Source: an optimization exercise on an open RTL-to-GDS flow (aim: small area and a short achievable clock period). Production flows keep margins and buffers that such runs may drop. RTL that was checked went through simulation tests only; none was proved equivalent to the original. Not every run is shown, and edits may drop behaviour that the tests do not exercise. The RTL of runs 2 to 4 was laid out without a check of its function.

## flow/design.v

```verilog
`timescale 1ns / 100ps
module lzc_17bit (
    input  wire [16:0] in_val,
    output reg  [4:0]  shift_amt,
    output reg         is_zero
);
    always @(*) begin
        is_zero = 1'b0;
        if      (in_val[16]) shift_amt = 5'd0;
        else if (in_val[15]) shift_amt = 5'd1;
        else if (in_val[14]) shift_amt = 5'd2;
        else if (in_val[13]) shift_amt = 5'd3;
        else if (in_val[12]) shift_amt = 5'd4;
        else if (in_val[11]) shift_amt = 5'd5;
        else if (in_val[10]) shift_amt = 5'd6;
        else if (in_val[9])  shift_amt = 5'd7;
        else if (in_val[8])  shift_amt = 5'd8;
        else if (in_val[7])  shift_amt = 5'd9;
        else if (in_val[6])  shift_amt = 5'd10;
        else if (in_val[5])  shift_amt = 5'd11;
        else if (in_val[4])  shift_amt = 5'd12;
        else if (in_val[3])  shift_amt = 5'd13;
        else if (in_val[2])  shift_amt = 5'd14;
        else if (in_val[1])  shift_amt = 5'd15;
        else if (in_val[0])  shift_amt = 5'd16;
        else begin
            shift_amt = 5'd17;
            is_zero = 1'b1;
        end
    end
endmodule
module bf16_mac_core (
    input  wire        clk,
    input  wire        rst_n,
    input  wire        en,
    input  wire [15:0] a,         
    input  wire [15:0] b,         
    input  wire [15:0] c,         
    input  wire        do_relu,   
    output reg  [15:0] d,         
    output reg         valid_out
);
    reg  [15:0] s1_c;
    reg         s1_sign_mul;
    reg  [8:0]  s1_exp_mul; 
    reg  [15:0] s1_mant_mul;
    reg         s1_valid;
    reg         s1_do_relu;
    wire [7:0] mant_a = {1'b1, a[6:0]};  
    wire [7:0] mant_b = {1'b1, b[6:0]};
    always @(posedge clk or negedge rst_n) begin
        if (!rst_n) begin
            s1_valid <= 1'b0;
        end else if (en) begin
            s1_sign_mul <= a[15] ^ b[15];
            s1_exp_mul  <= a[14:7] + b[14:7] - 8'd127;
            s1_mant_mul <= mant_a * mant_b;
            s1_c        <= c;
            s1_do_relu  <= do_relu;
            s1_valid    <= 1'b1;
        end else begin
            s1_valid <= 1'b0;
        end
    end
    reg         s2_sign_res;
    reg  [8:0]  s2_exp_res;
    reg  [16:0] s2_mant_sum; 
    reg         s2_valid;
    reg         s2_do_relu;
    wire        c_sign = s1_c[15];
    wire [8:0]  c_exp  = {1'b0, s1_c[14:7]};
    wire [15:0] c_mant = {1'b1, s1_c[6:0], 8'b0};  
    reg [8:0]  exp_diff;
    reg [8:0]  larger_exp;
    reg [15:0] aligned_mul_mant;
    reg [15:0] aligned_c_mant;
    always @(*) begin
        if (s1_exp_mul > c_exp) begin
            exp_diff         = s1_exp_mul - c_exp;
            larger_exp       = s1_exp_mul;
            aligned_mul_mant = s1_mant_mul;
            aligned_c_mant   = c_mant >> exp_diff;
        end else begin
            exp_diff         = c_exp - s1_exp_mul;
            larger_exp       = c_exp;
            aligned_mul_mant = s1_mant_mul >> exp_diff;
            aligned_c_mant   = c_mant;
        end
    end
    always @(posedge clk or negedge rst_n) begin
        if (!rst_n) begin
            s2_valid <= 1'b0;
        end else begin
            s2_exp_res <= larger_exp;
            if (s1_sign_mul == c_sign) begin
                s2_mant_sum <= aligned_mul_mant + aligned_c_mant;
                s2_sign_res <= s1_sign_mul;
            end else begin
                if (aligned_mul_mant > aligned_c_mant) begin
                    s2_mant_sum <= aligned_mul_mant - aligned_c_mant;
                    s2_sign_res <= s1_sign_mul;
                end else begin
                    s2_mant_sum <= aligned_c_mant - aligned_mul_mant;
                    s2_sign_res <= c_sign;
                end
            end
            s2_do_relu <= s1_do_relu;
            s2_valid   <= s1_valid;
        end
    end
    wire [4:0] shift_amount;
    wire       mant_is_zero;
    lzc_17bit u_lzc (
        .in_val(s2_mant_sum),
        .shift_amt(shift_amount),
        .is_zero(mant_is_zero)
    );
    wire [16:0] norm_mant = s2_mant_sum << shift_amount;
    wire [8:0]  norm_exp  = s2_exp_res - {4'b0, shift_amount};
    always @(posedge clk or negedge rst_n) begin
        if (!rst_n) begin
            valid_out <= 1'b0;
            d         <= 16'b0;
        end else begin
            if (s2_valid) begin
                valid_out <= 1'b1;
                if (mant_is_zero) begin
                    d <= 16'b0;
                end else begin
                    d[15]   <= s2_sign_res;
                    d[14:7] <= norm_exp[7:0];
                    d[6:0]  <= norm_mant[15:9];  
                end
                if (s2_do_relu && s2_sign_res) begin
                    d <= 16'b0;
                end
            end else begin
                valid_out <= 1'b0;
            end
        end
    end
endmodule
module tensor_unit_64bit (
    input  wire        clk,
    input  wire        rst_n,
    input  wire        en,
    input  wire [63:0] vector_a,
    input  wire [63:0] vector_b,
    input  wire [63:0] vector_c,
    input  wire        do_relu,
    output wire [63:0] vector_out,
    output wire        valid_out
);
    wire v0, v1, v2, v3;
    assign valid_out = v0 & v1 & v2 & v3;
    bf16_mac_core lane0 (
        .clk(clk), .rst_n(rst_n), .en(en), .do_relu(do_relu),
        .a(vector_a[15:0]), .b(vector_b[15:0]), .c(vector_c[15:0]),
        .d(vector_out[15:0]), .valid_out(v0)
    );
    bf16_mac_core lane1 (
        .clk(clk), .rst_n(rst_n), .en(en), .do_relu(do_relu),
        .a(vector_a[31:16]), .b(vector_b[31:16]), .c(vector_c[31:16]),
        .d(vector_out[31:16]), .valid_out(v1)
    );
    bf16_mac_core lane2 (
        .clk(clk), .rst_n(rst_n), .en(en), .do_relu(do_relu),
        .a(vector_a[47:32]), .b(vector_b[47:32]), .c(vector_c[47:32]),
        .d(vector_out[47:32]), .valid_out(v2)
    );
    bf16_mac_core lane3 (
        .clk(clk), .rst_n(rst_n), .en(en), .do_relu(do_relu),
        .a(vector_a[63:48]), .b(vector_b[63:48]), .c(vector_c[63:48]),
        .d(vector_out[63:48]), .valid_out(v3)
    );
endmodule
```

## flow/run.sh

```bash
#!/bin/bash
# synth_recipe.tcl (not shown) runs the flow's synth.tcl, then flattens the netlist and writes it again
# the make line also repeats each setting of config.mk as NAME=value (left out here)
make -C /OpenROAD-flow-scripts/flow DESIGN_CONFIG=/design/flow/config.mk WORK_HOME=/design/flow/orfs CLKGATE_MAP_FILE= SYNTH_SCRIPT=/design/flow/synth_recipe.tcl finish
```

## flow/config.mk

```make
export PLATFORM = sky130hd
export DESIGN_NAME = tensor_unit_64bit
export DESIGN_NICKNAME = tensor_unit_64bit
export VERILOG_FILES = /design/flow/design.v
export SDC_FILE = /design/flow/constraint.sdc
export NUM_CORES = 4
export LEC_CHECK = 0
export CAP_MARGIN = 20
export CORE_MARGIN = 2
export CORE_UTILIZATION = 40
export SLEW_MARGIN = 20
```

## flow/constraint.sdc

```tcl
create_clock -name core_clock -period 7.0 [get_ports {clk}]
set_input_delay 1.4000 -clock core_clock [delete_from_list [all_inputs] [get_ports {clk}]]
set_output_delay 1.4000 -clock core_clock [all_outputs]
set_load 0.01 [all_outputs]
```

**Run 1: power grid**

Pins as bars on the die edge.
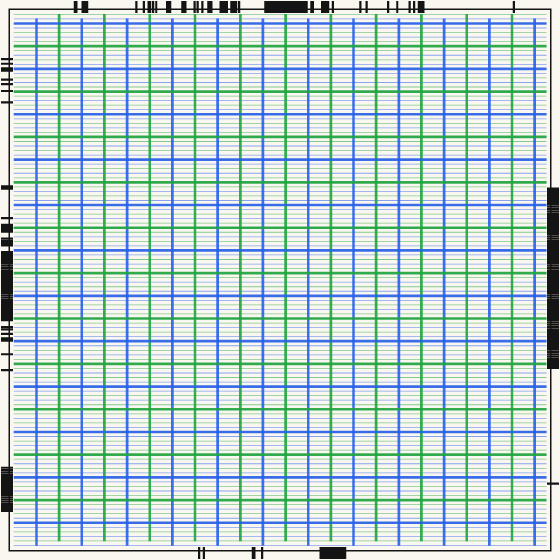
color	net
green	VDD
blue	VSS
met1 rails	118
met4 straps	23
met5 straps	23
signal pins	261
rows	117

**Run 1: cell classes on the final placement**

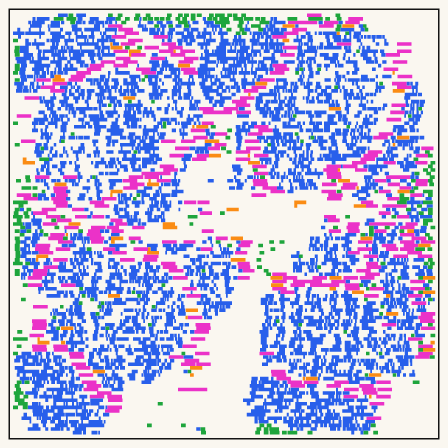
color	class	cells
blue	remaining logic cells	4149
orange	clock drivers and dummy loads	81
green	remaining buffers and delay cells	332
magenta	registers	341

==> impl_metrics.csv, run 1 <==
group,metric,value,unit
global_routing,grt_max_degree,82,
timing,relSlewSlack,28.7,%
critical_path,max_stage_delay,0.54,ns
drt,drtAntennaViolNets,0,
drt,dr.first_iter.drc_count,2508,
final_layout,stdcell_area,46500,um2
synth,yosys.cell_types.count,95,
critical_path,cp-end-kind,"flip-flop",
timing,finalCritPeriodShare,92.6,%
clock_network,post_cts_buffers,0,
drt,num_vias,34500,
synth,synth-simple-area-share,15.1,%
critical_path,path_class,"flip-flop to flip-flop",
synth,synth_ff_type,"edfxtp_1",
final_layout,nets,5713,
floorplan,coreArea,102000,um2
timing,clock.fmax,154,MHz
floorplan,die_y,324,um
synth,yosys.area.top_type,"edfxtp_1",
critical_path,r2r_start,"lane1.s1_c[7]",
critical_path,critPathMostFrequentCell,"o211ai_1",
drt,post_drt_wl_per_cell,18.4,um
floorplan,die_area,105000,um2
min_path,hp-class,"flip-flop to flip-flop",
min_path,hp-start,"lane0.s1_valid",
outcome,status,"timing/DRC/antenna clean",
global_routing,grt_usage,21.6,%
synth,avgSynthCellArea,8.75,um2
timing,hold_violations,0,
min_path,hold_end,"lane0.s2_valid",
timing,setup_viol,0,
critical_path,reg2reg_setup_slack,0.52,ns
synth,synth_warnings,2,
synth,ys_ff_latch,341,
timing,tightest_slew,1.06,ns
global_routing,grt_overflow,0,
drt,drcViolationCount,0,
run,cap_violations,0,
synth,synthAdderAreaFrac,23.0,%
final_layout,final_core_util,45.8,%
synth,syn_inst,4667,
clock_network,clock_latency,0.62,ns
synth,synth_top_area_share,20.1,%
critical_path,ff2ff_path_depth,24,
final_layout,drive_above_1_share,5.38,%
critical_path,critical_path.cell_chain,"inv_1 -> ha_1 -> fa_1 -> nor2b_4 -> o21ai_4 -> a21o_1 -> a21oi_1 -> a21oi_1 -> o21a_1 -> or4_4 -> or2_1 -> or3_4 -> o211ai_1 -> ha_1 -> nor4b_1 -> o311ai_0 -> nand2_1 -> o211ai_1 -> o21ai_0 -> o31a_1 -> buf_12 -> mux2_2 -> o211ai_1 -> o22ai_1",
floorplan,io_pins,261,
timing,final_max_slew_viol_count,0,
placed_design,routabilityCongestion,0.944,
floorplan,row_count,117,
clock_network,cts.clk_slew.worst_paths,0.06,ns
synth,synth_top_family_by_area,"adder cells",
critical_path,worst_setup_path_start_kind,"flip-flop",
floorplan,initial_utilization,40.2,%
placed_design,post-place-cells,6190,
critical_path,cp-startpoint,"lane1.s1_c[7]",
clock_network,htree_levels,2,
synth,synth_fp_nets,5511,
placed_design,pre_cts_slack,0.357,ns
timing,setup_tns,0,ns
final_layout,fin_cells,6273,
timing,rsz0062_at_grt,"no",
synth,synth_compound_area_share,20.6,%
final_layout,final.fill_count,10000,
placed_design,place_area,45000,um2
final_layout,area_delta_synth_final,13.8,%
clock_network,clkSinkCount,341,
timing,fin_ws,0.519,ns
min_path,hold_depth,0,
critical_path,critPathSlowestCell,"or4_4",
timing,hold_ws,0.349,ns
drt,totalWireLength,115000,um
clock_network,clock-root-buffer,"clkbuf_16",
critical_path,path_max_fanout,25,
synth,synthArstFlopShare,19.6,%
clock_network,cts_buffer_depth,3,
clock_network,cts_buffers,45,
timing,fin_crit,6.48,ns
clock_network,cts_tree,"yes",
floorplan,die_w,324,um
synth,muxShareOfSynthArea,6.01,%
synth,synth_area,40900,um2
**Run 1: clock distribution**

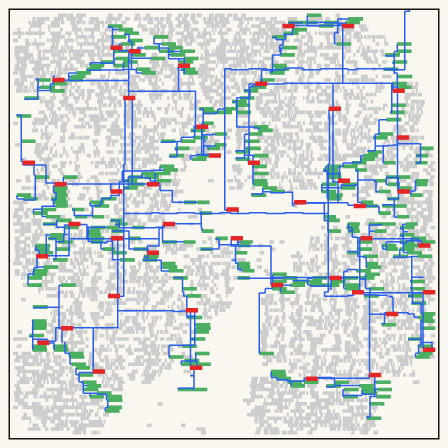
[blue] clock wires | length: 6140 um
[red] clock-net drivers | count: 45
[green] flip-flops | count: 341
routed clock nets	46

-- run 1: layer usage --
| layer | global-route usage (%) | vias to the layer above | share of wire (%) |
|---|---|---|---|
| met4 | 5.68 | 2 | 2.4 |
| met2 | 35.2 | 910 | 45 |
| li1 | - | 16900 | - |
| met3 | 3.26 | 141 | 5.9 |
| met1 | 29.8 | 16600 | 46 |
| met5 | 0 | - | 0.011 |
-- run 1: synthesized netlist by cell type (all sizes together), types with 18 or more instances --
cell type	instances
or3	24
o211ai	39
a21oi	328
nand2	359
o21bai	62
o21ai	305
fa	172
buf	37
inv	524
clkbuf	140
xor2	54
o31ai	35
and3	28
dfrtp	67
a21o	72
nor3	106
nor2	315
nand4	18
xnor2	148
nor4	29
o2bb2ai	42
mux2i	151
o21a	54
ha	476
a211oi	42
and2	184
edfxtp	274
nand2b	50
a31oi	41
mux2	52
a22o	32
nor2b	71
a221o	21
nand3	49
-- run 1: placed cells by master, fill, tap and decap left out, types with 41 or more instances in the layout --
cell type,n
a21o_1,72
a31oi_1,41
xnor2_1,148
fa_1,172
o21ai_0,291
o2bb2ai_1,42
nor2b_1,70
dfrtp_1,67
nor2_1,314
inv_1,521
and2_1,182
nand3_1,49
clkdlybuf4s50_1,259
ha_1,476
buf_4,70
nor3_1,105
mux2_2,52
xor2_1,53
o21bai_1,62
nand2_1,359
nand2b_1,50
a21oi_1,327
o21a_1,54
clkbuf_16,47
mux2i_1,151
a211oi_1,42
edfxtp_1,274
-- run 1: critical path: cells and delay by family (launching register included) --
kind	cells	cell delay, ns
DFF	1	0.38
adders and majority gates	3	1.01
and+or+nand+nor	6	2.08
muxes	1	0.35
AOI/OAI and AO/OA	12	2.10
buffers and inverters	2	0.27
-- run 1: cell families after synthesis --
group	count (synthesis)
xor+xnor	202
simple gates	1276
compound gates	1278
buf+inv	703
mux	219
fa+ha+maj	648
flops	341
-- run 1: final cells by class --
type                       instances  area, um2  share of cell area (%)
inverter                         526       1970                    4.25
tap                             1368       1710                    3.68
antenna                            2       5.00                  0.0108
multi-input combinational       3623      28300                    60.8
clock inverter                    18        184                   0.396
timing repair buffer             332       3170                    6.82
clock buffer                      63       1280                    2.75
sequential                       341       9900                    21.3
-- run 1: repair_timing --
item | in CTS | in global routing
hold buffers | 0 | 0
gates resized for setup | 0 | 4
setup endpoints to repair | 0 | 16
endpoints found under the hold margin | 0 | 0
--- run 2 (diff from run 1) ---
==> flow/design.v (replaced) <==
`timescale 1ns / 100ps
module bf16_mac_lane (
    input  wire        clk,
    input  wire [15:0] a,
    input  wire [15:0] b,
    input  wire [15:0] c,
    input  wire        relu,
    output reg  [15:0] d
);
    reg        r0_sp;
    reg  [8:0] r0_es;        
    reg  [6:0] r0_ma, r0_mb;
    reg [15:0] r0_c;
    reg        r0_relu;
    always @(posedge clk) begin
        r0_sp   <= a[15] ^ b[15];
        r0_es   <= {1'b0, a[14:7]} + {1'b0, b[14:7]} + 9'd1;
        r0_ma   <= a[6:0];
        r0_mb   <= b[6:0];
        r0_c    <= c;
        r0_relu <= relu;
    end
    wire [15:0] prod = {1'b1, r0_ma} * {1'b1, r0_mb};
    wire  [8:0] ep   = r0_es - 9'd128;           
    wire  [8:0] ec   = {1'b0, r0_c[14:7]};
    wire        gt   = ep > ec;
    wire  [8:0] dpc  = ep - ec;
    wire  [8:0] dcp  = ec - ep;
    wire  [8:0] dd   = gt ? dpc : dcp;
    wire  [4:0] sh   = (dd[8:4] != 5'd0) ? 5'd16 : {1'b0, dd[3:0]};
    reg [15:0] r1_p;
    reg  [6:0] r1_mc;
    reg  [4:0] r1_sh;
    reg        r1_gt;
    reg  [7:0] r1_e;
    reg        r1_sp, r1_sc, r1_relu;
    always @(posedge clk) begin
        r1_p    <= prod;
        r1_mc   <= r0_c[6:0];
        r1_sh   <= sh;
        r1_gt   <= gt;
        r1_e    <= gt ? ep[7:0] : ec[7:0];
        r1_sp   <= r0_sp;
        r1_sc   <= r0_c[15];
        r1_relu <= r0_relu;
    end
    wire [15:0] cm = {1'b1, r1_mc, 8'b0};
    wire [15:0] x  = r1_gt ? r1_p : (r1_p >> r1_sh);
    wire [15:0] y  = r1_gt ? (cm >> r1_sh) : cm;
    wire        sub = r1_sp ^ r1_sc;
    wire [16:0] dxy = {1'b0, x} - {1'b0, y};
    wire        neg = dxy[16];
    wire [16:0] sum = sub ? (neg ? ({1'b0, y} - {1'b0, x}) : dxy) : ({1'b0, x} + {1'b0, y});
    wire        sgn = (sub & neg) ? r1_sc : r1_sp;
    reg [4:0] lz;
    integer i;
    always @(*) begin
        lz = 5'd16;
        for (i = 0; i < 17; i = i + 1)
            if (sum[i]) lz = 16 - i;
    end
    wire [16:0] nm   = sum << lz;
    wire  [7:0] ne   = r1_e - {3'b0, lz};
    wire        zero = (sum == 17'd0) | (r1_relu & sgn);
    always @(posedge clk) begin
        d <= zero ? 16'd0 : {sgn, ne, nm[15:9]};
    end
endmodule
module tensor_unit_64bit (
    input  wire        clk,
    input  wire        rst_n,
    input  wire        en,
    input  wire [63:0] vector_a,
    input  wire [63:0] vector_b,
    input  wire [63:0] vector_c,
    input  wire        do_relu,
    output wire [63:0] vector_out,
    output wire        valid_out
);
    reg v0, v1, v2;
    always @(posedge clk or negedge rst_n) begin
        if (!rst_n) begin
            v0 <= 1'b0;
            v1 <= 1'b0;
            v2 <= 1'b0;
        end else begin
            v0 <= en;
            v1 <= v0;
            v2 <= v1;
        end
    end
    assign valid_out = v2;
    genvar g;
    generate
        for (g = 0; g < 4; g = g + 1) begin : lane
            bf16_mac_lane u (
                .clk(clk), .relu(do_relu),
                .a(vector_a[16*g +: 16]), .b(vector_b[16*g +: 16]), .c(vector_c[16*g +: 16]),
                .d(vector_out[16*g +: 16])
            );
        end
    endgenerate
endmodule
**Run 2: power grid**

Pins as bars on the die edge.
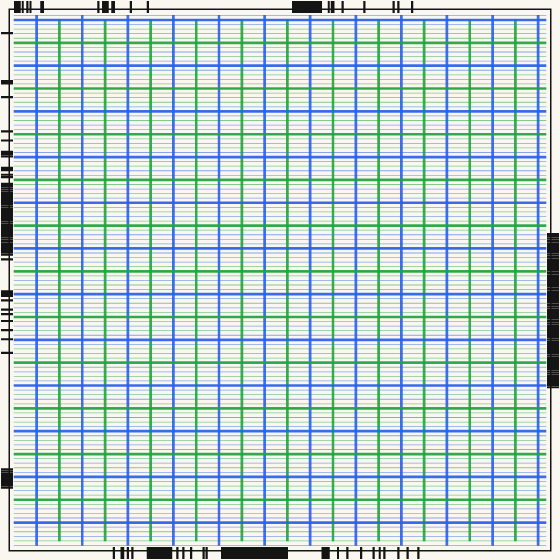
color	net
blue	VSS
green	VDD
met4 straps	23
met5 straps	23
met1 rails	117

**Run 2: signal wires by layer**

Scale bar: 100 um. Only two layers are drawn.
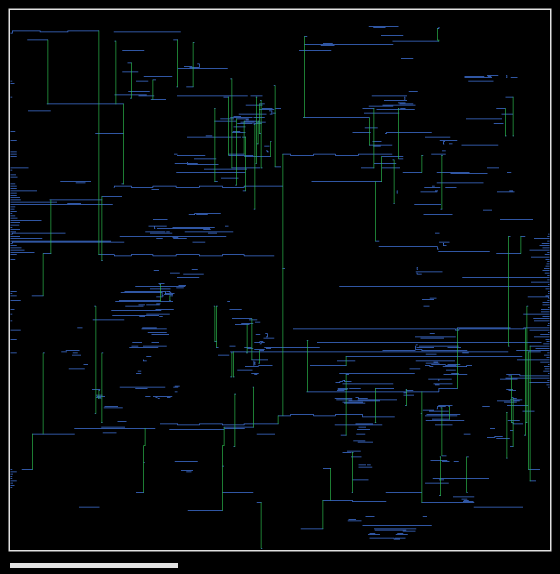
color	layer	wire length
blue	M3	6540 um
green	M4	2610 um

==> run 2 against run 1 <==
  * Sequential share of layout area shrank 4.8 points
  * Critical path depth rose by 3
  * Maximum frequency down 1.7%
  * Area after synthesis shrank 1.3%
  * Critical endpoint is now lane[2].u.d[14]
  * Still clean on timing, DRC and antenna
  * Clock skew up 0.011 ns
  * Non-clock buffer count grew 103
  * Die area fell by 1.3%
  * Largest cell class unchanged
==> impl_metrics.csv, run 2 <==
group,metric,value,unit
outcome,status,"timing/DRC/antenna clean",
synth,muxShareOfSynthArea,5.56,%
synth,synthArstFlopShare,0.779,%
synth,yosys.cell_types.count,122,
min_path,hp-class,"flip-flop to flip-flop",
timing,setup_viol,0,
floorplan,row_count,116,
clock_network,clock-root-buffer,"clkbuf_16",
timing,rsz0062_at_grt,"yes",
clock_network,clock_latency,0.62,ns
synth,avgSynthCellArea,8.04,um2
synth,synth_fp_nets,5832,
critical_path,critPathBufInv,3,
final_layout,fin_cells,6628,
timing,relSlewSlack,40.4,%
timing,hold_ws,0.322,ns
clock_network,cts_buffer_depth,3,
drt,drcViolationCount,0,
critical_path,cp-end-kind,"flip-flop",
critical_path,cp_top_family,"compound AO/OA/AOI/OAI gates",
critical_path,path_class,"flip-flop to flip-flop",
clock_network,cts_buffers,47,
floorplan,die_y,321,um
global_routing,grt_usage,22.3,%
placed_design,post-place-cells,6536,
synth,synth_area,40300,um2
drt,totalWireLength,117000,um
critical_path,path_max_fanout,34,
synth,ys_ff_latch,385,
timing,hold_violations,0,
floorplan,coreArea,100000,um2
placed_design,routabilityCongestion,0.950,
floorplan,initial_utilization,40.3,%
synth,synth_common_cells,"580 x inv_1, 454 x ha_1, 382 x dfxtp_1",
timing,final_max_slew_viol_count,0,
timing,tightest_slew,0.894,ns
drt,post_drt_wl_per_cell,17.7,um
final_layout,final.fill_count,9863,
global_routing,grt_overflow,0,
synth,synth_warnings,2,
[run 2: what timing repair did]
item                       CTS  global route
hold buffers                 0             0
setup endpoints to repair    0            21
setup buffers                0             6
gates resized for setup      0            28
[run 2: layout make-up]
| class | instances | area, um2 | share of cell area (%) |
|---|---|---|---|
| repair buffers | 435 | 3950 | 8.45 |
| flip-flops and latches | 385 | 7720 | 16.5 |
| diodes | 1 | 2.50 | 0.00535 |
| clock inverters | 24 | 298 | 0.637 |
| inverters | 590 | 2210 | 4.73 |
| multi-input cells | 3834 | 29700 | 63.4 |
| clock buffers | 61 | 1310 | 2.80 |
| well taps | 1298 | 1620 | 3.47 |
[run 2: path summary, 6_finish.rpt]
path                                    startpoint  cells after the start  slack [ns]                  to
worst max register to register  lane[2].u.r1_sh[0]                     27        0.40     lane[2].u.d[14]
max in group asynchronous                    rst_n                      1        5.90                  v0
min in group asynchronous                    rst_n                      1        0.97                  v2
worst min-delay path             lane[1].u.r0_c[3]                      0        0.32  lane[1].u.r1_mc[3]
worst max-delay path            lane[2].u.r1_sh[0]                     27        0.40     lane[2].u.d[14]
worst min register to register   lane[1].u.r0_c[3]                      0        0.32  lane[1].u.r1_mc[3]
[run 2: per-layer routing]
layer / GRT usage [%] / routed length (um)
met4: 5.50 / 2610
met5: 0 / 0
met3: 3.55 / 6540
met1: 30.4 / 54100
met2: 36.8 / 54200
[run 2: kinds of logic after synthesis]
kind of cell	after synthesis
and+or+nand+nor	1512
AOI/OAI and AO/OA	1330
buffers and inverters	797
adders and majority gates	620
DFF	385
muxes	203
xor gates and xnor gates	169
[run 2: stage by stage]
stage / utilization (%) / setup TNS, ns / cell area (um2) / setup WS [ns]
floorplan: - / 0 / 40300 / 0.0467
global placement: 45.0 / 0 / 45000 / 0.203
detailed placement: 45.0 / 0 / 45000 / 0.156
CTS: 46.6 / 0 / 46600 / 0.148
global route: 46.8 / -0.0546 / 46800 / -0.0532
finish: 46.8 / 0 / 46800 / 0.403
--- run 3 (changed files replaced; the others as in run 2) ---
==> flow/design.v <==
`timescale 1ns / 100ps
module bf16_mant_mul (
    input  wire [6:0]  ma,
    input  wire [6:0]  mb,
    output wire [15:0] p
);
  wire m_1 = (ma[0] & mb[6]) ^ (ma[1] & mb[5]);
  wire m_2 = (ma[0] & mb[6]) & (ma[1] & mb[5]);
  wire m_3 = (ma[1] & mb[6]) ^ (ma[2] & mb[5]);
  wire m_4 = m_3 ^ (ma[3] & mb[4]);
  wire m_5 = ((ma[1] & mb[6]) & (ma[2] & mb[5])) | (m_3 & (ma[3] & mb[4]));
  wire m_6 = (ma[4] & mb[3]) ^ (ma[5] & mb[2]);
  wire m_7 = (ma[4] & mb[3]) & (ma[5] & mb[2]);
  wire m_8 = (ma[2] & mb[6]) ^ (ma[3] & mb[5]);
  wire m_9 = m_8 ^ (ma[4] & mb[4]);
  wire m_10 = ((ma[2] & mb[6]) & (ma[3] & mb[5])) | (m_8 & (ma[4] & mb[4]));
  wire m_11 = (ma[5] & mb[3]) ^ (ma[6] & mb[2]);
  wire m_12 = (ma[5] & mb[3]) & (ma[6] & mb[2]);
  wire m_13 = (ma[3] & mb[6]) ^ (ma[4] & mb[5]);
  wire m_14 = m_13 ^ (ma[5] & mb[4]);
  wire m_15 = ((ma[3] & mb[6]) & (ma[4] & mb[5])) | (m_13 & (ma[5] & mb[4]));
  wire m_16 = (ma[0] & mb[4]) ^ (ma[1] & mb[3]);
  wire m_17 = (ma[0] & mb[4]) & (ma[1] & mb[3]);
  wire m_18 = (ma[0] & mb[5]) ^ (ma[1] & mb[4]);
  wire m_19 = m_18 ^ (ma[2] & mb[3]);
  wire m_20 = ((ma[0] & mb[5]) & (ma[1] & mb[4])) | (m_18 & (ma[2] & mb[3]));
  wire m_21 = (ma[3] & mb[2]) ^ (ma[4] & mb[1]);
  wire m_22 = (ma[3] & mb[2]) & (ma[4] & mb[1]);
  wire m_23 = (ma[2] & mb[4]) ^ (ma[3] & mb[3]);
  wire m_24 = m_23 ^ (ma[4] & mb[2]);
  wire m_25 = ((ma[2] & mb[4]) & (ma[3] & mb[3])) | (m_23 & (ma[4] & mb[2]));
  wire m_26 = (ma[5] & mb[1]) ^ (ma[6] & mb[0]);
  wire m_27 = m_26 ^ m_1;
  wire m_28 = ((ma[5] & mb[1]) & (ma[6] & mb[0])) | (m_26 & m_1);
  wire m_29 = (ma[6] & mb[1]) ^ ma[0];
  wire m_30 = m_29 ^ mb[0];
  wire m_31 = ((ma[6] & mb[1]) & ma[0]) | (m_29 & mb[0]);
  wire m_32 = m_2 ^ m_4;
  wire m_33 = m_32 ^ m_6;
  wire m_34 = (m_2 & m_4) | (m_32 & m_6);
  wire m_35 = ma[1] ^ mb[1];
  wire m_36 = m_35 ^ m_5;
  wire m_37 = (ma[1] & mb[1]) | (m_35 & m_5);
  wire m_38 = m_7 ^ m_9;
  wire m_39 = m_38 ^ m_11;
  wire m_40 = (m_7 & m_9) | (m_38 & m_11);
  wire m_41 = (ma[6] & mb[3]) ^ ma[2];
  wire m_42 = m_41 ^ mb[2];
  wire m_43 = ((ma[6] & mb[3]) & ma[2]) | (m_41 & mb[2]);
  wire m_44 = m_10 ^ m_12;
  wire m_45 = m_44 ^ m_14;
  wire m_46 = (m_10 & m_12) | (m_44 & m_14);
  wire m_47 = (ma[4] & mb[6]) ^ (ma[5] & mb[5]);
  wire m_48 = m_47 ^ (ma[6] & mb[4]);
  wire m_49 = ((ma[4] & mb[6]) & (ma[5] & mb[5])) | (m_47 & (ma[6] & mb[4]));
  wire m_50 = ma[3] ^ mb[3];
  wire m_51 = m_50 ^ m_15;
  wire m_52 = (ma[3] & mb[3]) | (m_50 & m_15);
  wire m_53 = (ma[5] & mb[6]) ^ (ma[6] & mb[5]);
  wire m_54 = m_53 ^ ma[4];
  wire m_55 = ((ma[5] & mb[6]) & (ma[6] & mb[5])) | (m_53 & ma[4]);
  wire m_56 = (ma[0] & mb[3]) ^ (ma[1] & mb[2]);
  wire m_57 = (ma[0] & mb[3]) & (ma[1] & mb[2]);
  wire m_58 = (ma[2] & mb[2]) ^ (ma[3] & mb[1]);
  wire m_59 = m_58 ^ (ma[4] & mb[0]);
  wire m_60 = ((ma[2] & mb[2]) & (ma[3] & mb[1])) | (m_58 & (ma[4] & mb[0]));
  wire m_61 = (ma[5] & mb[0]) ^ m_17;
  wire m_62 = m_61 ^ m_19;
  wire m_63 = ((ma[5] & mb[0]) & m_17) | (m_61 & m_19);
  wire m_64 = m_20 ^ m_22;
  wire m_65 = m_64 ^ m_24;
  wire m_66 = (m_20 & m_22) | (m_64 & m_24);
  wire m_67 = m_25 ^ m_28;
  wire m_68 = m_67 ^ m_30;
  wire m_69 = (m_25 & m_28) | (m_67 & m_30);
  wire m_70 = m_31 ^ m_34;
  wire m_71 = m_70 ^ m_36;
  wire m_72 = (m_31 & m_34) | (m_70 & m_36);
  wire m_73 = m_37 ^ m_40;
  wire m_74 = m_73 ^ m_42;
  wire m_75 = (m_37 & m_40) | (m_73 & m_42);
  wire m_76 = m_43 ^ m_46;
  wire m_77 = m_76 ^ m_48;
  wire m_78 = (m_43 & m_46) | (m_76 & m_48);
  wire m_79 = mb[4] ^ m_49;
  wire m_80 = m_79 ^ m_52;
  wire m_81 = (mb[4] & m_49) | (m_79 & m_52);
  wire m_82 = (ma[6] & mb[6]) ^ ma[5];
  wire m_83 = m_82 ^ mb[5];
  wire m_84 = ((ma[6] & mb[6]) & ma[5]) | (m_82 & mb[5]);
  wire m_85 = (ma[0] & mb[2]) ^ (ma[1] & mb[1]);
  wire m_86 = (ma[0] & mb[2]) & (ma[1] & mb[1]);
  wire m_87 = (ma[2] & mb[1]) ^ (ma[3] & mb[0]);
  wire m_88 = m_87 ^ m_56;
  wire m_89 = ((ma[2] & mb[1]) & (ma[3] & mb[0])) | (m_87 & m_56);
  wire m_90 = m_16 ^ m_57;
  wire m_91 = m_90 ^ m_59;
  wire m_92 = (m_16 & m_57) | (m_90 & m_59);
  wire m_93 = m_21 ^ m_60;
  wire m_94 = m_93 ^ m_62;
  wire m_95 = (m_21 & m_60) | (m_93 & m_62);
  wire m_96 = m_27 ^ m_63;
  wire m_97 = m_96 ^ m_65;
  wire m_98 = (m_27 & m_63) | (m_96 & m_65);
  wire m_99 = m_33 ^ m_66;
  wire m_100 = m_99 ^ m_68;
  wire m_101 = (m_33 & m_66) | (m_99 & m_68);
  wire m_102 = m_39 ^ m_69;
  wire m_103 = m_102 ^ m_71;
  wire m_104 = (m_39 & m_69) | (m_102 & m_71);
  wire m_105 = m_45 ^ m_72;
  wire m_106 = m_105 ^ m_74;
  wire m_107 = (m_45 & m_72) | (m_105 & m_74);
  wire m_108 = m_51 ^ m_75;
  wire m_109 = m_108 ^ m_77;
  wire m_110 = (m_51 & m_75) | (m_108 & m_77);
  wire m_111 = m_54 ^ m_78;
  wire m_112 = m_111 ^ m_80;
  wire m_113 = (m_54 & m_78) | (m_111 & m_80);
  wire m_114 = m_55 ^ m_81;
  wire m_115 = m_114 ^ m_83;
  wire m_116 = (m_55 & m_81) | (m_114 & m_83);
  wire m_117 = ma[6] ^ mb[6];
  wire m_118 = m_117 ^ m_84;
  wire m_119 = (ma[6] & mb[6]) | (m_117 & m_84);
  wire m_120 = (ma[0] & mb[1]) ^ (ma[1] & mb[0]);
  wire m_121 = (ma[0] & mb[1]) & (ma[1] & mb[0]);
  wire m_122 = (ma[2] & mb[0]) ^ m_85;
  wire m_123 = (ma[2] & mb[0]) & m_85;
  wire m_124 = m_86 ^ m_88;
  wire m_125 = m_86 & m_88;
  wire m_126 = m_89 ^ m_91;
  wire m_127 = m_89 & m_91;
  wire m_128 = m_92 ^ m_94;
  wire m_129 = m_92 & m_94;
  wire m_130 = m_95 ^ m_97;
  wire m_131 = m_95 & m_97;
  wire m_132 = m_98 ^ m_100;
  wire m_133 = m_98 & m_100;
  wire m_134 = m_101 ^ m_103;
  wire m_135 = m_101 & m_103;
  wire m_136 = m_104 ^ m_106;
  wire m_137 = m_104 & m_106;
  wire m_138 = m_107 ^ m_109;
  wire m_139 = m_107 & m_109;
  wire m_140 = m_110 ^ m_112;
  wire m_141 = m_110 & m_112;
  wire m_142 = m_113 ^ m_115;
  wire m_143 = m_113 & m_115;
  wire m_144 = m_116 ^ m_118;
  wire m_145 = m_116 & m_118;
  wire m_146 = 1'b1 ^ m_119;
  wire m_147 = 1'b1 & m_119;
  wire m_148 = m_121 | (m_120 & 1'b0);
  wire m_149 = m_120 & (ma[0] & mb[0]);
  wire m_150 = m_125 | (m_124 & m_123);
  wire m_151 = m_124 & m_122;
  wire m_152 = m_129 | (m_128 & m_127);
  wire m_153 = m_128 & m_126;
  wire m_154 = m_133 | (m_132 & m_131);
  wire m_155 = m_132 & m_130;
  wire m_156 = m_137 | (m_136 & m_135);
  wire m_157 = m_136 & m_134;
  wire m_158 = m_141 | (m_140 & m_139);
  wire m_159 = m_140 & m_138;
  wire m_160 = m_145 | (m_144 & m_143);
  wire m_161 = m_144 & m_142;
  wire m_162 = 1'b0 | (1'b0 & m_147);
  wire m_163 = 1'b0 & m_146;
  wire m_164 = m_123 | (m_122 & m_148);
  wire m_165 = m_122 & m_149;
  wire m_166 = m_150 | (m_151 & m_148);
  wire m_167 = m_151 & m_149;
  wire m_168 = m_131 | (m_130 & m_152);
  wire m_169 = m_130 & m_153;
  wire m_170 = m_154 | (m_155 & m_152);
  wire m_171 = m_155 & m_153;
  wire m_172 = m_139 | (m_138 & m_156);
  wire m_173 = m_138 & m_157;
  wire m_174 = m_158 | (m_159 & m_156);
  wire m_175 = m_159 & m_157;
  wire m_176 = m_147 | (m_146 & m_160);
  wire m_177 = m_146 & m_161;
  wire m_178 = m_162 | (m_163 & m_160);
  wire m_179 = m_163 & m_161;
  wire m_180 = m_127 | (m_126 & m_166);
  wire m_181 = m_126 & m_167;
  wire m_182 = m_152 | (m_153 & m_166);
  wire m_183 = m_153 & m_167;
  wire m_184 = m_168 | (m_169 & m_166);
  wire m_185 = m_169 & m_167;
  wire m_186 = m_170 | (m_171 & m_166);
  wire m_187 = m_171 & m_167;
  wire m_188 = m_143 | (m_142 & m_174);
  wire m_189 = m_142 & m_175;
  wire m_190 = m_160 | (m_161 & m_174);
  wire m_191 = m_161 & m_175;
  wire m_192 = m_176 | (m_177 & m_174);
  wire m_193 = m_177 & m_175;
  wire m_194 = m_178 | (m_179 & m_174);
  wire m_195 = m_179 & m_175;
  wire m_196 = m_135 | (m_134 & m_186);
  wire m_197 = m_134 & m_187;
  wire m_198 = m_156 | (m_157 & m_186);
  wire m_199 = m_157 & m_187;
  wire m_200 = m_172 | (m_173 & m_186);
  wire m_201 = m_173 & m_187;
  wire m_202 = m_174 | (m_175 & m_186);
  wire m_203 = m_175 & m_187;
  wire m_204 = m_188 | (m_189 & m_186);
  wire m_205 = m_189 & m_187;
  wire m_206 = m_190 | (m_191 & m_186);
  wire m_207 = m_191 & m_187;
  wire m_208 = m_192 | (m_193 & m_186);
  wire m_209 = m_193 & m_187;
  wire m_210 = m_194 | (m_195 & m_186);
  wire m_211 = m_195 & m_187;
  wire m_212 = m_120 ^ 1'b0;
  wire m_213 = m_122 ^ m_148;
  wire m_214 = m_124 ^ m_164;
  wire m_215 = m_126 ^ m_166;
  wire m_216 = m_128 ^ m_180;
  wire m_217 = m_130 ^ m_182;
  wire m_218 = m_132 ^ m_184;
  wire m_219 = m_134 ^ m_186;
  wire m_220 = m_136 ^ m_196;
  wire m_221 = m_138 ^ m_198;
  wire m_222 = m_140 ^ m_200;
  wire m_223 = m_142 ^ m_202;
  wire m_224 = m_144 ^ m_204;
  wire m_225 = m_146 ^ m_206;
  wire m_226 = 1'b0 ^ m_208;
  assign p = {m_226,m_225,m_224,m_223,m_222,m_221,m_220,m_219,m_218,m_217,m_216,m_215,m_214,m_213,m_212,(ma[0] & mb[0])};
endmodule
module bf16_mac_lane (
    input  wire        clk,
    input  wire [15:0] a,
    input  wire [15:0] b,
    input  wire [15:0] c,
    input  wire        relu2,     
    output wire [15:0] d
);
    wire [8:0] ep0  = {1'b0, a[14:7]} + {1'b0, b[14:7]} + 9'h181;    
    wire [8:0] ec0  = {1'b0, c[14:7]};
    wire [9:0] dpc  = {1'b0, ep0} - {1'b0, ec0};
    wire       gt0  = ~dpc[9] & (dpc[8:0] != 9'd0);
    wire [8:0] dcp  = ec0 - ep0;
    wire [8:0] dd   = gt0 ? dpc[8:0] : dcp;
    wire [4:0] sh0  = (dd[8:4] != 5'd0) ? 5'd16 : {1'b0, dd[3:0]};
    reg  [6:0] r0_ma, r0_mb, r0_mc;
    reg  [4:0] r0_sh;
    reg        r0_gt;
    reg  [7:0] r0_e;
    reg        r0_sp, r0_sc;
    always @(posedge clk) begin
        r0_ma <= a[6:0];
        r0_mb <= b[6:0];
        r0_mc <= c[6:0];
        r0_sh <= sh0;
        r0_gt <= gt0;
        r0_e  <= gt0 ? ep0[7:0] : c[14:7];
        r0_sp <= a[15] ^ b[15];
        r0_sc <= c[15];
    end
    wire [15:0] prod;
    bf16_mant_mul u_mul (.ma(r0_ma), .mb(r0_mb), .p(prod));
    reg [15:0] r1_p;
    reg  [6:0] r1_mc;
    reg  [4:0] r1_sh;
    reg        r1_gt;
    reg  [7:0] r1_e;
    reg        r1_sp, r1_sc;
    always @(posedge clk) begin
        r1_p  <= prod;
        r1_mc <= r0_mc;
        r1_sh <= r0_sh;
        r1_gt <= r0_gt;
        r1_e  <= r0_e;
        r1_sp <= r0_sp;
        r1_sc <= r0_sc;
    end
    wire [15:0] cm  = {1'b1, r1_mc, 8'b0};
    wire [15:0] x   = r1_gt ? r1_p : (r1_p >> r1_sh);
    wire [15:0] y   = r1_gt ? (cm >> r1_sh) : cm;
    wire        sub = r1_sp ^ r1_sc;
    wire [16:0] dxy = {1'b0, x} - {1'b0, y};
    wire [16:0] dyx = {1'b0, y} - {1'b0, x};
    wire        neg = dxy[16];
    wire [16:0] sum = sub ? (neg ? dyx : dxy) : ({1'b0, x} + {1'b0, y});
    reg [16:0] r2_s;
    reg  [7:0] r2_e;
    reg        r2_sg;
    always @(posedge clk) begin
        r2_s  <= sum;
        r2_e  <= r1_e;
        r2_sg <= (sub & neg) ? r1_sc : r1_sp;
    end
    reg [4:0] lz;
    integer i;
    always @(*) begin
        lz = 5'd16;
        for (i = 0; i < 17; i = i + 1)
            if (r2_s[i]) lz = 16 - i;
    end
    wire [16:0] nm   = r2_s << lz;
    wire  [7:0] ne   = r2_e - {3'b0, lz};
    wire        zero = (r2_s == 17'd0) | (relu2 & r2_sg);
    assign d = zero ? 16'd0 : {r2_sg, ne, nm[15:9]};
endmodule
module tensor_unit_64bit (
    input  wire        clk,
    input  wire        rst_n,
    input  wire        en,
    input  wire [63:0] vector_a,
    input  wire [63:0] vector_b,
    input  wire [63:0] vector_c,
    input  wire        do_relu,
    output wire [63:0] vector_out,
    output wire        valid_out
);
    reg v0, v1, v2;
    always @(posedge clk or negedge rst_n) begin
        if (!rst_n) begin
            v0 <= 1'b0;
            v1 <= 1'b0;
            v2 <= 1'b0;
        end else begin
            v0 <= en;
            v1 <= v0;
            v2 <= v1;
        end
    end
    assign valid_out = v2;
    reg relu0, relu1, relu2;
    always @(posedge clk) begin
        relu0 <= do_relu;
        relu1 <= relu0;
        relu2 <= relu1;
    end
    genvar g;
    generate
        for (g = 0; g < 4; g = g + 1) begin : lane
            bf16_mac_lane u (
                .clk(clk), .relu2(relu2),
                .a(vector_a[16*g +: 16]), .b(vector_b[16*g +: 16]), .c(vector_c[16*g +: 16]),
                .d(vector_out[16*g +: 16])
            );
        end
    endgenerate
endmodule
**Run 3: power grid**

Pins as bars on the die edge.
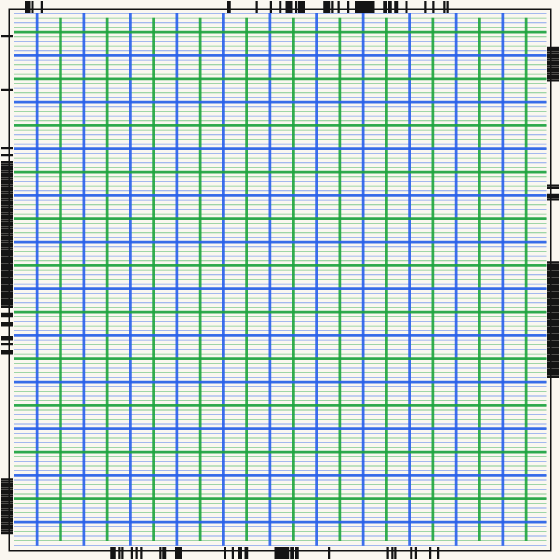
color	net
green	VDD
blue	VSS
met4 straps	22
met1 rails	115
rows	114

**Run 3: the clock network**

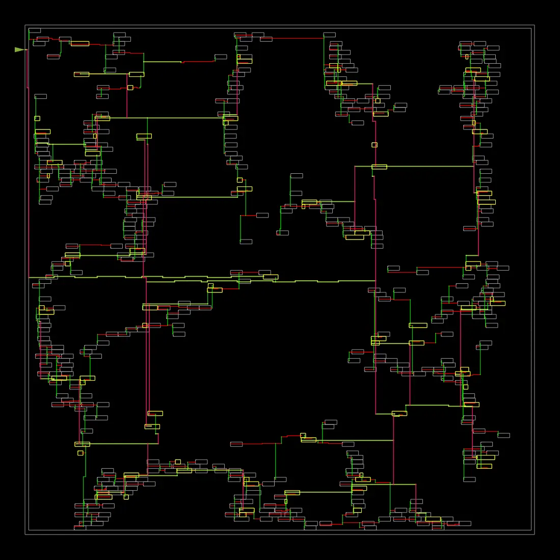
sequential cell count: 414
Clock Buffer Count: 60
clock skew: 0.0276 ns

==> run 3 against run 2 <==
  * Critical path depth down 11
  * Flip-flop and latch count up 29
  * First-iteration DRC count down 25%
  * Clock skew up 0.0017 ns
  * Highest routed layer is now met5
  * Area after synthesis down 4.2%
  * Still clean on timing, DRC and antenna
  * Die area down 4.1%
  * Worst setup slack better by 0.41 ns
  * Via count down 10%
  * Final cell count down 6.3%
==> impl_metrics.csv, run 3 <==
group,metric,value,unit
timing,setup_tns,0,ns
global_routing,met2_usage,32.3,%
clock_network,cts_buffers,50,
drt,totalWireLength,99000,um
global_routing,grt_use_met3,3.19,%
critical_path,path_class,"flip-flop to output pin",
critical_path,worst_setup_path_start_kind,"flip-flop",
synth,synth_fp_nets,5537,
timing,hold_violations,0,
synth,synth_most_common_cell,"inv_1",
clock_network,ctsHoldBuffers,0,
floorplan,die_area,99100,um2
clock_network,post_cts_buffers,0,
clock_network,clock-root-buffer,"clkbuf_16",
critical_path,reg2reg_setup_slack,1.36,ns
critical_path,path_max_fanout,17,
global_routing,grt.busiest_layer,"met2",
floorplan,io_pins,261,
floorplan,coreArea,96300,um2
floorplan,row_count,114,
final_layout,area_delta_synth_final,14.0,%
timing,relSlewSlack,29.0,%
synth,synth_common_cells,"622 x inv_1, 432 x ha_1, 411 x dfxtp_1",
synth,synth_warnings,2,
final_layout,drive_above_1_share,5.05,%
critical_path,critPathSlowestCell,"clkdlybuf4s50_1",
synth,syn_inst,4729,
final_layout,nets,5703,
outcome,status,"timing/DRC/antenna clean",
critical_path,critical_path.cell_chain,"nor2_1 -> o31ai_1 -> a211oi_1 -> or3_1 -> a211oi_2 -> inv_2 -> ha_1 -> nor2b_1 -> o21ai_0 -> nand2b_1 -> a21o_1 -> a21o_1 -> nor3_1 -> xnor2_1 -> nor2_1 -> clkdlybuf4s50_1",
synth,synth_top_area_share,21.3,%
global_routing,grt_usage,19.7,%
timing,rsz0062_at_grt,"no",
global_routing,grt_max_degree,37,
clock_network,cts_buffer_depth,3,
synth,synth_area,38600,um2
drt,drtAntennaViolNets,0,
drt,dr.first_iter.drc_count,2054,
==> run 3: changes by cell type in the layout (fill, tap and decap cells not counted), moves of 26 or more <==
cell | previous run | this run
a21o_1 | 111 | 76
a22oi_1 | 34 | 6
mux2i_1 | 142 | 191
inv_1 | 580 | 622
buf_4 | 172 | 31
nor2_1 | 325 | 384
nand2b_1 | 77 | 49
nor3_1 | 141 | 104
o21ai_0 | 272 | 239
dfxtp_1 | 380 | 409
and2_1 | 196 | 170
nand2_1 | 361 | 326
==> run 3: per-layer routing <==
layer / vias to the layer above / part of all wire, %
li1: 16500 / -
met1: 15300 / 47
met2: 869 / 45
met3: 130 / 5.9
met4: 16 / 2.0
met5: - / 0.10
==> run 3: cell families after synthesis <==
group | Yosys count | synth area share [%]
AO/OA/AOI/OAI | 1137 | 19.3
multiplexers | 251 | 7.08
flip-flops | 414 | 21.5
buffers and inverters | 810 | 8.11
XOR/XNOR | 171 | 4.02
adder cells (fa/ha/maj) | 612 | 23.3
AND/OR/NAND/NOR | 1334 | 16.7
==> run 3: final cells by class <==
cell class | count | area [um2]
tap | 1276 | 1600
antenna | 1 | 2.50
fill | 9550 | 52200
sequential | 414 | 8310
clock buffer | 60 | 1350
multi-input combinational | 3505 | 27200
clock inverter | 31 | 349
timing repair buffer | 291 | 2840
inverter | 633 | 2380
==> run 3: through the flow <==
step	std cells	util (%)	worst slack, ns	area [um2]
floorplan	4729	-	1.95	38600
global placement	6119	44.0	1.25	42300
detailed placement	6119	44.0	1.15	42300
CTS	6210	45.7	0.688	44000
global route	6210	45.8	0.383	44100
finish	6211	45.8	0.816	44100
==> run 3: final timing paths <==
path,end,cells past startpoint,startpoint
worst max-delay path,vector_out[30],16,lane[1].u.r2_s[2]
worst min-delay path,lane[1].u.r1_mc[5],0,lane[1].u.r0_mc[5]
worst max register to register,lane[2].u.r2_s[14],18,lane[2].u.r1_sh[0]
worst min register to register,lane[1].u.r1_mc[5],0,lane[1].u.r0_mc[5]
max in group asynchronous,v0,1,rst_n
min in group asynchronous,v1,1,rst_n
==> run 3: worst max-delay path: cells and delay by family, from the launching register on <==
family | cells | cell delay [ns]
fa+ha+maj | 1 | 0.33
buf+inv | 2 | 0.86
compound gates | 6 | 1.43
simple gates | 6 | 1.06
xor+xnor | 1 | 0.09
flops | 1 | 0.38
--- run 4 (diff from run 3) ---
--- a/flow/config.mk
+++ b/flow/config.mk
@@ -10,2 +10,3 @@
 export CORE_UTILIZATION = 40
+export SETUP_SLACK_MARGIN = 3.2
 export SLEW_MARGIN = 20
**Run 4: congestion heat map**

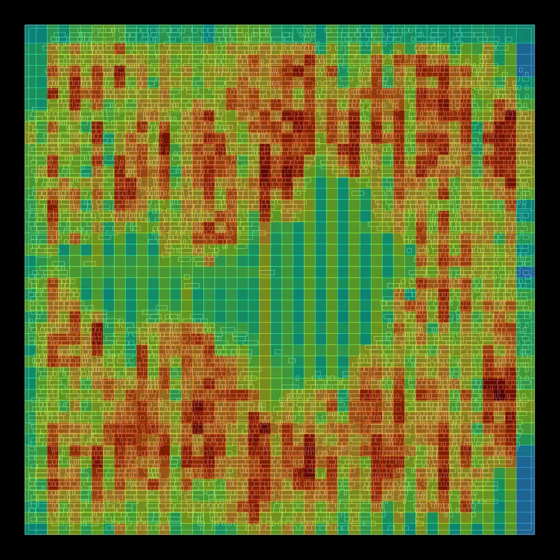
M3 GR Usage: 2.92%
GR Layer Usage met2: 39.8%

**Run 4: clock distribution**

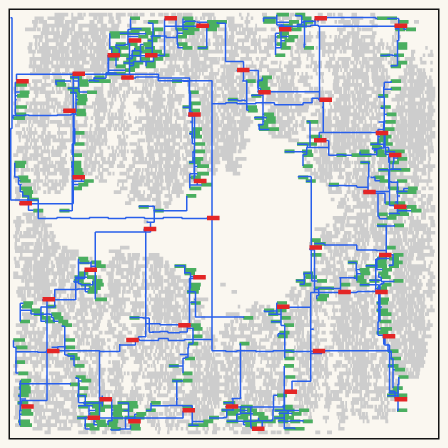
[red] clock-net drivers | count: 48
[green] flip-flops | count: 414
[blue] clock wires | length: 6460 um
flops lie	spread over the die
routed clock nets	49

==> run 4 against run 3 <==
  * Still clean on timing, DRC and antenna
  * Utilization increased by 12 points
  * First-iteration DRC count increased by 1.1%
  * Final area increased by 27%
==> impl_metrics.csv, run 4 <==
group,metric,value,unit
critical_path,ff2ff_path_depth,17,
floorplan,taps,1276,
placed_design,post-place-cells,6116,
synth,synth_fp_nets,5537,
critical_path,r2r_start,"lane[2].u.r1_sh[1]",
final_layout,seq_share,15.3,%
final_layout,nClkBuffers,61,
critical_path,cp-end-kind,"output pin",
outcome,status,"timing/DRC/antenna clean",
clock_network,clkSinkCount,414,
floorplan,die_w,315,um
final_layout,nFlopsAndLatches,414,
synth,avgSynthCellArea,8.17,um2
final_layout,buffer_area_share,13.7,%
drt,post_drt_wl_per_cell,17.9,um
min_path,hp-class,"flip-flop to flip-flop",
clock_network,cts.clk_slew.worst_paths,0.06,ns
final_layout,multi_input_cells,3514,
placed_design,routabilityCongestion,0.914,
clock_network,cts_buffers,48,
final_layout,largest_cell_class,"multi-input gates",
final_layout,multi_input_area_share,60.7,%
timing,skew,0.0180,ns
critical_path,critPathSlowestCell,"or3_4",
timing,rsz0062_at_grt,"yes",
critical_path,path_max_fanout,2,
critical_path,cp-startpoint,"lane[1].u.r2_s[1]",
final_layout,final_common_cell,"inv_1",
drt,dr.first_iter.drc_count,2076,
drt,drtAntennaViolNets,0,
clock_network,clock_latency,0.64,ns
final_layout,drive_above_1_share,34.7,%
timing,relSlewSlack,34.4,%
global_routing,grt_usage,22.4,%
final_layout,num_antenna_cells,2,
timing,finalCritPeriodShare,70.1,%
timing,clock.fmax,204,MHz
timing,setup_tns,0,ns
final_layout,seq_area,8550,um2
floorplan,coreArea,96300,um2
final_layout,multiInputGateArea,33900,um2
final_layout,final_core_util,58.1,%
drt,num_vias,36500,
global_routing,grt_overflow,0,
final_layout,clk_share,3.01,%
synth,synth_area,38600,um2
synth,synth_most_common_cell,"inv_1",
critical_path,max_stage_delay,0.36,ns
==> run 4: through the flow <==
step                      worst slack [ns]
after CTS                             2.03
after floorplan                       2.51
after detailed placement              1.11
final                                 2.09
after global routing                  1.91
after global placement                1.12
==> run 4: how the worst min path moves through the flow <==
stage / from / endpoint / slack, ns / cells after the start
floorplan: lane[1].u.r0_sh[1] / lane[1].u.r1_sh[1] / 0.31 / 0
global placement: lane[1].u.r1_e[5] / lane[1].u.r2_e[5] / 0.31 / 0
detailed placement: lane[0].u.r1_e[6] / lane[0].u.r2_e[6] / 0.31 / 0
CTS: lane[3].u.r0_sh[0] / lane[3].u.r1_sh[0] / 0.31 / 0
global route: lane[3].u.r0_sh[0] / lane[3].u.r1_sh[0] / 0.33 / 0
finish: lane[3].u.r0_sh[1] / lane[3].u.r1_sh[1] / 0.32 / 0
==> run 4: critical path: cells and delay by family (launching register included) <==
family	cells	cell delay [ns]
AO/OA/AOI/OAI	6	1.04
AND/OR/NAND/NOR	6	0.83
flip-flops	1	0.35
buffers and inverters	3	0.33
adder cells (fa/ha/maj)	1	0.19
XOR/XNOR	1	0.13
==> run 4: cell families (layout without fill, tap and decap cells) <==
| family | after synthesis | after routing | synth area share [%] |
|---|---|---|---|
| and+or+nand+nor | 1334 | 1337 | 16.7 |
| AOI/OAI and AO/OA | 1137 | 1143 | 19.3 |
| buffers and inverters | 810 | 1547 | 8.11 |
| adders and majority gates | 612 | 612 | 23.3 |
| DFF | 414 | 414 | 21.5 |
| muxes | 251 | 251 | 7.08 |
| xor gates and xnor gates | 171 | 171 | 4.02 |
| other | 0 | 2 | 0 |
==> run 4: repair_timing <==
item / 4_1_cts / 5_1_grt
setup endpoints to repair: 203 / 208
resized for setup: 1342 / 586
setup buffers: 350 / 176
gates cloned: 16 / 4
pin swaps: 462 / 379
==> run 4: layer usage <==
layer | GRT usage (%) | part of all wire [%] | vias up
met4 | 8.21 | 3.6 | 2
met2 | 39.8 | 50 | 1092
met3 | 2.92 | 4.5 | 304
met5 | 0 | 0.011 | -
met1 | 27.7 | 41 | 17500
li1 | - | - | 17600
==> run 5: a larger rewrite; changed files in full <==
==> flow/design.v <==
`timescale 1ns / 100ps
module bf16_mul_tree (
    input  wire [6:0]  ma,
    input  wire [6:0]  mb,
    output wire [15:0] ps,
    output wire [15:0] pc
);
  wire t_1 = (ma[0] & mb[6]) ^ (ma[1] & mb[5]);
  wire t_2 = (ma[0] & mb[6]) & (ma[1] & mb[5]);
  wire t_3 = (ma[1] & mb[6]) ^ (ma[2] & mb[5]);
  wire t_4 = t_3 ^ (ma[3] & mb[4]);
  wire t_5 = ((ma[1] & mb[6]) & (ma[2] & mb[5])) | (t_3 & (ma[3] & mb[4]));
  wire t_6 = (ma[4] & mb[3]) ^ (ma[5] & mb[2]);
  wire t_7 = (ma[4] & mb[3]) & (ma[5] & mb[2]);
  wire t_8 = (ma[2] & mb[6]) ^ (ma[3] & mb[5]);
  wire t_9 = t_8 ^ (ma[4] & mb[4]);
  wire t_10 = ((ma[2] & mb[6]) & (ma[3] & mb[5])) | (t_8 & (ma[4] & mb[4]));
  wire t_11 = (ma[5] & mb[3]) ^ (ma[6] & mb[2]);
  wire t_12 = (ma[5] & mb[3]) & (ma[6] & mb[2]);
  wire t_13 = (ma[3] & mb[6]) ^ (ma[4] & mb[5]);
  wire t_14 = t_13 ^ (ma[5] & mb[4]);
  wire t_15 = ((ma[3] & mb[6]) & (ma[4] & mb[5])) | (t_13 & (ma[5] & mb[4]));
  wire t_16 = (ma[0] & mb[4]) ^ (ma[1] & mb[3]);
  wire t_17 = (ma[0] & mb[4]) & (ma[1] & mb[3]);
  wire t_18 = (ma[0] & mb[5]) ^ (ma[1] & mb[4]);
  wire t_19 = t_18 ^ (ma[2] & mb[3]);
  wire t_20 = ((ma[0] & mb[5]) & (ma[1] & mb[4])) | (t_18 & (ma[2] & mb[3]));
  wire t_21 = (ma[3] & mb[2]) ^ (ma[4] & mb[1]);
  wire t_22 = (ma[3] & mb[2]) & (ma[4] & mb[1]);
  wire t_23 = (ma[2] & mb[4]) ^ (ma[3] & mb[3]);
  wire t_24 = t_23 ^ (ma[4] & mb[2]);
  wire t_25 = ((ma[2] & mb[4]) & (ma[3] & mb[3])) | (t_23 & (ma[4] & mb[2]));
  wire t_26 = (ma[5] & mb[1]) ^ (ma[6] & mb[0]);
  wire t_27 = t_26 ^ t_1;
  wire t_28 = ((ma[5] & mb[1]) & (ma[6] & mb[0])) | (t_26 & t_1);
  wire t_29 = (ma[6] & mb[1]) ^ ma[0];
  wire t_30 = t_29 ^ mb[0];
  wire t_31 = ((ma[6] & mb[1]) & ma[0]) | (t_29 & mb[0]);
  wire t_32 = t_2 ^ t_4;
  wire t_33 = t_32 ^ t_6;
  wire t_34 = (t_2 & t_4) | (t_32 & t_6);
  wire t_35 = ma[1] ^ mb[1];
  wire t_36 = t_35 ^ t_5;
  wire t_37 = (ma[1] & mb[1]) | (t_35 & t_5);
  wire t_38 = t_7 ^ t_9;
  wire t_39 = t_38 ^ t_11;
  wire t_40 = (t_7 & t_9) | (t_38 & t_11);
  wire t_41 = (ma[6] & mb[3]) ^ ma[2];
  wire t_42 = t_41 ^ mb[2];
  wire t_43 = ((ma[6] & mb[3]) & ma[2]) | (t_41 & mb[2]);
  wire t_44 = t_10 ^ t_12;
  wire t_45 = t_44 ^ t_14;
  wire t_46 = (t_10 & t_12) | (t_44 & t_14);
  wire t_47 = (ma[4] & mb[6]) ^ (ma[5] & mb[5]);
  wire t_48 = t_47 ^ (ma[6] & mb[4]);
  wire t_49 = ((ma[4] & mb[6]) & (ma[5] & mb[5])) | (t_47 & (ma[6] & mb[4]));
  wire t_50 = ma[3] ^ mb[3];
  wire t_51 = t_50 ^ t_15;
  wire t_52 = (ma[3] & mb[3]) | (t_50 & t_15);
  wire t_53 = (ma[5] & mb[6]) ^ (ma[6] & mb[5]);
  wire t_54 = t_53 ^ ma[4];
  wire t_55 = ((ma[5] & mb[6]) & (ma[6] & mb[5])) | (t_53 & ma[4]);
  wire t_56 = (ma[0] & mb[3]) ^ (ma[1] & mb[2]);
  wire t_57 = (ma[0] & mb[3]) & (ma[1] & mb[2]);
  wire t_58 = (ma[2] & mb[2]) ^ (ma[3] & mb[1]);
  wire t_59 = t_58 ^ (ma[4] & mb[0]);
  wire t_60 = ((ma[2] & mb[2]) & (ma[3] & mb[1])) | (t_58 & (ma[4] & mb[0]));
  wire t_61 = (ma[5] & mb[0]) ^ t_17;
  wire t_62 = t_61 ^ t_19;
  wire t_63 = ((ma[5] & mb[0]) & t_17) | (t_61 & t_19);
  wire t_64 = t_20 ^ t_22;
  wire t_65 = t_64 ^ t_24;
  wire t_66 = (t_20 & t_22) | (t_64 & t_24);
  wire t_67 = t_25 ^ t_28;
  wire t_68 = t_67 ^ t_30;
  wire t_69 = (t_25 & t_28) | (t_67 & t_30);
  wire t_70 = t_31 ^ t_34;
  wire t_71 = t_70 ^ t_36;
  wire t_72 = (t_31 & t_34) | (t_70 & t_36);
  wire t_73 = t_37 ^ t_40;
  wire t_74 = t_73 ^ t_42;
  wire t_75 = (t_37 & t_40) | (t_73 & t_42);
  wire t_76 = t_43 ^ t_46;
  wire t_77 = t_76 ^ t_48;
  wire t_78 = (t_43 & t_46) | (t_76 & t_48);
  wire t_79 = mb[4] ^ t_49;
  wire t_80 = t_79 ^ t_52;
  wire t_81 = (mb[4] & t_49) | (t_79 & t_52);
  wire t_82 = (ma[6] & mb[6]) ^ ma[5];
  wire t_83 = t_82 ^ mb[5];
  wire t_84 = ((ma[6] & mb[6]) & ma[5]) | (t_82 & mb[5]);
  wire t_85 = (ma[0] & mb[2]) ^ (ma[1] & mb[1]);
  wire t_86 = (ma[0] & mb[2]) & (ma[1] & mb[1]);
  wire t_87 = (ma[2] & mb[1]) ^ (ma[3] & mb[0]);
  wire t_88 = t_87 ^ t_56;
  wire t_89 = ((ma[2] & mb[1]) & (ma[3] & mb[0])) | (t_87 & t_56);
  wire t_90 = t_16 ^ t_57;
  wire t_91 = t_90 ^ t_59;
  wire t_92 = (t_16 & t_57) | (t_90 & t_59);
  wire t_93 = t_21 ^ t_60;
  wire t_94 = t_93 ^ t_62;
  wire t_95 = (t_21 & t_60) | (t_93 & t_62);
  wire t_96 = t_27 ^ t_63;
  wire t_97 = t_96 ^ t_65;
  wire t_98 = (t_27 & t_63) | (t_96 & t_65);
  wire t_99 = t_33 ^ t_66;
  wire t_100 = t_99 ^ t_68;
  wire t_101 = (t_33 & t_66) | (t_99 & t_68);
  wire t_102 = t_39 ^ t_69;
  wire t_103 = t_102 ^ t_71;
  wire t_104 = (t_39 & t_69) | (t_102 & t_71);
  wire t_105 = t_45 ^ t_72;
  wire t_106 = t_105 ^ t_74;
  wire t_107 = (t_45 & t_72) | (t_105 & t_74);
  wire t_108 = t_51 ^ t_75;
  wire t_109 = t_108 ^ t_77;
  wire t_110 = (t_51 & t_75) | (t_108 & t_77);
  wire t_111 = t_54 ^ t_78;
  wire t_112 = t_111 ^ t_80;
  wire t_113 = (t_54 & t_78) | (t_111 & t_80);
  wire t_114 = t_55 ^ t_81;
  wire t_115 = t_114 ^ t_83;
  wire t_116 = (t_55 & t_81) | (t_114 & t_83);
  wire t_117 = ma[6] ^ mb[6];
  wire t_118 = t_117 ^ t_84;
  wire t_119 = (ma[6] & mb[6]) | (t_117 & t_84);
  assign ps = {1'b0, 1'b1, t_116, t_113, t_110, t_107, t_104, t_101, t_98, t_95, t_92, t_89, t_86, (ma[2] & mb[0]), (ma[0] & mb[1]), (ma[0] & mb[0])};
  assign pc = {1'b0, t_119, t_118, t_115, t_112, t_109, t_106, t_103, t_100, t_97, t_94, t_91, t_88, t_85, (ma[1] & mb[0]), 1'b0};
endmodule
module bf16_mul_cpa (
    input  wire [15:0] ps,
    input  wire [15:0] pc,
    output wire [15:0] p
);
  wire c_1 = ps[0] ^ pc[0];
  wire c_2 = ps[0] & pc[0];
  wire c_3 = ps[1] ^ pc[1];
  wire c_4 = ps[1] & pc[1];
  wire c_5 = ps[2] ^ pc[2];
  wire c_6 = ps[2] & pc[2];
  wire c_7 = ps[3] ^ pc[3];
  wire c_8 = ps[3] & pc[3];
  wire c_9 = ps[4] ^ pc[4];
  wire c_10 = ps[4] & pc[4];
  wire c_11 = ps[5] ^ pc[5];
  wire c_12 = ps[5] & pc[5];
  wire c_13 = ps[6] ^ pc[6];
  wire c_14 = ps[6] & pc[6];
  wire c_15 = ps[7] ^ pc[7];
  wire c_16 = ps[7] & pc[7];
  wire c_17 = ps[8] ^ pc[8];
  wire c_18 = ps[8] & pc[8];
  wire c_19 = ps[9] ^ pc[9];
  wire c_20 = ps[9] & pc[9];
  wire c_21 = ps[10] ^ pc[10];
  wire c_22 = ps[10] & pc[10];
  wire c_23 = ps[11] ^ pc[11];
  wire c_24 = ps[11] & pc[11];
  wire c_25 = ps[12] ^ pc[12];
  wire c_26 = ps[12] & pc[12];
  wire c_27 = ps[13] ^ pc[13];
  wire c_28 = ps[13] & pc[13];
  wire c_29 = ps[14] ^ pc[14];
  wire c_30 = ps[14] & pc[14];
  wire c_31 = ps[15] ^ pc[15];
  wire c_32 = ps[15] & pc[15];
  wire c_33 = c_4 | (c_3 & c_2);
  wire c_34 = c_3 & c_1;
  wire c_35 = c_8 | (c_7 & c_6);
  wire c_36 = c_7 & c_5;
  wire c_37 = c_12 | (c_11 & c_10);
  wire c_38 = c_11 & c_9;
  wire c_39 = c_16 | (c_15 & c_14);
  wire c_40 = c_15 & c_13;
  wire c_41 = c_20 | (c_19 & c_18);
  wire c_42 = c_19 & c_17;
  wire c_43 = c_24 | (c_23 & c_22);
  wire c_44 = c_23 & c_21;
  wire c_45 = c_28 | (c_27 & c_26);
  wire c_46 = c_27 & c_25;
  wire c_47 = c_32 | (c_31 & c_30);
  wire c_48 = c_31 & c_29;
  wire c_49 = c_6 | (c_5 & c_33);
  wire c_50 = c_5 & c_34;
  wire c_51 = c_35 | (c_36 & c_33);
  wire c_52 = c_36 & c_34;
  wire c_53 = c_14 | (c_13 & c_37);
  wire c_54 = c_13 & c_38;
  wire c_55 = c_39 | (c_40 & c_37);
  wire c_56 = c_40 & c_38;
  wire c_57 = c_22 | (c_21 & c_41);
  wire c_58 = c_21 & c_42;
  wire c_59 = c_43 | (c_44 & c_41);
  wire c_60 = c_44 & c_42;
  wire c_61 = c_30 | (c_29 & c_45);
  wire c_62 = c_29 & c_46;
  wire c_63 = c_47 | (c_48 & c_45);
  wire c_64 = c_48 & c_46;
  wire c_65 = c_10 | (c_9 & c_51);
  wire c_66 = c_9 & c_52;
  wire c_67 = c_37 | (c_38 & c_51);
  wire c_68 = c_38 & c_52;
  wire c_69 = c_53 | (c_54 & c_51);
  wire c_70 = c_54 & c_52;
  wire c_71 = c_55 | (c_56 & c_51);
  wire c_72 = c_56 & c_52;
  wire c_73 = c_26 | (c_25 & c_59);
  wire c_74 = c_25 & c_60;
  wire c_75 = c_45 | (c_46 & c_59);
  wire c_76 = c_46 & c_60;
  wire c_77 = c_61 | (c_62 & c_59);
  wire c_78 = c_62 & c_60;
  wire c_79 = c_63 | (c_64 & c_59);
  wire c_80 = c_64 & c_60;
  wire c_81 = c_18 | (c_17 & c_71);
  wire c_82 = c_17 & c_72;
  wire c_83 = c_41 | (c_42 & c_71);
  wire c_84 = c_42 & c_72;
  wire c_85 = c_57 | (c_58 & c_71);
  wire c_86 = c_58 & c_72;
  wire c_87 = c_59 | (c_60 & c_71);
  wire c_88 = c_60 & c_72;
  wire c_89 = c_73 | (c_74 & c_71);
  wire c_90 = c_74 & c_72;
  wire c_91 = c_75 | (c_76 & c_71);
  wire c_92 = c_76 & c_72;
  wire c_93 = c_77 | (c_78 & c_71);
  wire c_94 = c_78 & c_72;
  wire c_95 = c_79 | (c_80 & c_71);
  wire c_96 = c_80 & c_72;
  wire c_97 = c_3 ^ c_2;
  wire c_98 = c_5 ^ c_33;
  wire c_99 = c_7 ^ c_49;
  wire c_100 = c_9 ^ c_51;
  wire c_101 = c_11 ^ c_65;
  wire c_102 = c_13 ^ c_67;
  wire c_103 = c_15 ^ c_69;
  wire c_104 = c_17 ^ c_71;
  wire c_105 = c_19 ^ c_81;
  wire c_106 = c_21 ^ c_83;
  wire c_107 = c_23 ^ c_85;
  wire c_108 = c_25 ^ c_87;
  wire c_109 = c_27 ^ c_89;
  wire c_110 = c_29 ^ c_91;
  wire c_111 = c_31 ^ c_93;
  assign p = {c_111, c_110, c_109, c_108, c_107, c_106, c_105, c_104, c_103, c_102, c_101, c_100, c_99, c_98, c_97, c_1};
endmodule
module bf16_exp_diff (
    input  wire [7:0] ea,
    input  wire [7:0] eb,
    input  wire [7:0] ec,
    output wire [9:0] xm,
    output wire [9:0] xd,
    output wire [8:0] t
);
  wire e_1 = ea[0] ^ eb[0];
  wire e_2 = ea[0] & eb[0];
  wire e_3 = ea[1] ^ eb[1];
  wire e_4 = ea[1] & eb[1];
  wire e_5 = ea[2] ^ eb[2];
  wire e_6 = ea[2] & eb[2];
  wire e_7 = ea[3] ^ eb[3];
  wire e_8 = ea[3] & eb[3];
  wire e_9 = ea[4] ^ eb[4];
  wire e_10 = ea[4] & eb[4];
  wire e_11 = ea[5] ^ eb[5];
  wire e_12 = ea[5] & eb[5];
  wire e_13 = ea[6] ^ eb[6];
  wire e_14 = ea[6] & eb[6];
  wire e_15 = ea[7] ^ eb[7];
  wire e_16 = e_15 ^ ~ec[7];
  wire e_17 = (ea[7] & eb[7]) | (e_15 & ~ec[7]);
  wire e_18 = ~ec[0] ^ 1'b1;
  wire e_19 = ~ec[0] & 1'b1;
  wire e_20 = ~ec[1] ^ e_2;
  wire e_21 = e_20 ^ e_3;
  wire e_22 = (~ec[1] & e_2) | (e_20 & e_3);
  wire e_23 = ~ec[2] ^ e_4;
  wire e_24 = e_23 ^ e_5;
  wire e_25 = (~ec[2] & e_4) | (e_23 & e_5);
  wire e_26 = ~ec[3] ^ e_6;
  wire e_27 = e_26 ^ e_7;
  wire e_28 = (~ec[3] & e_6) | (e_26 & e_7);
  wire e_29 = ~ec[4] ^ e_8;
  wire e_30 = e_29 ^ e_9;
  wire e_31 = (~ec[4] & e_8) | (e_29 & e_9);
  wire e_32 = ~ec[5] ^ e_10;
  wire e_33 = e_32 ^ e_11;
  wire e_34 = (~ec[5] & e_10) | (e_32 & e_11);
  wire e_35 = ~ec[6] ^ e_12;
  wire e_36 = e_35 ^ e_13;
  wire e_37 = (~ec[6] & e_12) | (e_35 & e_13);
  wire e_38 = 1'b1 ^ e_14;
  wire e_39 = e_38 ^ e_16;
  wire e_40 = (1'b1 & e_14) | (e_38 & e_16);
  wire e_41 = e_1 ^ e_18;
  wire e_42 = e_1 & e_18;
  wire e_43 = e_19 ^ e_21;
  wire e_44 = e_19 & e_21;
  wire e_45 = e_22 ^ e_24;
  wire e_46 = e_22 & e_24;
  wire e_47 = e_25 ^ e_27;
  wire e_48 = e_25 & e_27;
  wire e_49 = e_28 ^ e_30;
  wire e_50 = e_28 & e_30;
  wire e_51 = e_31 ^ e_33;
  wire e_52 = e_31 & e_33;
  wire e_53 = e_34 ^ e_36;
  wire e_54 = e_34 & e_36;
  wire e_55 = e_37 ^ e_39;
  wire e_56 = e_37 & e_39;
  wire e_57 = e_17 ^ e_40;
  wire e_58 = e_17 & e_40;
  wire e_59 = 1'b1 ^ 1'b0;
  wire e_60 = 1'b1 & 1'b0;
  wire e_61 = e_44 | (e_43 & e_42);
  wire e_62 = e_43 & e_41;
  wire e_63 = e_48 | (e_47 & e_46);
  wire e_64 = e_47 & e_45;
  wire e_65 = e_52 | (e_51 & e_50);
  wire e_66 = e_51 & e_49;
  wire e_67 = e_56 | (e_55 & e_54);
  wire e_68 = e_55 & e_53;
  wire e_69 = e_60 | (e_59 & e_58);
  wire e_70 = e_59 & e_57;
  wire e_71 = e_46 | (e_45 & e_61);
  wire e_72 = e_45 & e_62;
  wire e_73 = e_63 | (e_64 & e_61);
  wire e_74 = e_64 & e_62;
  wire e_75 = e_54 | (e_53 & e_65);
  wire e_76 = e_53 & e_66;
  wire e_77 = e_67 | (e_68 & e_65);
  wire e_78 = e_68 & e_66;
  wire e_79 = e_50 | (e_49 & e_73);
  wire e_80 = e_49 & e_74;
  wire e_81 = e_65 | (e_66 & e_73);
  wire e_82 = e_66 & e_74;
  wire e_83 = e_75 | (e_76 & e_73);
  wire e_84 = e_76 & e_74;
  wire e_85 = e_77 | (e_78 & e_73);
  wire e_86 = e_78 & e_74;
  wire e_87 = e_58 | (e_57 & e_85);
  wire e_88 = e_57 & e_86;
  wire e_89 = e_69 | (e_70 & e_85);
  wire e_90 = e_70 & e_86;
  wire e_91 = ~e_41;
  wire e_92 = e_43 ^ e_42;
  wire e_93 = e_43 ^ (e_42 | e_41);
  wire e_94 = e_45 ^ e_61;
  wire e_95 = e_45 ^ (e_61 | e_62);
  wire e_96 = e_47 ^ e_71;
  wire e_97 = e_47 ^ (e_71 | e_72);
  wire e_98 = e_49 ^ e_73;
  wire e_99 = e_49 ^ (e_73 | e_74);
  wire e_100 = e_51 ^ e_79;
  wire e_101 = e_51 ^ (e_79 | e_80);
  wire e_102 = e_53 ^ e_81;
  wire e_103 = e_53 ^ (e_81 | e_82);
  wire e_104 = e_55 ^ e_83;
  wire e_105 = e_55 ^ (e_83 | e_84);
  wire e_106 = e_57 ^ e_85;
  wire e_107 = e_57 ^ (e_85 | e_86);
  wire e_108 = e_59 ^ e_87;
  wire e_109 = e_59 ^ (e_87 | e_88);
  wire e_110 = e_89 | e_90;
  wire e_111 = ea[0] ^ eb[0];
  wire e_112 = ea[0] & eb[0];
  wire e_113 = ea[1] ^ eb[1];
  wire e_114 = ea[1] & eb[1];
  wire e_115 = ea[2] ^ eb[2];
  wire e_116 = ea[2] & eb[2];
  wire e_117 = ea[3] ^ eb[3];
  wire e_118 = ea[3] & eb[3];
  wire e_119 = ea[4] ^ eb[4];
  wire e_120 = ea[4] & eb[4];
  wire e_121 = ea[5] ^ eb[5];
  wire e_122 = ea[5] & eb[5];
  wire e_123 = ea[6] ^ eb[6];
  wire e_124 = ea[6] & eb[6];
  wire e_125 = ea[7] ^ eb[7];
  wire e_126 = ea[7] & eb[7];
  wire e_127 = e_112 | (e_111 & 1'b1);
  wire e_128 = e_114 | (e_113 & e_127);
  wire e_129 = e_113 & e_111;
  wire e_130 = e_118 | (e_117 & e_116);
  wire e_131 = e_117 & e_115;
  wire e_132 = e_122 | (e_121 & e_120);
  wire e_133 = e_121 & e_119;
  wire e_134 = e_126 | (e_125 & e_124);
  wire e_135 = e_125 & e_123;
  wire e_136 = e_116 | (e_115 & e_128);
  wire e_137 = e_115 & e_129;
  wire e_138 = e_130 | (e_131 & e_128);
  wire e_139 = e_131 & e_129;
  wire e_140 = e_124 | (e_123 & e_132);
  wire e_141 = e_123 & e_133;
  wire e_142 = e_134 | (e_135 & e_132);
  wire e_143 = e_135 & e_133;
  wire e_144 = e_120 | (e_119 & e_138);
  wire e_145 = e_119 & e_139;
  wire e_146 = e_132 | (e_133 & e_138);
  wire e_147 = e_133 & e_139;
  wire e_148 = e_140 | (e_141 & e_138);
  wire e_149 = e_141 & e_139;
  wire e_150 = e_142 | (e_143 & e_138);
  wire e_151 = e_143 & e_139;
  wire e_152 = e_111 ^ 1'b1;
  wire e_153 = e_113 ^ e_127;
  wire e_154 = e_115 ^ e_128;
  wire e_155 = e_117 ^ e_136;
  wire e_156 = e_119 ^ e_138;
  wire e_157 = e_121 ^ e_144;
  wire e_158 = e_123 ^ e_146;
  wire e_159 = e_125 ^ e_148;
  assign xm = {e_108, e_106, e_104, e_102, e_100, e_98, e_96, e_94, e_92, e_41};
  assign xd = {e_109, e_107, e_105, e_103, e_101, e_99, e_97, e_95, e_93, e_91};
  assign t = {e_150, e_159, e_158, e_157, e_156, e_155, e_154, e_153, e_152};
endmodule
module bf16_addsub (
    input  wire [15:0] x,
    input  wire [15:0] yb,
    output wire [15:0] s0,
    output wire [15:0] s1,
    output wire        c0
);
  wire a_1 = x[0] ^ yb[0];
  wire a_2 = x[0] & yb[0];
  wire a_3 = x[1] ^ yb[1];
  wire a_4 = x[1] & yb[1];
  wire a_5 = x[2] ^ yb[2];
  wire a_6 = x[2] & yb[2];
  wire a_7 = x[3] ^ yb[3];
  wire a_8 = x[3] & yb[3];
  wire a_9 = x[4] ^ yb[4];
  wire a_10 = x[4] & yb[4];
  wire a_11 = x[5] ^ yb[5];
  wire a_12 = x[5] & yb[5];
  wire a_13 = x[6] ^ yb[6];
  wire a_14 = x[6] & yb[6];
  wire a_15 = x[7] ^ yb[7];
  wire a_16 = x[7] & yb[7];
  wire a_17 = x[8] ^ yb[8];
  wire a_18 = x[8] & yb[8];
  wire a_19 = x[9] ^ yb[9];
  wire a_20 = x[9] & yb[9];
  wire a_21 = x[10] ^ yb[10];
  wire a_22 = x[10] & yb[10];
  wire a_23 = x[11] ^ yb[11];
  wire a_24 = x[11] & yb[11];
  wire a_25 = x[12] ^ yb[12];
  wire a_26 = x[12] & yb[12];
  wire a_27 = x[13] ^ yb[13];
  wire a_28 = x[13] & yb[13];
  wire a_29 = x[14] ^ yb[14];
  wire a_30 = x[14] & yb[14];
  wire a_31 = x[15] ^ yb[15];
  wire a_32 = x[15] & yb[15];
  wire a_33 = a_4 | (a_3 & a_2);
  wire a_34 = a_3 & a_1;
  wire a_35 = a_8 | (a_7 & a_6);
  wire a_36 = a_7 & a_5;
  wire a_37 = a_12 | (a_11 & a_10);
  wire a_38 = a_11 & a_9;
  wire a_39 = a_16 | (a_15 & a_14);
  wire a_40 = a_15 & a_13;
  wire a_41 = a_20 | (a_19 & a_18);
  wire a_42 = a_19 & a_17;
  wire a_43 = a_24 | (a_23 & a_22);
  wire a_44 = a_23 & a_21;
  wire a_45 = a_28 | (a_27 & a_26);
  wire a_46 = a_27 & a_25;
  wire a_47 = a_32 | (a_31 & a_30);
  wire a_48 = a_31 & a_29;
  wire a_49 = a_6 | (a_5 & a_33);
  wire a_50 = a_5 & a_34;
  wire a_51 = a_35 | (a_36 & a_33);
  wire a_52 = a_36 & a_34;
  wire a_53 = a_14 | (a_13 & a_37);
  wire a_54 = a_13 & a_38;
  wire a_55 = a_39 | (a_40 & a_37);
  wire a_56 = a_40 & a_38;
  wire a_57 = a_22 | (a_21 & a_41);
  wire a_58 = a_21 & a_42;
  wire a_59 = a_43 | (a_44 & a_41);
  wire a_60 = a_44 & a_42;
  wire a_61 = a_30 | (a_29 & a_45);
  wire a_62 = a_29 & a_46;
  wire a_63 = a_47 | (a_48 & a_45);
  wire a_64 = a_48 & a_46;
  wire a_65 = a_10 | (a_9 & a_51);
  wire a_66 = a_9 & a_52;
  wire a_67 = a_37 | (a_38 & a_51);
  wire a_68 = a_38 & a_52;
  wire a_69 = a_53 | (a_54 & a_51);
  wire a_70 = a_54 & a_52;
  wire a_71 = a_55 | (a_56 & a_51);
  wire a_72 = a_56 & a_52;
  wire a_73 = a_26 | (a_25 & a_59);
  wire a_74 = a_25 & a_60;
  wire a_75 = a_45 | (a_46 & a_59);
  wire a_76 = a_46 & a_60;
  wire a_77 = a_61 | (a_62 & a_59);
  wire a_78 = a_62 & a_60;
  wire a_79 = a_63 | (a_64 & a_59);
  wire a_80 = a_64 & a_60;
  wire a_81 = a_18 | (a_17 & a_71);
  wire a_82 = a_17 & a_72;
  wire a_83 = a_41 | (a_42 & a_71);
  wire a_84 = a_42 & a_72;
  wire a_85 = a_57 | (a_58 & a_71);
  wire a_86 = a_58 & a_72;
  wire a_87 = a_59 | (a_60 & a_71);
  wire a_88 = a_60 & a_72;
  wire a_89 = a_73 | (a_74 & a_71);
  wire a_90 = a_74 & a_72;
  wire a_91 = a_75 | (a_76 & a_71);
  wire a_92 = a_76 & a_72;
  wire a_93 = a_77 | (a_78 & a_71);
  wire a_94 = a_78 & a_72;
  wire a_95 = a_79 | (a_80 & a_71);
  wire a_96 = a_80 & a_72;
  wire a_97 = ~a_1;
  wire a_98 = a_3 ^ a_2;
  wire a_99 = a_3 ^ (a_2 | a_1);
  wire a_100 = a_5 ^ a_33;
  wire a_101 = a_5 ^ (a_33 | a_34);
  wire a_102 = a_7 ^ a_49;
  wire a_103 = a_7 ^ (a_49 | a_50);
  wire a_104 = a_9 ^ a_51;
  wire a_105 = a_9 ^ (a_51 | a_52);
  wire a_106 = a_11 ^ a_65;
  wire a_107 = a_11 ^ (a_65 | a_66);
  wire a_108 = a_13 ^ a_67;
  wire a_109 = a_13 ^ (a_67 | a_68);
  wire a_110 = a_15 ^ a_69;
  wire a_111 = a_15 ^ (a_69 | a_70);
  wire a_112 = a_17 ^ a_71;
  wire a_113 = a_17 ^ (a_71 | a_72);
  wire a_114 = a_19 ^ a_81;
  wire a_115 = a_19 ^ (a_81 | a_82);
  wire a_116 = a_21 ^ a_83;
  wire a_117 = a_21 ^ (a_83 | a_84);
  wire a_118 = a_23 ^ a_85;
  wire a_119 = a_23 ^ (a_85 | a_86);
  wire a_120 = a_25 ^ a_87;
  wire a_121 = a_25 ^ (a_87 | a_88);
  wire a_122 = a_27 ^ a_89;
  wire a_123 = a_27 ^ (a_89 | a_90);
  wire a_124 = a_29 ^ a_91;
  wire a_125 = a_29 ^ (a_91 | a_92);
  wire a_126 = a_31 ^ a_93;
  wire a_127 = a_31 ^ (a_93 | a_94);
  wire a_128 = a_95 | a_96;
  assign s0 = {a_126, a_124, a_122, a_120, a_118, a_116, a_114, a_112, a_110, a_108, a_106, a_104, a_102, a_100, a_98, a_1};
  assign s1 = {a_127, a_125, a_123, a_121, a_119, a_117, a_115, a_113, a_111, a_109, a_107, a_105, a_103, a_101, a_99, a_97};
  assign c0 = a_95;
endmodule
module bf16_mac_lane (
    input  wire        clk,
    input  wire [15:0] a,
    input  wire [15:0] b,
    input  wire [15:0] c,
    input  wire        relu1,     
    output wire [15:0] d
);
    wire [15:0] ps0, pc0;
    bf16_mul_tree u_tree (.ma(a[6:0]), .mb(b[6:0]), .ps(ps0), .pc(pc0));
    wire [9:0] xm, xd;
    wire [8:0] t;
    bf16_exp_diff u_exp (.ea(a[14:7]), .eb(b[14:7]), .ec(c[14:7]), .xm(xm), .xd(xd), .t(t));
    wire       wrap = (t[8:7] == 2'b00);           
    wire       gt0  = wrap | ~xm[9];               
    wire [8:0] dd   = gt0 ? xd[8:0] : ~xm[8:0];    
    wire       big0 = wrap | (dd[8:4] != 5'd0);    
    reg [15:0] r0_ps, r0_pc;
    reg  [6:0] r0_mc;
    reg  [3:0] r0_sh;
    reg        r0_big, r0_gt;
    reg  [7:0] r0_e;
    reg        r0_sp, r0_sc;
    always @(posedge clk) begin
        r0_ps  <= ps0;
        r0_pc  <= pc0;
        r0_mc  <= c[6:0];
        r0_sh  <= dd[3:0];
        r0_big <= big0;
        r0_gt  <= gt0;
        r0_e   <= gt0 ? {~t[7], t[6:0]} : c[14:7];
        r0_sp  <= a[15] ^ b[15];
        r0_sc  <= c[15];
    end
    wire [15:0] prod;
    bf16_mul_cpa u_cpa (.ps(r0_ps), .pc(r0_pc), .p(prod));
    wire [15:0] cm  = {1'b1, r0_mc, 8'b0};
    wire [15:0] x1  = r0_gt ? prod : (r0_big ? 16'd0 : (prod >> r0_sh));
    wire [15:0] y1  = r0_gt ? (r0_big ? 16'd0 : (cm >> r0_sh)) : cm;
    wire        sub1 = r0_sp ^ r0_sc;
    reg [15:0] r1_x, r1_yb;
    reg  [7:0] r1_e;
    reg        r1_sp, r1_sc, r1_sub;
    always @(posedge clk) begin
        r1_x   <= x1;
        r1_yb  <= sub1 ? ~y1 : y1;
        r1_e   <= r0_e;
        r1_sp  <= r0_sp;
        r1_sc  <= r0_sc;
        r1_sub <= sub1;
    end
    wire [15:0] s0, s1;
    wire        c0;
    bf16_addsub u_add (.x(r1_x), .yb(r1_yb), .s0(s0), .s1(s1), .c0(c0));
    wire [16:0] sum = ~r1_sub ? {c0, s0} : (c0 ? {1'b0, s1} : {1'b0, ~s0});
    wire        sg2 = (r1_sub & ~c0) ? r1_sc : r1_sp;
    reg [4:0] lz;
    integer i;
    always @(*) begin
        lz = 5'd16;
        for (i = 0; i < 17; i = i + 1)
            if (sum[i]) lz = 16 - i;
    end
    wire zero2 = (sum == 17'd0);
    reg [15:0] r2_s;
    reg  [4:0] r2_lz;
    reg  [7:0] r2_e;
    reg        r2_sg, r2_kill;
    always @(posedge clk) begin
        r2_s    <= sum[15:0];
        r2_lz   <= lz;
        r2_e    <= r1_e;
        r2_sg   <= sg2;
        r2_kill <= zero2 | (relu1 & sg2);
    end
    wire [15:0] nm = r2_s << r2_lz;
    wire  [7:0] ne = r2_e - {3'b0, r2_lz};
    assign d = r2_kill ? 16'd0 : {r2_sg, ne, nm[15:9]};
endmodule
module tensor_unit_64bit (
    input  wire        clk,
    input  wire        rst_n,
    input  wire        en,
    input  wire [63:0] vector_a,
    input  wire [63:0] vector_b,
    input  wire [63:0] vector_c,
    input  wire        do_relu,
    output wire [63:0] vector_out,
    output wire        valid_out
);
    reg v0, v1, v2;
    always @(posedge clk or negedge rst_n) begin
        if (!rst_n) begin
            v0 <= 1'b0;
            v1 <= 1'b0;
            v2 <= 1'b0;
        end else begin
            v0 <= en;
            v1 <= v0;
            v2 <= v1;
        end
    end
    assign valid_out = v2;
    reg relu0, relu1;
    always @(posedge clk) begin
        relu0 <= do_relu;
        relu1 <= relu0;
    end
    genvar g;
    generate
        for (g = 0; g < 4; g = g + 1) begin : lane
            bf16_mac_lane u (
                .clk(clk), .relu1(relu1),
                .a(vector_a[16*g +: 16]), .b(vector_b[16*g +: 16]), .c(vector_c[16*g +: 16]),
                .d(vector_out[16*g +: 16])
            );
        end
    endgenerate
endmodule
==> flow/config.mk <==
export PLATFORM = sky130hd
export DESIGN_NAME = tensor_unit_64bit
export DESIGN_NICKNAME = tensor_unit_64bit
export VERILOG_FILES = /design/flow/design.v
export SDC_FILE = /design/flow/constraint.sdc
export NUM_CORES = 4
export LEC_CHECK = 0
export CAP_MARGIN = 20
export CORE_MARGIN = 2
export CORE_UTILIZATION = 40
export SETUP_SLACK_MARGIN = 2.8
export SLEW_MARGIN = 20
**Run 5: clock distribution**

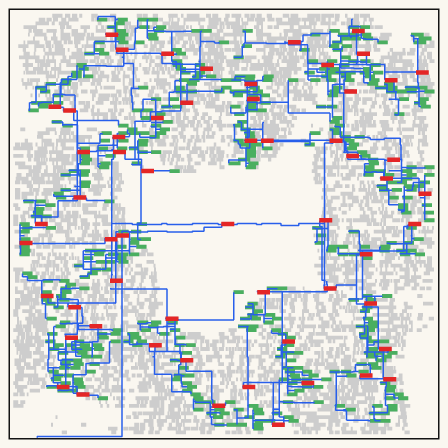
[blue] clock wires | length: 7130 um
[green] flip-flops | count: 505
[red] clock-net drivers | count: 58
flops lie	spread over the die

**Run 5: signal wires by layer**

Scale bar: 100 um. Only two layers are drawn.
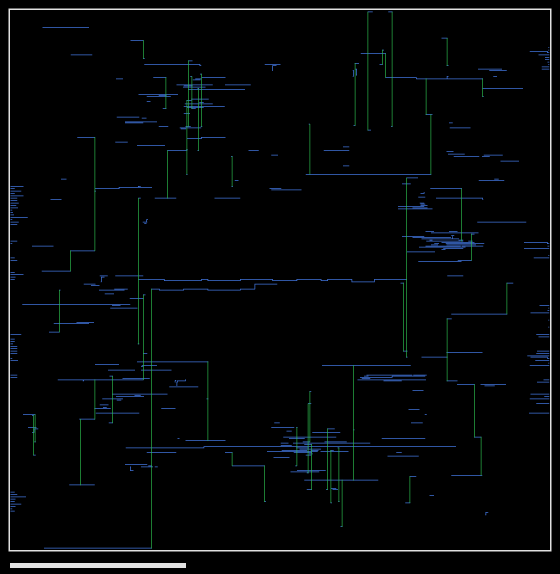
Total Wirelength: 89700 um
WL/cell: 15.9 um

==> run 5 against run 4 <==
  * First-iteration DRC count shrank 25%
  * Highest routed layer is now met4
  * Count of clock-buffer cells in the layout rose by 15
  * Worst setup slack better by 0.69 ns
  * Non-clock buffer count fell by 479
  * Still clean on timing, DRC and antenna
==> impl_metrics.csv, run 5 <==
group,metric,value,unit
critical_path,critPathSlowestCell,"fa_2",
synth,ys_ff_latch,505,
final_layout,final_core_util,47.7,%
synth,syn_inst,4164,
global_routing,grt_max_degree,51,
clock_network,cts_buffer_depth,3,
timing,relSlewSlack,36.4,%
floorplan,coreArea,91400,um2
drt,num_vias,29600,
critical_path,path_class,"primary input to flip-flop",
final_layout,final_common_cell,"dfxtp_1",
synth,synth_edf_count,0,
final_layout,nets,5104,
timing,finalCritPeriodShare,60.2,%
critical_path,cp-end-kind,"flip-flop",
timing,fin_crit,4.22,ns
final_layout,fin_cells,5657,
clock_network,htree_levels,2,
synth,synth_fp_nets,4848,
timing,hold_violations,0,
timing,skew,0.0289,ns
clock_network,clock-root-buffer,"clkbuf_16",
clock_network,cts_buffers,58,
synth,synth_warnings,2,
clock_network,clock_latency,0.63,ns
timing,tightest_slew,0.952,ns
drt,drtAntennaViolNets,0,
critical_path,critical_path.cell_chain,"clkdlybuf4s50_1 -> inv_1 -> fa_2 -> ha_4 -> a21o_1 -> a21oi_2 -> inv_1 -> a21o_1 -> a21oi_2 -> buf_4 -> buf_4 -> buf_4 -> o21ai_0 -> a21oi_1 -> a21boi_1 -> o41ai_2 -> o311ai_1",
floorplan,row_count,111,
min_path,hold_depth,0,
final_layout,drive_above_1_share,10.7,%
synth,synthArstFlopShare,0.594,%
clock_network,cts_tree,"yes",
min_path,hold_end,"lane[0].u.r2_e[1]",
timing,setup_tns,0,ns
drt,first_pass_iters,8,
critical_path,max_stage_delay,0.62,ns
min_path,hp-start,"lane[0].u.r1_e[1]",
placed_design,post-place-cells,5482,
final_layout,mostFrequentLayoutCells,"486 x dfxtp_1, 478 x inv_1, 326 x nand2_1, 291 x nor2_1, 235 x ha_1",
synth,yosys.cell_types.count,102,
critical_path,critPathMostFrequentCell,"buf_4",
critical_path,cp_top_family,"compound AO/OA/AOI/OAI gates",
drt,drcViolationCount,0,
critical_path,ff2ff_path_depth,14,
outcome,status,"timing/DRC/antenna clean",
timing,rsz0062_at_grt,"yes",
floorplan,initial_utilization,40.3,%
floorplan,die_y,307,um
synth,synth_ff_type,"dfxtp_1",
min_path,hp-class,"flip-flop to flip-flop",
synth,yosys.area.top_type,"dfxtp_1",
synth,avgSynthCellArea,8.84,um2
global_routing,grt_overflow,0,
placed_design,routabilityCongestion,0.894,
critical_path,r2r_start,"lane[3].u.r1_yb[0]",
timing,final_max_slew_viol_count,0,
critical_path,timing.rr.end,"lane[3].u.r2_lz[0]",
final_layout,area_delta_synth_final,18.4,%
timing,setup_viol,0,
critical_path,reg2reg_setup_slack,3.06,ns
critical_path,path_max_fanout,3,
run,cap_violations,0,
drt,dr.first_iter.drc_count,1566,
clock_network,clkSinkCount,505,
synth,synth_area,36800,um2
synth,synth_top_area_share,27.3,%
critical_path,critPathBufInv,6,
[run 5: cell count changes in the layout (fill, tap and decap cells not counted), sizes merged, moves of 48 or more]
cell and change:
o21ai -86, buf -543, mux2i -79, fa +48, a21oi -89, dfxtp +91, inv -136, xnor2 +56
ha -172, nor2 -91
[run 5: how the worst max path moves through the flow]
stage                  startpoint  cells past startpoint  slack (ns)                  to
4_1_cts        lane[3].u.r2_lz[1]                      9        2.72      vector_out[62]
5_1_grt              vector_c[57]                     17        2.62    lane[3].u.r0_big
6_report             vector_c[57]                     17        2.78    lane[3].u.r0_big
3_3_place_gp         vector_a[56]                     17        1.80  lane[3].u.r0_sh[3]
2_1_floorplan        vector_a[40]                     15        2.52    lane[2].u.r0_big
3_5_place_dp         vector_a[56]                     17        1.74  lane[3].u.r0_sh[3]
[run 5: area by class of cell]
cell class / count / area [um2] / area share (%)
flip-flops and latches: 505 / 10200 / 23.3
multi-input cells: 3003 / 24800 / 56.9
inverters: 506 / 1920 / 4.40
diodes: 1 / 2.50 / 0.00574
well taps: 1186 / 1480 / 3.40
clock buffers: 76 / 1610 / 3.69
clock inverters: 34 / 367 / 0.841
repair buffers: 346 / 3230 / 7.40
[run 5: stage by stage]
| stage | area (um2) | worst slack (ns) |
|---|---|---|
| floorplan | 37100 | 2.52 |
| global placement | 40600 | 1.80 |
| detailed placement | 40600 | 1.74 |
| CTS | 43300 | 2.72 |
| global route | 43600 | 2.62 |
| finish | 43600 | 2.78 |
[run 5: what timing repair did]
item | in CTS | in global routing
cloned | 4 | 1
hold buffers | 0 | 0
buffers inserted | 46 | 13
pin swaps | 65 | 56
endpoints found under the setup margin | 106 | 46
resized for setup | 168 | 75
endpoints found under the hold margin | 0 | 0
[run 5: per-layer routing]
metal,up-vias,global-route usage [%],wire (um)
met4,0,4.40,1720
met3,113,2.26,3580
li1,14800,-,-
met5,-,0,0
met1,14100,25.3,41200
met2,587,32.2,43300
[run 5: cell families after synthesis]
| group | share of synthesized area, % |
|---|---|
| xor gates and xnor gates | 5.78 |
| DFF | 27.5 |
| and+or+nand+nor | 14.9 |
| muxes | 6.89 |
| buffers and inverters | 6.84 |
| AOI/OAI and AO/OA | 16.9 |
| adders and majority gates | 21.2 |
## Run 6: large edit since run 5, in outline
flow/design.v: 676 -> 748 lines; modules unchanged: 3
  bf16_exp_diff: edited, 171 -> 201 lines
  bf16_exp_norm: new, 38 lines
  bf16_addsub: edited, 139 -> 141 lines
  bf16_mac_lane: edited, 79 -> 81 lines
==> module bf16_exp_diff as of run 6 <==
module bf16_exp_diff (
    input  wire [7:0] ea,
    input  wire [7:0] eb,
    input  wire [7:0] ec,
    output wire [9:0] xm,
    output wire [9:0] xd,
    output wire [8:0] t
);
  wire e_1 = ea[0] ^ eb[0];
  wire e_2 = ea[0] & eb[0];
  wire e_3 = ea[1] ^ eb[1];
  wire e_4 = ea[1] & eb[1];
  wire e_5 = ea[2] ^ eb[2];
  wire e_6 = ea[2] & eb[2];
  wire e_7 = ea[3] ^ eb[3];
  wire e_8 = ea[3] & eb[3];
  wire e_9 = ea[4] ^ eb[4];
  wire e_10 = ea[4] & eb[4];
  wire e_11 = ea[5] ^ eb[5];
  wire e_12 = ea[5] & eb[5];
  wire e_13 = ea[6] ^ eb[6];
  wire e_14 = ea[6] & eb[6];
  wire e_15 = ea[7] ^ eb[7];
  wire e_16 = e_15 ^ ~ec[7];
  wire e_17 = (ea[7] & eb[7]) | (e_15 & ~ec[7]);
  wire e_18 = ~ec[0] ^ 1'b1;
  wire e_19 = ~ec[0] & 1'b1;
  wire e_20 = ~ec[1] ^ e_2;
  wire e_21 = e_20 ^ e_3;
  wire e_22 = (~ec[1] & e_2) | (e_20 & e_3);
  wire e_23 = ~ec[2] ^ e_4;
  wire e_24 = e_23 ^ e_5;
  wire e_25 = (~ec[2] & e_4) | (e_23 & e_5);
  wire e_26 = ~ec[3] ^ e_6;
  wire e_27 = e_26 ^ e_7;
  wire e_28 = (~ec[3] & e_6) | (e_26 & e_7);
  wire e_29 = ~ec[4] ^ e_8;
  wire e_30 = e_29 ^ e_9;
  wire e_31 = (~ec[4] & e_8) | (e_29 & e_9);
  wire e_32 = ~ec[5] ^ e_10;
  wire e_33 = e_32 ^ e_11;
  wire e_34 = (~ec[5] & e_10) | (e_32 & e_11);
  wire e_35 = ~ec[6] ^ e_12;
  wire e_36 = e_35 ^ e_13;
  wire e_37 = (~ec[6] & e_12) | (e_35 & e_13);
  wire e_38 = 1'b1 ^ e_14;
  wire e_39 = e_38 ^ e_16;
  wire e_40 = (1'b1 & e_14) | (e_38 & e_16);
  wire e_41 = e_1 ^ e_18;
  wire e_42 = e_1 & e_18;
  wire e_43 = e_19 ^ e_21;
  wire e_44 = e_19 & e_21;
  wire e_45 = e_22 ^ e_24;
  wire e_46 = e_22 & e_24;
  wire e_47 = e_25 ^ e_27;
  wire e_48 = e_25 & e_27;
  wire e_49 = e_28 ^ e_30;
  wire e_50 = e_28 & e_30;
  wire e_51 = e_31 ^ e_33;
  wire e_52 = e_31 & e_33;
  wire e_53 = e_34 ^ e_36;
  wire e_54 = e_34 & e_36;
  wire e_55 = e_37 ^ e_39;
  wire e_56 = e_37 & e_39;
  wire e_57 = e_17 ^ e_40;
  wire e_58 = e_17 & e_40;
  wire e_59 = 1'b1 ^ 1'b0;
  wire e_60 = 1'b1 & 1'b0;
  wire e_61 = e_44 | (e_43 & e_42);
  wire e_62 = e_43 & e_41;
  wire e_63 = e_46 | (e_45 & e_44);
  wire e_64 = e_45 & e_43;
  wire e_65 = e_48 | (e_47 & e_46);
  wire e_66 = e_47 & e_45;
  wire e_67 = e_50 | (e_49 & e_48);
  wire e_68 = e_49 & e_47;
  wire e_69 = e_52 | (e_51 & e_50);
  wire e_70 = e_51 & e_49;
  wire e_71 = e_54 | (e_53 & e_52);
  wire e_72 = e_53 & e_51;
  wire e_73 = e_56 | (e_55 & e_54);
  wire e_74 = e_55 & e_53;
  wire e_75 = e_58 | (e_57 & e_56);
  wire e_76 = e_57 & e_55;
  wire e_77 = e_60 | (e_59 & e_58);
  wire e_78 = e_59 & e_57;
  wire e_79 = e_63 | (e_64 & e_42);
  wire e_80 = e_64 & e_41;
  wire e_81 = e_65 | (e_66 & e_61);
  wire e_82 = e_66 & e_62;
  wire e_83 = e_67 | (e_68 & e_63);
  wire e_84 = e_68 & e_64;
  wire e_85 = e_69 | (e_70 & e_65);
  wire e_86 = e_70 & e_66;
  wire e_87 = e_71 | (e_72 & e_67);
  wire e_88 = e_72 & e_68;
  wire e_89 = e_73 | (e_74 & e_69);
  wire e_90 = e_74 & e_70;
  wire e_91 = e_75 | (e_76 & e_71);
  wire e_92 = e_76 & e_72;
  wire e_93 = e_77 | (e_78 & e_73);
  wire e_94 = e_78 & e_74;
  wire e_95 = e_83 | (e_84 & e_42);
  wire e_96 = e_84 & e_41;
  wire e_97 = e_85 | (e_86 & e_61);
  wire e_98 = e_86 & e_62;
  wire e_99 = e_87 | (e_88 & e_79);
  wire e_100 = e_88 & e_80;
  wire e_101 = e_89 | (e_90 & e_81);
  wire e_102 = e_90 & e_82;
  wire e_103 = e_91 | (e_92 & e_83);
  wire e_104 = e_92 & e_84;
  wire e_105 = e_93 | (e_94 & e_85);
  wire e_106 = e_94 & e_86;
  wire e_107 = e_103 | (e_104 & e_42);
  wire e_108 = e_104 & e_41;
  wire e_109 = e_105 | (e_106 & e_61);
  wire e_110 = e_106 & e_62;
  wire e_111 = ~e_41;
  wire e_112 = e_43 ^ e_42;
  wire e_113 = e_43 ^ (e_42 | e_41);
  wire e_114 = e_45 ^ e_61;
  wire e_115 = e_45 ^ (e_61 | e_62);
  wire e_116 = e_47 ^ e_79;
  wire e_117 = e_47 ^ (e_79 | e_80);
  wire e_118 = e_49 ^ e_81;
  wire e_119 = e_49 ^ (e_81 | e_82);
  wire e_120 = e_51 ^ e_95;
  wire e_121 = e_51 ^ (e_95 | e_96);
  wire e_122 = e_53 ^ e_97;
  wire e_123 = e_53 ^ (e_97 | e_98);
  wire e_124 = e_55 ^ e_99;
  wire e_125 = e_55 ^ (e_99 | e_100);
  wire e_126 = e_57 ^ e_101;
  wire e_127 = e_57 ^ (e_101 | e_102);
  wire e_128 = e_59 ^ e_107;
  wire e_129 = e_59 ^ (e_107 | e_108);
  wire e_130 = e_109 | e_110;
  wire e_131 = ea[0] ^ eb[0];
  wire e_132 = ea[0] & eb[0];
  wire e_133 = ea[1] ^ eb[1];
  wire e_134 = ea[1] & eb[1];
  wire e_135 = ea[2] ^ eb[2];
  wire e_136 = ea[2] & eb[2];
  wire e_137 = ea[3] ^ eb[3];
  wire e_138 = ea[3] & eb[3];
  wire e_139 = ea[4] ^ eb[4];
  wire e_140 = ea[4] & eb[4];
  wire e_141 = ea[5] ^ eb[5];
  wire e_142 = ea[5] & eb[5];
  wire e_143 = ea[6] ^ eb[6];
  wire e_144 = ea[6] & eb[6];
  wire e_145 = ea[7] ^ eb[7];
  wire e_146 = ea[7] & eb[7];
  wire e_147 = e_132 | (e_131 & 1'b1);
  wire e_148 = e_134 | (e_133 & e_147);
  wire e_149 = e_133 & e_131;
  wire e_150 = e_136 | (e_135 & e_134);
  wire e_151 = e_135 & e_133;
  wire e_152 = e_138 | (e_137 & e_136);
  wire e_153 = e_137 & e_135;
  wire e_154 = e_140 | (e_139 & e_138);
  wire e_155 = e_139 & e_137;
  wire e_156 = e_142 | (e_141 & e_140);
  wire e_157 = e_141 & e_139;
  wire e_158 = e_144 | (e_143 & e_142);
  wire e_159 = e_143 & e_141;
  wire e_160 = e_146 | (e_145 & e_144);
  wire e_161 = e_145 & e_143;
  wire e_162 = e_150 | (e_151 & e_147);
  wire e_163 = e_151 & e_131;
  wire e_164 = e_152 | (e_153 & e_148);
  wire e_165 = e_153 & e_149;
  wire e_166 = e_154 | (e_155 & e_150);
  wire e_167 = e_155 & e_151;
  wire e_168 = e_156 | (e_157 & e_152);
  wire e_169 = e_157 & e_153;
  wire e_170 = e_158 | (e_159 & e_154);
  wire e_171 = e_159 & e_155;
  wire e_172 = e_160 | (e_161 & e_156);
  wire e_173 = e_161 & e_157;
  wire e_174 = e_166 | (e_167 & e_147);
  wire e_175 = e_167 & e_131;
  wire e_176 = e_168 | (e_169 & e_148);
  wire e_177 = e_169 & e_149;
  wire e_178 = e_170 | (e_171 & e_162);
  wire e_179 = e_171 & e_163;
  wire e_180 = e_172 | (e_173 & e_164);
  wire e_181 = e_173 & e_165;
  wire e_182 = e_131 ^ 1'b1;
  wire e_183 = e_133 ^ e_147;
  wire e_184 = e_135 ^ e_148;
  wire e_185 = e_137 ^ e_162;
  wire e_186 = e_139 ^ e_164;
  wire e_187 = e_141 ^ e_174;
  wire e_188 = e_143 ^ e_176;
  wire e_189 = e_145 ^ e_178;
  assign xm = {e_128, e_126, e_124, e_122, e_120, e_118, e_116, e_114, e_112, e_41};
  assign xd = {e_129, e_127, e_125, e_123, e_121, e_119, e_117, e_115, e_113, e_111};
  assign t = {e_180, e_189, e_188, e_187, e_186, e_185, e_184, e_183, e_182};
endmodule
==> flow/flow/run.sh (new file) <==
#!/bin/bash
# The standard layout, with plain sky130_fd_sc_hd__buf_2 cells as the input and output
# port buffers instead of the delay buffers the resizer picks by default.
set -euo pipefail
bash standard.sh synth > synth.log 2>&1
bash standard.sh "BUFFER_PORTS_ARGS=-buffer_cell sky130_fd_sc_hd__buf_2" finish > layout.log 2>&1
==> flow/standard.sh (new file) <==
#!/bin/bash
# synth_recipe.tcl (not shown) runs the flow's synth.tcl, then flattens the netlist and writes it again
# the make line also repeats each setting of config.mk as NAME=value (left out here)
make -C /OpenROAD-flow-scripts/flow DESIGN_CONFIG=/design/flow/config.mk WORK_HOME=/design/flow/orfs CLKGATE_MAP_FILE= SYNTH_SCRIPT=/design/flow/synth_recipe.tcl "${@:-finish}"
--- a/flow/config.mk
+++ b/flow/config.mk
@@ -9,4 +9,4 @@
 export CORE_MARGIN = 2
 export CORE_UTILIZATION = 40
-export SETUP_SLACK_MARGIN = 2.8
+export SETUP_SLACK_MARGIN = 3.2
 export SLEW_MARGIN = 20
removed: flow/run.sh
**Run 6: congestion heat map**

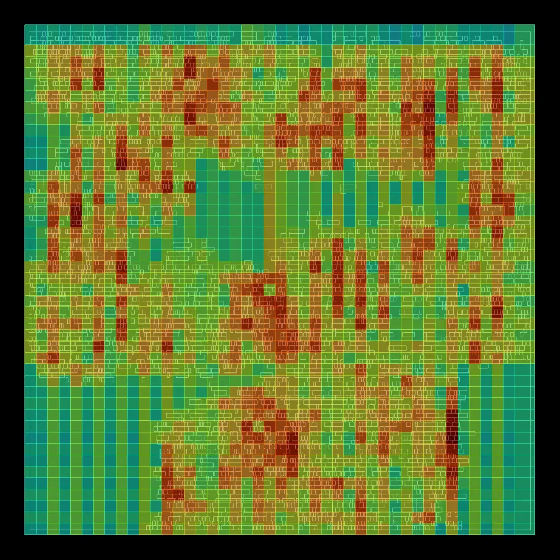
WL/cell: 16.4 um
GR Layer Usage met2: 33.4%
fin util: 48.3%
GRT busiest layer: met2

**Run 6: the clock network**

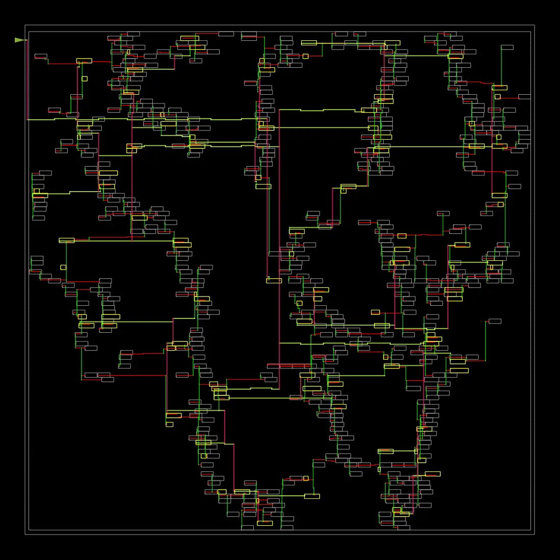
Clock Buffer Count: 74
sequential cell count: 505

==> run 6 against run 5 <==
  * Clock skew down 0.0061 ns
  * Global-route usage up 0.83 points
  * Maximum frequency up 6.9%
  * Worst setup slack better by 0.27 ns
  * Synthesized cell count up 2.7%
  * Final cell count up 4.1%
==> impl_metrics.csv, run 6 <==
group,metric,value,unit
outcome,status,"timing/DRC/antenna clean",
timing,hold_ws,0.323,ns
global_routing,grt_max_degree,42,
synth,syn_inst,4275,
synth,synth_common_cells,"502 x dfxtp_1, 447 x inv_1, 367 x nor2_1",
synth,synth_top_area_share,27.1,%
timing,relSlewSlack,16.5,%
global_routing,grt_overflow,0,
clock_network,cts.clk_slew.worst_paths,0.07,ns
timing,tightest_slew,1.24,ns
synth,synth_most_common_cell,"dfxtp_1",
final_layout,mostFrequentLayoutCells,"481 x dfxtp_1, 433 x inv_1, 356 x nor2_1, 313 x nand2_1, 252 x buf_2",
synth,ys_ff_latch,505,
run,cap_violations,0,
clock_network,cts_buffers,59,
synth,avgSynthCellArea,8.68,um2
global_routing,grt_usage,19.7,%
drt,wl_met3,4850,um
critical_path,path_max_fanout,4,
drt,route.met2.wl,45400,um
timing,hold_violations,0,
timing,rsz0062_at_grt,"yes",
drt,drtAntennaViolNets,0,
critical_path,critical_path.cell_chain,"buf_6 -> ha_4 -> nor2b_4 -> o21bai_4 -> a21oi_2 -> nor2_1 -> nor2_2 -> nor2_2 -> nor2_4 -> buf_6 -> xnor2_2 -> nor2_1 -> buf_2",
critical_path,cp-end-kind,"output pin",
final_layout,nets,5259,
critical_path,cp_top_family,"simple AND/OR/NAND/NOR gates",
clock_network,clkSinkCount,505,
timing,setup_tns,0,ns
drt,num_vias,31000,
drt,drcViolationCount,0,
final_layout,final_common_cell,"dfxtp_1",
min_path,hp-class,"flip-flop to flip-flop",
synth,synth_ff_type,"dfxtp_1",
floorplan,io_pins,261,
timing,clock.fmax,254,MHz
==> run 6: changes by cell type in the layout (fill, tap and decap cells not counted), sizes merged, moves of 24 or more <==
cell           previous run  this run
nand4                    13        38
a21oi                   230       280
dlygate4sd2              33         0
clkdlybuf4s50           197         0
inv                     496       456
buf                      92       417
xor2                     67        97
fa                      228       188
ha                      260       284
mux2i                   113       144
nor2                    293       367
==> run 6: logic make-up (layout without fill, tap and decap cells) <==
| group | after synthesis | after routing | synth area share, % |
|---|---|---|---|
| AO/OA/AOI/OAI | 1022 | 1025 | 18.1 |
| XOR/XNOR | 255 | 255 | 6.02 |
| adder cells (fa/ha/maj) | 472 | 472 | 19.7 |
| buffers and inverters | 627 | 990 | 6.46 |
| flip-flops | 505 | 505 | 27.3 |
| multiplexers | 224 | 224 | 7.37 |
| other | 0 | 4 | 0 |
| AND/OR/NAND/NOR | 1170 | 1170 | 15.1 |
==> run 6: worst paths after layout <==
| kind | end | slack [ns] | depth (start not counted) | start |
|---|---|---|---|---|
| setup / recovery | vector_out[12] | 3.06 | 13 | lane[0].u.r2_lz[0] |
| max in group asynchronous | v2 | 6.38 | 1 | rst_n |
| hold reg to reg | lane[1].u.r2_e[4] | 0.32 | 0 | lane[1].u.r1_e[4] |
| hold / removal | lane[1].u.r2_e[4] | 0.32 | 0 | lane[1].u.r1_e[4] |
| min in group asynchronous | v0 | 0.52 | 1 | rst_n |
| setup reg to reg | lane[2].u.r1_p[4] | 3.30 | 14 | lane[2].u.r0_pc[2] |
==> run 6: cell type report <==
class	count	area (um2)
diodes	4	10.0
clock buffers	74	1630
clock inverters	37	514
fillers	8787	47500
inverters	461	1750
multi-input cells	3146	25900
flip-flops and latches	505	10200
well taps	1243	1560
repair buffers	418	2750
==> run 6: routing by layer <==
layer	track usage, %	vias up
li1	-	15400
met1	25.6	14700
met2	33.4	719
met3	3.47	188
met4	5.41	22
met5	0	-
==> run 6: metrics by stage <==
stage | cells | setup WS (ns) | area (um2)
2_1_floorplan | 4275 | 2.62 | 37400
3_3_place_gp | 5630 | 1.71 | 39600
3_5_place_dp | 5630 | 1.69 | 39600
4_1_cts | 5812 | 2.90 | 43000
5_1_grt | 5886 | 2.86 | 44300
6_report | 5888 | 3.06 | 44300
--- run 7 (diff from run 6) ---
--- a/flow/design.v
+++ b/flow/design.v
@@ -252,3 +252,2 @@
     output wire [9:0] xm,
-    output wire [9:0] xd,
     output wire [8:0] t
@@ -365,84 +364,72 @@
   wire e_110 = e_106 & e_62;
-  wire e_111 = ~e_41;
-  wire e_112 = e_43 ^ e_42;
-  wire e_113 = e_43 ^ (e_42 | e_41);
-  wire e_114 = e_45 ^ e_61;
-  wire e_115 = e_45 ^ (e_61 | e_62);
-  wire e_116 = e_47 ^ e_79;
-  wire e_117 = e_47 ^ (e_79 | e_80);
-  wire e_118 = e_49 ^ e_81;
-  wire e_119 = e_49 ^ (e_81 | e_82);
-  wire e_120 = e_51 ^ e_95;
-  wire e_121 = e_51 ^ (e_95 | e_96);
-  wire e_122 = e_53 ^ e_97;
-  wire e_123 = e_53 ^ (e_97 | e_98);
-  wire e_124 = e_55 ^ e_99;
-  wire e_125 = e_55 ^ (e_99 | e_100);
-  wire e_126 = e_57 ^ e_101;
-  wire e_127 = e_57 ^ (e_101 | e_102);
-  wire e_128 = e_59 ^ e_107;
-  wire e_129 = e_59 ^ (e_107 | e_108);
-  wire e_130 = e_109 | e_110;
-  wire e_131 = ea[0] ^ eb[0];
-  wire e_132 = ea[0] & eb[0];
-  wire e_133 = ea[1] ^ eb[1];
-  wire e_134 = ea[1] & eb[1];
-  wire e_135 = ea[2] ^ eb[2];
-  wire e_136 = ea[2] & eb[2];
-  wire e_137 = ea[3] ^ eb[3];
-  wire e_138 = ea[3] & eb[3];
-  wire e_139 = ea[4] ^ eb[4];
-  wire e_140 = ea[4] & eb[4];
-  wire e_141 = ea[5] ^ eb[5];
-  wire e_142 = ea[5] & eb[5];
-  wire e_143 = ea[6] ^ eb[6];
-  wire e_144 = ea[6] & eb[6];
-  wire e_145 = ea[7] ^ eb[7];
-  wire e_146 = ea[7] & eb[7];
-  wire e_147 = e_132 | (e_131 & 1'b1);
-  wire e_148 = e_134 | (e_133 & e_147);
-  wire e_149 = e_133 & e_131;
-  wire e_150 = e_136 | (e_135 & e_134);
-  wire e_151 = e_135 & e_133;
-  wire e_152 = e_138 | (e_137 & e_136);
-  wire e_153 = e_137 & e_135;
-  wire e_154 = e_140 | (e_139 & e_138);
-  wire e_155 = e_139 & e_137;
-  wire e_156 = e_142 | (e_141 & e_140);
-  wire e_157 = e_141 & e_139;
-  wire e_158 = e_144 | (e_143 & e_142);
-  wire e_159 = e_143 & e_141;
-  wire e_160 = e_146 | (e_145 & e_144);
-  wire e_161 = e_145 & e_143;
-  wire e_162 = e_150 | (e_151 & e_147);
-  wire e_163 = e_151 & e_131;
-  wire e_164 = e_152 | (e_153 & e_148);
-  wire e_165 = e_153 & e_149;
-  wire e_166 = e_154 | (e_155 & e_150);
-  wire e_167 = e_155 & e_151;
-  wire e_168 = e_156 | (e_157 & e_152);
-  wire e_169 = e_157 & e_153;
-  wire e_170 = e_158 | (e_159 & e_154);
-  wire e_171 = e_159 & e_155;
-  wire e_172 = e_160 | (e_161 & e_156);
-  wire e_173 = e_161 & e_157;
-  wire e_174 = e_166 | (e_167 & e_147);
-  wire e_175 = e_167 & e_131;
-  wire e_176 = e_168 | (e_169 & e_148);
-  wire e_177 = e_169 & e_149;
-  wire e_178 = e_170 | (e_171 & e_162);
-  wire e_179 = e_171 & e_163;
-  wire e_180 = e_172 | (e_173 & e_164);
-  wire e_181 = e_173 & e_165;
-  wire e_182 = e_131 ^ 1'b1;
-  wire e_183 = e_133 ^ e_147;
-  wire e_184 = e_135 ^ e_148;
-  wire e_185 = e_137 ^ e_162;
-  wire e_186 = e_139 ^ e_164;
-  wire e_187 = e_141 ^ e_174;
-  wire e_188 = e_143 ^ e_176;
-  wire e_189 = e_145 ^ e_178;
-  assign xm = {e_128, e_126, e_124, e_122, e_120, e_118, e_116, e_114, e_112, e_41};
-  assign xd = {e_129, e_127, e_125, e_123, e_121, e_119, e_117, e_115, e_113, e_111};
-  assign t = {e_180, e_189, e_188, e_187, e_186, e_185, e_184, e_183, e_182};
+  wire e_111 = e_43 ^ e_42;
+  wire e_112 = e_45 ^ e_61;
+  wire e_113 = e_47 ^ e_79;
+  wire e_114 = e_49 ^ e_81;
+  wire e_115 = e_51 ^ e_95;
+  wire e_116 = e_53 ^ e_97;
+  wire e_117 = e_55 ^ e_99;
+  wire e_118 = e_57 ^ e_101;
+  wire e_119 = e_59 ^ e_107;
+  wire e_120 = ea[0] ^ eb[0];
+  wire e_121 = ea[0] & eb[0];
+  wire e_122 = ea[1] ^ eb[1];
+  wire e_123 = ea[1] & eb[1];
+  wire e_124 = ea[2] ^ eb[2];
+  wire e_125 = ea[2] & eb[2];
+  wire e_126 = ea[3] ^ eb[3];
+  wire e_127 = ea[3] & eb[3];
+  wire e_128 = ea[4] ^ eb[4];
+  wire e_129 = ea[4] & eb[4];
+  wire e_130 = ea[5] ^ eb[5];
+  wire e_131 = ea[5] & eb[5];
+  wire e_132 = ea[6] ^ eb[6];
+  wire e_133 = ea[6] & eb[6];
+  wire e_134 = ea[7] ^ eb[7];
+  wire e_135 = ea[7] & eb[7];
+  wire e_136 = e_121 | (e_120 & 1'b1);
+  wire e_137 = e_123 | (e_122 & e_136);
+  wire e_138 = e_122 & e_120;
+  wire e_139 = e_125 | (e_124 & e_123);
+  wire e_140 = e_124 & e_122;
+  wire e_141 = e_127 | (e_126 & e_125);
+  wire e_142 = e_126 & e_124;
+  wire e_143 = e_129 | (e_128 & e_127);
+  wire e_144 = e_128 & e_126;
+  wire e_145 = e_131 | (e_130 & e_129);
+  wire e_146 = e_130 & e_128;
+  wire e_147 = e_133 | (e_132 & e_131);
+  wire e_148 = e_132 & e_130;
+  wire e_149 = e_135 | (e_134 & e_133);
+  wire e_150 = e_134 & e_132;
+  wire e_151 = e_139 | (e_140 & e_136);
+  wire e_152 = e_140 & e_120;
+  wire e_153 = e_141 | (e_142 & e_137);
+  wire e_154 = e_142 & e_138;
+  wire e_155 = e_143 | (e_144 & e_139);
+  wire e_156 = e_144 & e_140;
+  wire e_157 = e_145 | (e_146 & e_141);
+  wire e_158 = e_146 & e_142;
+  wire e_159 = e_147 | (e_148 & e_143);
+  wire e_160 = e_148 & e_144;
+  wire e_161 = e_149 | (e_150 & e_145);
+  wire e_162 = e_150 & e_146;
+  wire e_163 = e_155 | (e_156 & e_136);
+  wire e_164 = e_156 & e_120;
+  wire e_165 = e_157 | (e_158 & e_137);
+  wire e_166 = e_158 & e_138;
+  wire e_167 = e_159 | (e_160 & e_151);
+  wire e_168 = e_160 & e_152;
+  wire e_169 = e_161 | (e_162 & e_153);
+  wire e_170 = e_162 & e_154;
+  wire e_171 = e_120 ^ 1'b1;
+  wire e_172 = e_122 ^ e_136;
+  wire e_173 = e_124 ^ e_137;
+  wire e_174 = e_126 ^ e_151;
+  wire e_175 = e_128 ^ e_153;
+  wire e_176 = e_130 ^ e_163;
+  wire e_177 = e_132 ^ e_165;
+  wire e_178 = e_134 ^ e_167;
+  assign xm = {e_119, e_118, e_117, e_116, e_115, e_114, e_113, e_112, e_111, e_41};
+  assign t = {e_169, e_178, e_177, e_176, e_175, e_174, e_173, e_172, e_171};
 endmodule
@@ -451,2 +438,3 @@
     input  wire [4:0] lz,
+    input  wire       cy,
     output wire [7:0] ne
@@ -477,10 +465,9 @@
   wire n_24 = (n_9) | (n_14 & n_8) | (n_14 & n_13 & n_7) | (n_14 & n_13 & n_12 & n_6) | (n_14 & n_13 & n_12 & n_11);
-  wire n_25 = (n_10) | (n_15 & n_9) | (n_15 & n_14 & n_8) | (n_15 & n_14 & n_13 & n_7) | (n_15 & n_14 & n_13 & n_12 & n_6) | (n_15 & n_14 & n_13 & n_12 & n_11);
-  wire n_26 = n_16 ^ 1'b1;
-  wire n_27 = n_17 ^ n_21;
-  wire n_28 = n_18 ^ n_22;
-  wire n_29 = n_19 ^ n_23;
-  wire n_30 = n_20 ^ n_24;
+  wire n_25 = n_16 ^ 1'b1;
+  wire n_26 = n_17 ^ n_21;
+  wire n_27 = n_18 ^ n_22;
+  wire n_28 = n_19 ^ n_23;
+  wire n_29 = n_20 ^ n_24;
   wire [2:0] eh1 = e[7:5] - 3'd1;
-  assign ne = {n_25 ? e[7:5] : eh1, {n_30, n_29, n_28, n_27, n_26}};
+  assign ne = {cy ? e[7:5] : eh1, {n_29, n_28, n_27, n_26, n_25}};
 endmodule
@@ -637,8 +624,8 @@
     bf16_mul_tree u_tree (.ma(a[6:0]), .mb(b[6:0]), .ps(ps0), .pc(pc0));
-    wire [9:0] xm, xd;
+    wire [9:0] xm;
     wire [8:0] t;
-    bf16_exp_diff u_exp (.ea(a[14:7]), .eb(b[14:7]), .ec(c[14:7]), .xm(xm), .xd(xd), .t(t));
+    bf16_exp_diff u_exp (.ea(a[14:7]), .eb(b[14:7]), .ec(c[14:7]), .xm(xm), .t(t));
     wire       wrap = (t[8:7] == 2'b00);           
     wire       gt0  = wrap | ~xm[9];               
-    wire [8:0] dd   = gt0 ? xd[8:0] : ~xm[8:0];    
+    wire [8:0] dd   = gt0 ? xm[8:0] : ~xm[8:0];
     wire       big0 = wrap | (dd[8:4] != 5'd0);    
@@ -649,3 +636,3 @@
     reg  [7:0] r0_e;
-    reg        r0_sp, r0_sc;
+    reg        r0_sp, r0_sub;
     always @(posedge clk) begin
@@ -659,3 +646,3 @@
         r0_sp  <= a[15] ^ b[15];
-        r0_sc  <= c[15];
+        r0_sub <= a[15] ^ b[15] ^ c[15];
     end
@@ -665,4 +652,4 @@
     wire [15:0] x1  = r0_gt ? prod : (r0_big ? 16'd0 : (prod >> r0_sh));
-    wire [15:0] y1  = r0_gt ? (r0_big ? 16'd0 : (cm >> r0_sh)) : cm;
-    wire        sub1 = r0_sp ^ r0_sc;
+    wire [15:0] y1  = r0_gt ? (r0_big ? 16'd0 : ({1'b0, cm[15:1]} >> r0_sh)) : cm;
+    wire        sub1 = r0_sub;
     wire [15:0] yb1  = sub1 ? ~y1 : y1;
@@ -670,3 +657,3 @@
     reg  [7:0] r1_e;
-    reg        r1_sp, r1_sc, r1_sub;
+    reg        r1_sp, r1_sub;
     always @(posedge clk) begin
@@ -676,3 +663,2 @@
         r1_sp  <= r0_sp;
-        r1_sc  <= r0_sc;
         r1_sub <= sub1;
@@ -683,3 +669,3 @@
     wire [16:0] sum = ~r1_sub ? {c0, s0} : (c0 ? {1'b0, s1} : {1'b0, ~s0});
-    wire        sg2 = (r1_sub & ~c0) ? r1_sc : r1_sp;
+    wire        sg2 = r1_sp ^ (r1_sub & ~c0);    
     reg [4:0] lz;
@@ -692,2 +678,7 @@
     wire zero2 = (sum == 17'd0);
+    reg [16:0] emask;
+    always @(*)
+        for (i = 0; i < 17; i = i + 1)
+            emask[i] = ({1'b0, r1_e[4:0]} >= 6'd16 - i);
+    wire cy2 = r1_e[4] | (|(sum & emask));
     reg [15:0] r2_s;
@@ -695,3 +686,3 @@
     reg  [7:0] r2_e;
-    reg        r2_sg, r2_kill;
+    reg        r2_sg, r2_kill, r2_cy;
     always @(posedge clk) begin
@@ -702,2 +693,3 @@
         r2_kill <= zero2 | (relu1 & sg2);
+        r2_cy   <= cy2;
     end
@@ -705,3 +697,3 @@
     wire  [7:0] ne;
-    bf16_exp_norm u_enorm (.e(r2_e), .lz(r2_lz), .ne(ne));
+    bf16_exp_norm u_enorm (.e(r2_e), .lz(r2_lz), .cy(r2_cy), .ne(ne));
     assign d = r2_kill ? 16'd0 : {r2_sg, ne, nm[15:9]};
==> flow/flow/run.sh (replaced) <==
#!/bin/bash
# The standard layout, with plain sky130_fd_sc_hd__buf_1 cells as the input and output
# port buffers instead of the delay buffers the resizer picks by default.
set -euo pipefail
bash standard.sh synth > synth.log 2>&1
bash standard.sh "BUFFER_PORTS_ARGS=-buffer_cell sky130_fd_sc_hd__buf_1" finish > layout.log 2>&1
**Run 7: signal wires by layer**

Scale bar: 100 um. Only two layers are drawn.
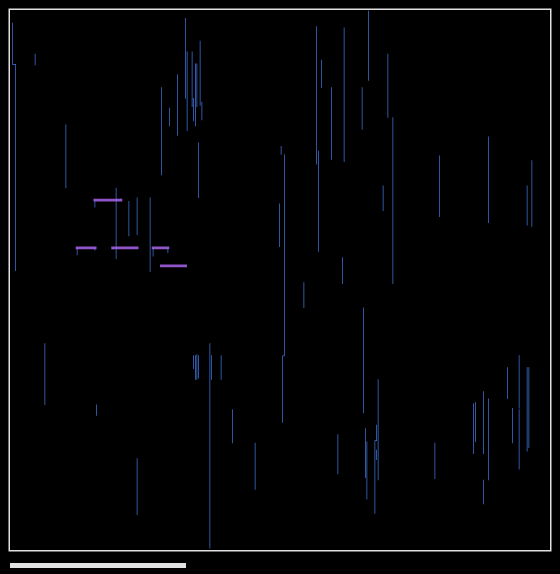
color	layer	wire length
purple	M5	60.7 um
blue	M4	2450 um

**Run 7: congestion heat map**

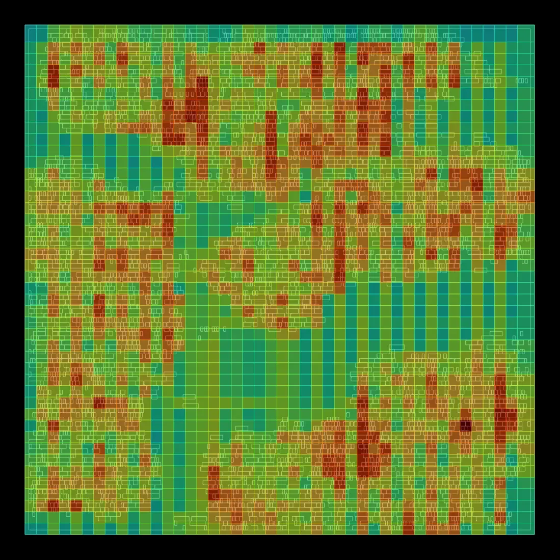
GR Layer Usage met2: 31.9%
GRT Total Usage: 19.0%
fin util: 46.9%
M1 GR Usage: 24.5%

==> run 7 against run 6 <==
  * Sequential share of layout area up 0.78 points
  * First-iteration DRC count shrank 2.8%
==> impl_metrics.csv, run 7 <==
group,metric,value,unit
outcome,status,"timing/DRC/antenna clean",
synth,yosys.cell_types.count,96,
floorplan,die_w,307,um
timing,skew,0.0161,ns
drt,totalWireLength,92300,um
floorplan,die_y,307,um
timing,setup_tns,0,ns
timing,clock.fmax,255,MHz
clock_network,ctsHoldBuffers,0,
synth,yosys.area.top_type,"dfxtp_1",
floorplan,row_count,111,
critical_path,path_max_fanout,2,
global_routing,grt_max_degree,45,
synth,synth_most_common_cell,"dfxtp_1",
critical_path,critPathMostFrequentCell,"a21oi_2",
synth,synth_ff_type,"dfxtp_1",
drt,drtAntennaViolNets,0,
timing,hold_violations,0,
clock_network,cts_buffer_depth,3,
timing,tightest_slew,1.10,ns
critical_path,max_stage_delay,0.51,ns
run,cap_violations,0,
timing,final_max_slew_viol_count,0,
synth,synth_top_area_share,27.4,%
critical_path,critical_path.cell_chain,"buf_8 -> ha_4 -> fa_1 -> ha_1 -> a21o_1 -> a21oi_2 -> o21bai_1 -> a21oi_2 -> o21bai_1 -> a21oi_2 -> buf_4 -> xnor2_2 -> or4_4 -> a221o_1",
clock_network,clock_latency,0.63,ns
timing,setup_viol,0,
final_layout,area_delta_synth_final,16.7,%
drt,dr.first_iter.drc_count,1877,
clock_network,clkSinkCount,505,
timing,hold_ws,0.324,ns
synth,synth_area,36700,um2
timing,fin_crit,3.92,ns
timing,finalCritPeriodShare,56.0,%
synth,synth_fp_nets,4935,
drt,num_vias,30500,
final_layout,mostFrequentLayoutCells,"482 x dfxtp_1, 421 x inv_1, 394 x nor2_1, 335 x nand2_1, 255 x ha_1",
drt,post_drt_wl_per_cell,15.9,um
final_layout,final_common_cell,"dfxtp_1",
clock_network,cts_buffers,58,
drt,drcViolationCount,0,
synth,synth_common_cells,"502 x dfxtp_1, 435 x inv_1, 408 x nor2_1",
synth,synth_warnings,2,
synth,ys_ff_latch,505,
floorplan,io_pins,261,
synth,syn_inst,4279,
min_path,hp-class,"flip-flop to flip-flop",
floorplan,initial_utilization,40.2,%
critical_path,reg2reg_setup_slack,3.38,ns
floorplan,die_area,94200,um2
synth,synth_edf_count,0,
critical_path,worst_setup_path_start_kind,"primary input",
placed_design,routabilityCongestion,0.904,
floorplan,coreArea,91200,um2
critical_path,critPathSlowestCell,"or4_4",
drt,first_pass_iters,8,
timing,relSlewSlack,26.5,%
synth,synthArstFlopShare,0.594,%
clock_network,clock-root-buffer,"clkbuf_16",
critical_path,cp-end-kind,"flip-flop",
run 7: cell types whose count changed after synthesis, sizes merged, moves of 12 or more:
cell and change:
a21o -24, nand4 -14, nand2 +28, nor2b +12
buf +14, o31ai +16, ha -12, nor2 +42
xor2 +24, nor3 -12, mux2i -19, nand2b +18
run 7: cell type report:
| class | count | area [um2] |
|---|---|---|
| fillers | 8750 | 48400 |
| multi-input cells | 3149 | 25100 |
| flip-flops and latches | 505 | 10200 |
| repair buffers | 389 | 2230 |
| inverters | 451 | 1710 |
| clock buffers | 74 | 1610 |
| well taps | 1186 | 1480 |
| clock inverters | 35 | 467 |
| diodes | 4 | 10.0 |
run 7: per-layer routing:
metal,GRT usage (%),share of wire [%],vias up
li1,-,-,15200
met1,24.5,44,14400
met2,31.9,48,718
met3,3.82,5.3,164
met4,5.73,2.7,10
met5,0,0.065,-
run 7: per-stage QoR:
step	instances	utilization (%)	worst slack (ns)	area, um2
after floorplan	4279	-	2.83	37000
after global placement	5568	42.6	1.97	38900
after detailed placement	5568	42.6	2.13	38900
after CTS	5726	45.7	2.97	41700
after global routing	5791	46.9	2.98	42800
final	5793	46.9	3.08	42800
run 7: timing repair:
item,4_1_cts,5_1_grt
setup endpoints to repair,143,140
buffers inserted,48,62
resized for setup,96,189
cloned,1,1
pin swaps,28,114
run 7: cell families after synthesis:
family                     synth area share [%]
AOI/OAI and AO/OA                          17.6
xor gates and xnor gates                   6.44
adders and majority gates                  19.6
buffers and inverters                      6.47
DFF                                        27.6
muxes                                      6.79
and+or+nand+nor                            15.5
run 7: worst max-delay path: cells and delay by family:
kind / cells / cell delay (ns)
xor+xnor: 1 / 0.06
compound gates: 7 / 1.18
buf+inv: 2 / 0.25
simple gates: 1 / 0.51
fa+ha+maj: 3 / 1.03
run 7: final timing paths:
kind,startpoint,end,cells past startpoint
worst min register to register,lane[1].u.r1_e[6],lane[1].u.r2_e[6],0
min in group asynchronous,rst_n,v0,1
worst max register to register,lane[2].u.r1_p[1],lane[2].u.r2_lz[0],13
max in group asynchronous,rst_n,v1,1
worst max-delay path,vector_a[40],lane[2].u.r0_big,14
worst min-delay path,lane[1].u.r1_e[6],lane[1].u.r2_e[6],0

==> re-timing with driven ports <==
The results above use ideal ports. As a check the final layouts listed here were re-extracted and re-timed, cells and wires unchanged.
Step 1, drivers: a clkbuf_16 drives clk and a buf_2 each remaining input, both assumed.
Step 2 moves the port delays by t, midway between the first and last clock arrival at a register: inputs arrive t later, outputs are due t later. That takes back most of the time a late clock gives input paths.
a / b / c = ideal ports / drivers / drivers and shift; a / b = the first two.
| run | t, ns | slack for setup (ns) | clock arrival spread, ns |
|---|---|---|---|
| run 1 | 0.677 | 0.519 / 0.519 / 0.519 | 0.024 / 0.024 |
| run 2 | 0.678 | 0.403 / 0.403 / 0.403 | 0.028 / 0.028 |
| run 3 | 0.684 | 0.816 / 0.750 / 1.163 | 0.029 / 0.029 |
| run 4 | 0.688 | 2.093 / 2.035 / 2.057 | 0.028 / 0.028 |
| run 5 | 0.680 | 2.784 / 2.802 / 2.141 | 0.031 / 0.030 |
| run 6 | 0.724 | 3.057 / 2.993 / 2.468 | 0.027 / 0.027 |
| run 7 | 0.688 | 3.081 / 3.074 / 2.402 | 0.020 / 0.020 |
After both steps setup and hold are still met in every run listed. The setup slack of run 7, which loses most, moves by -0.007 ns with the drivers and by -0.679 ns with both steps.
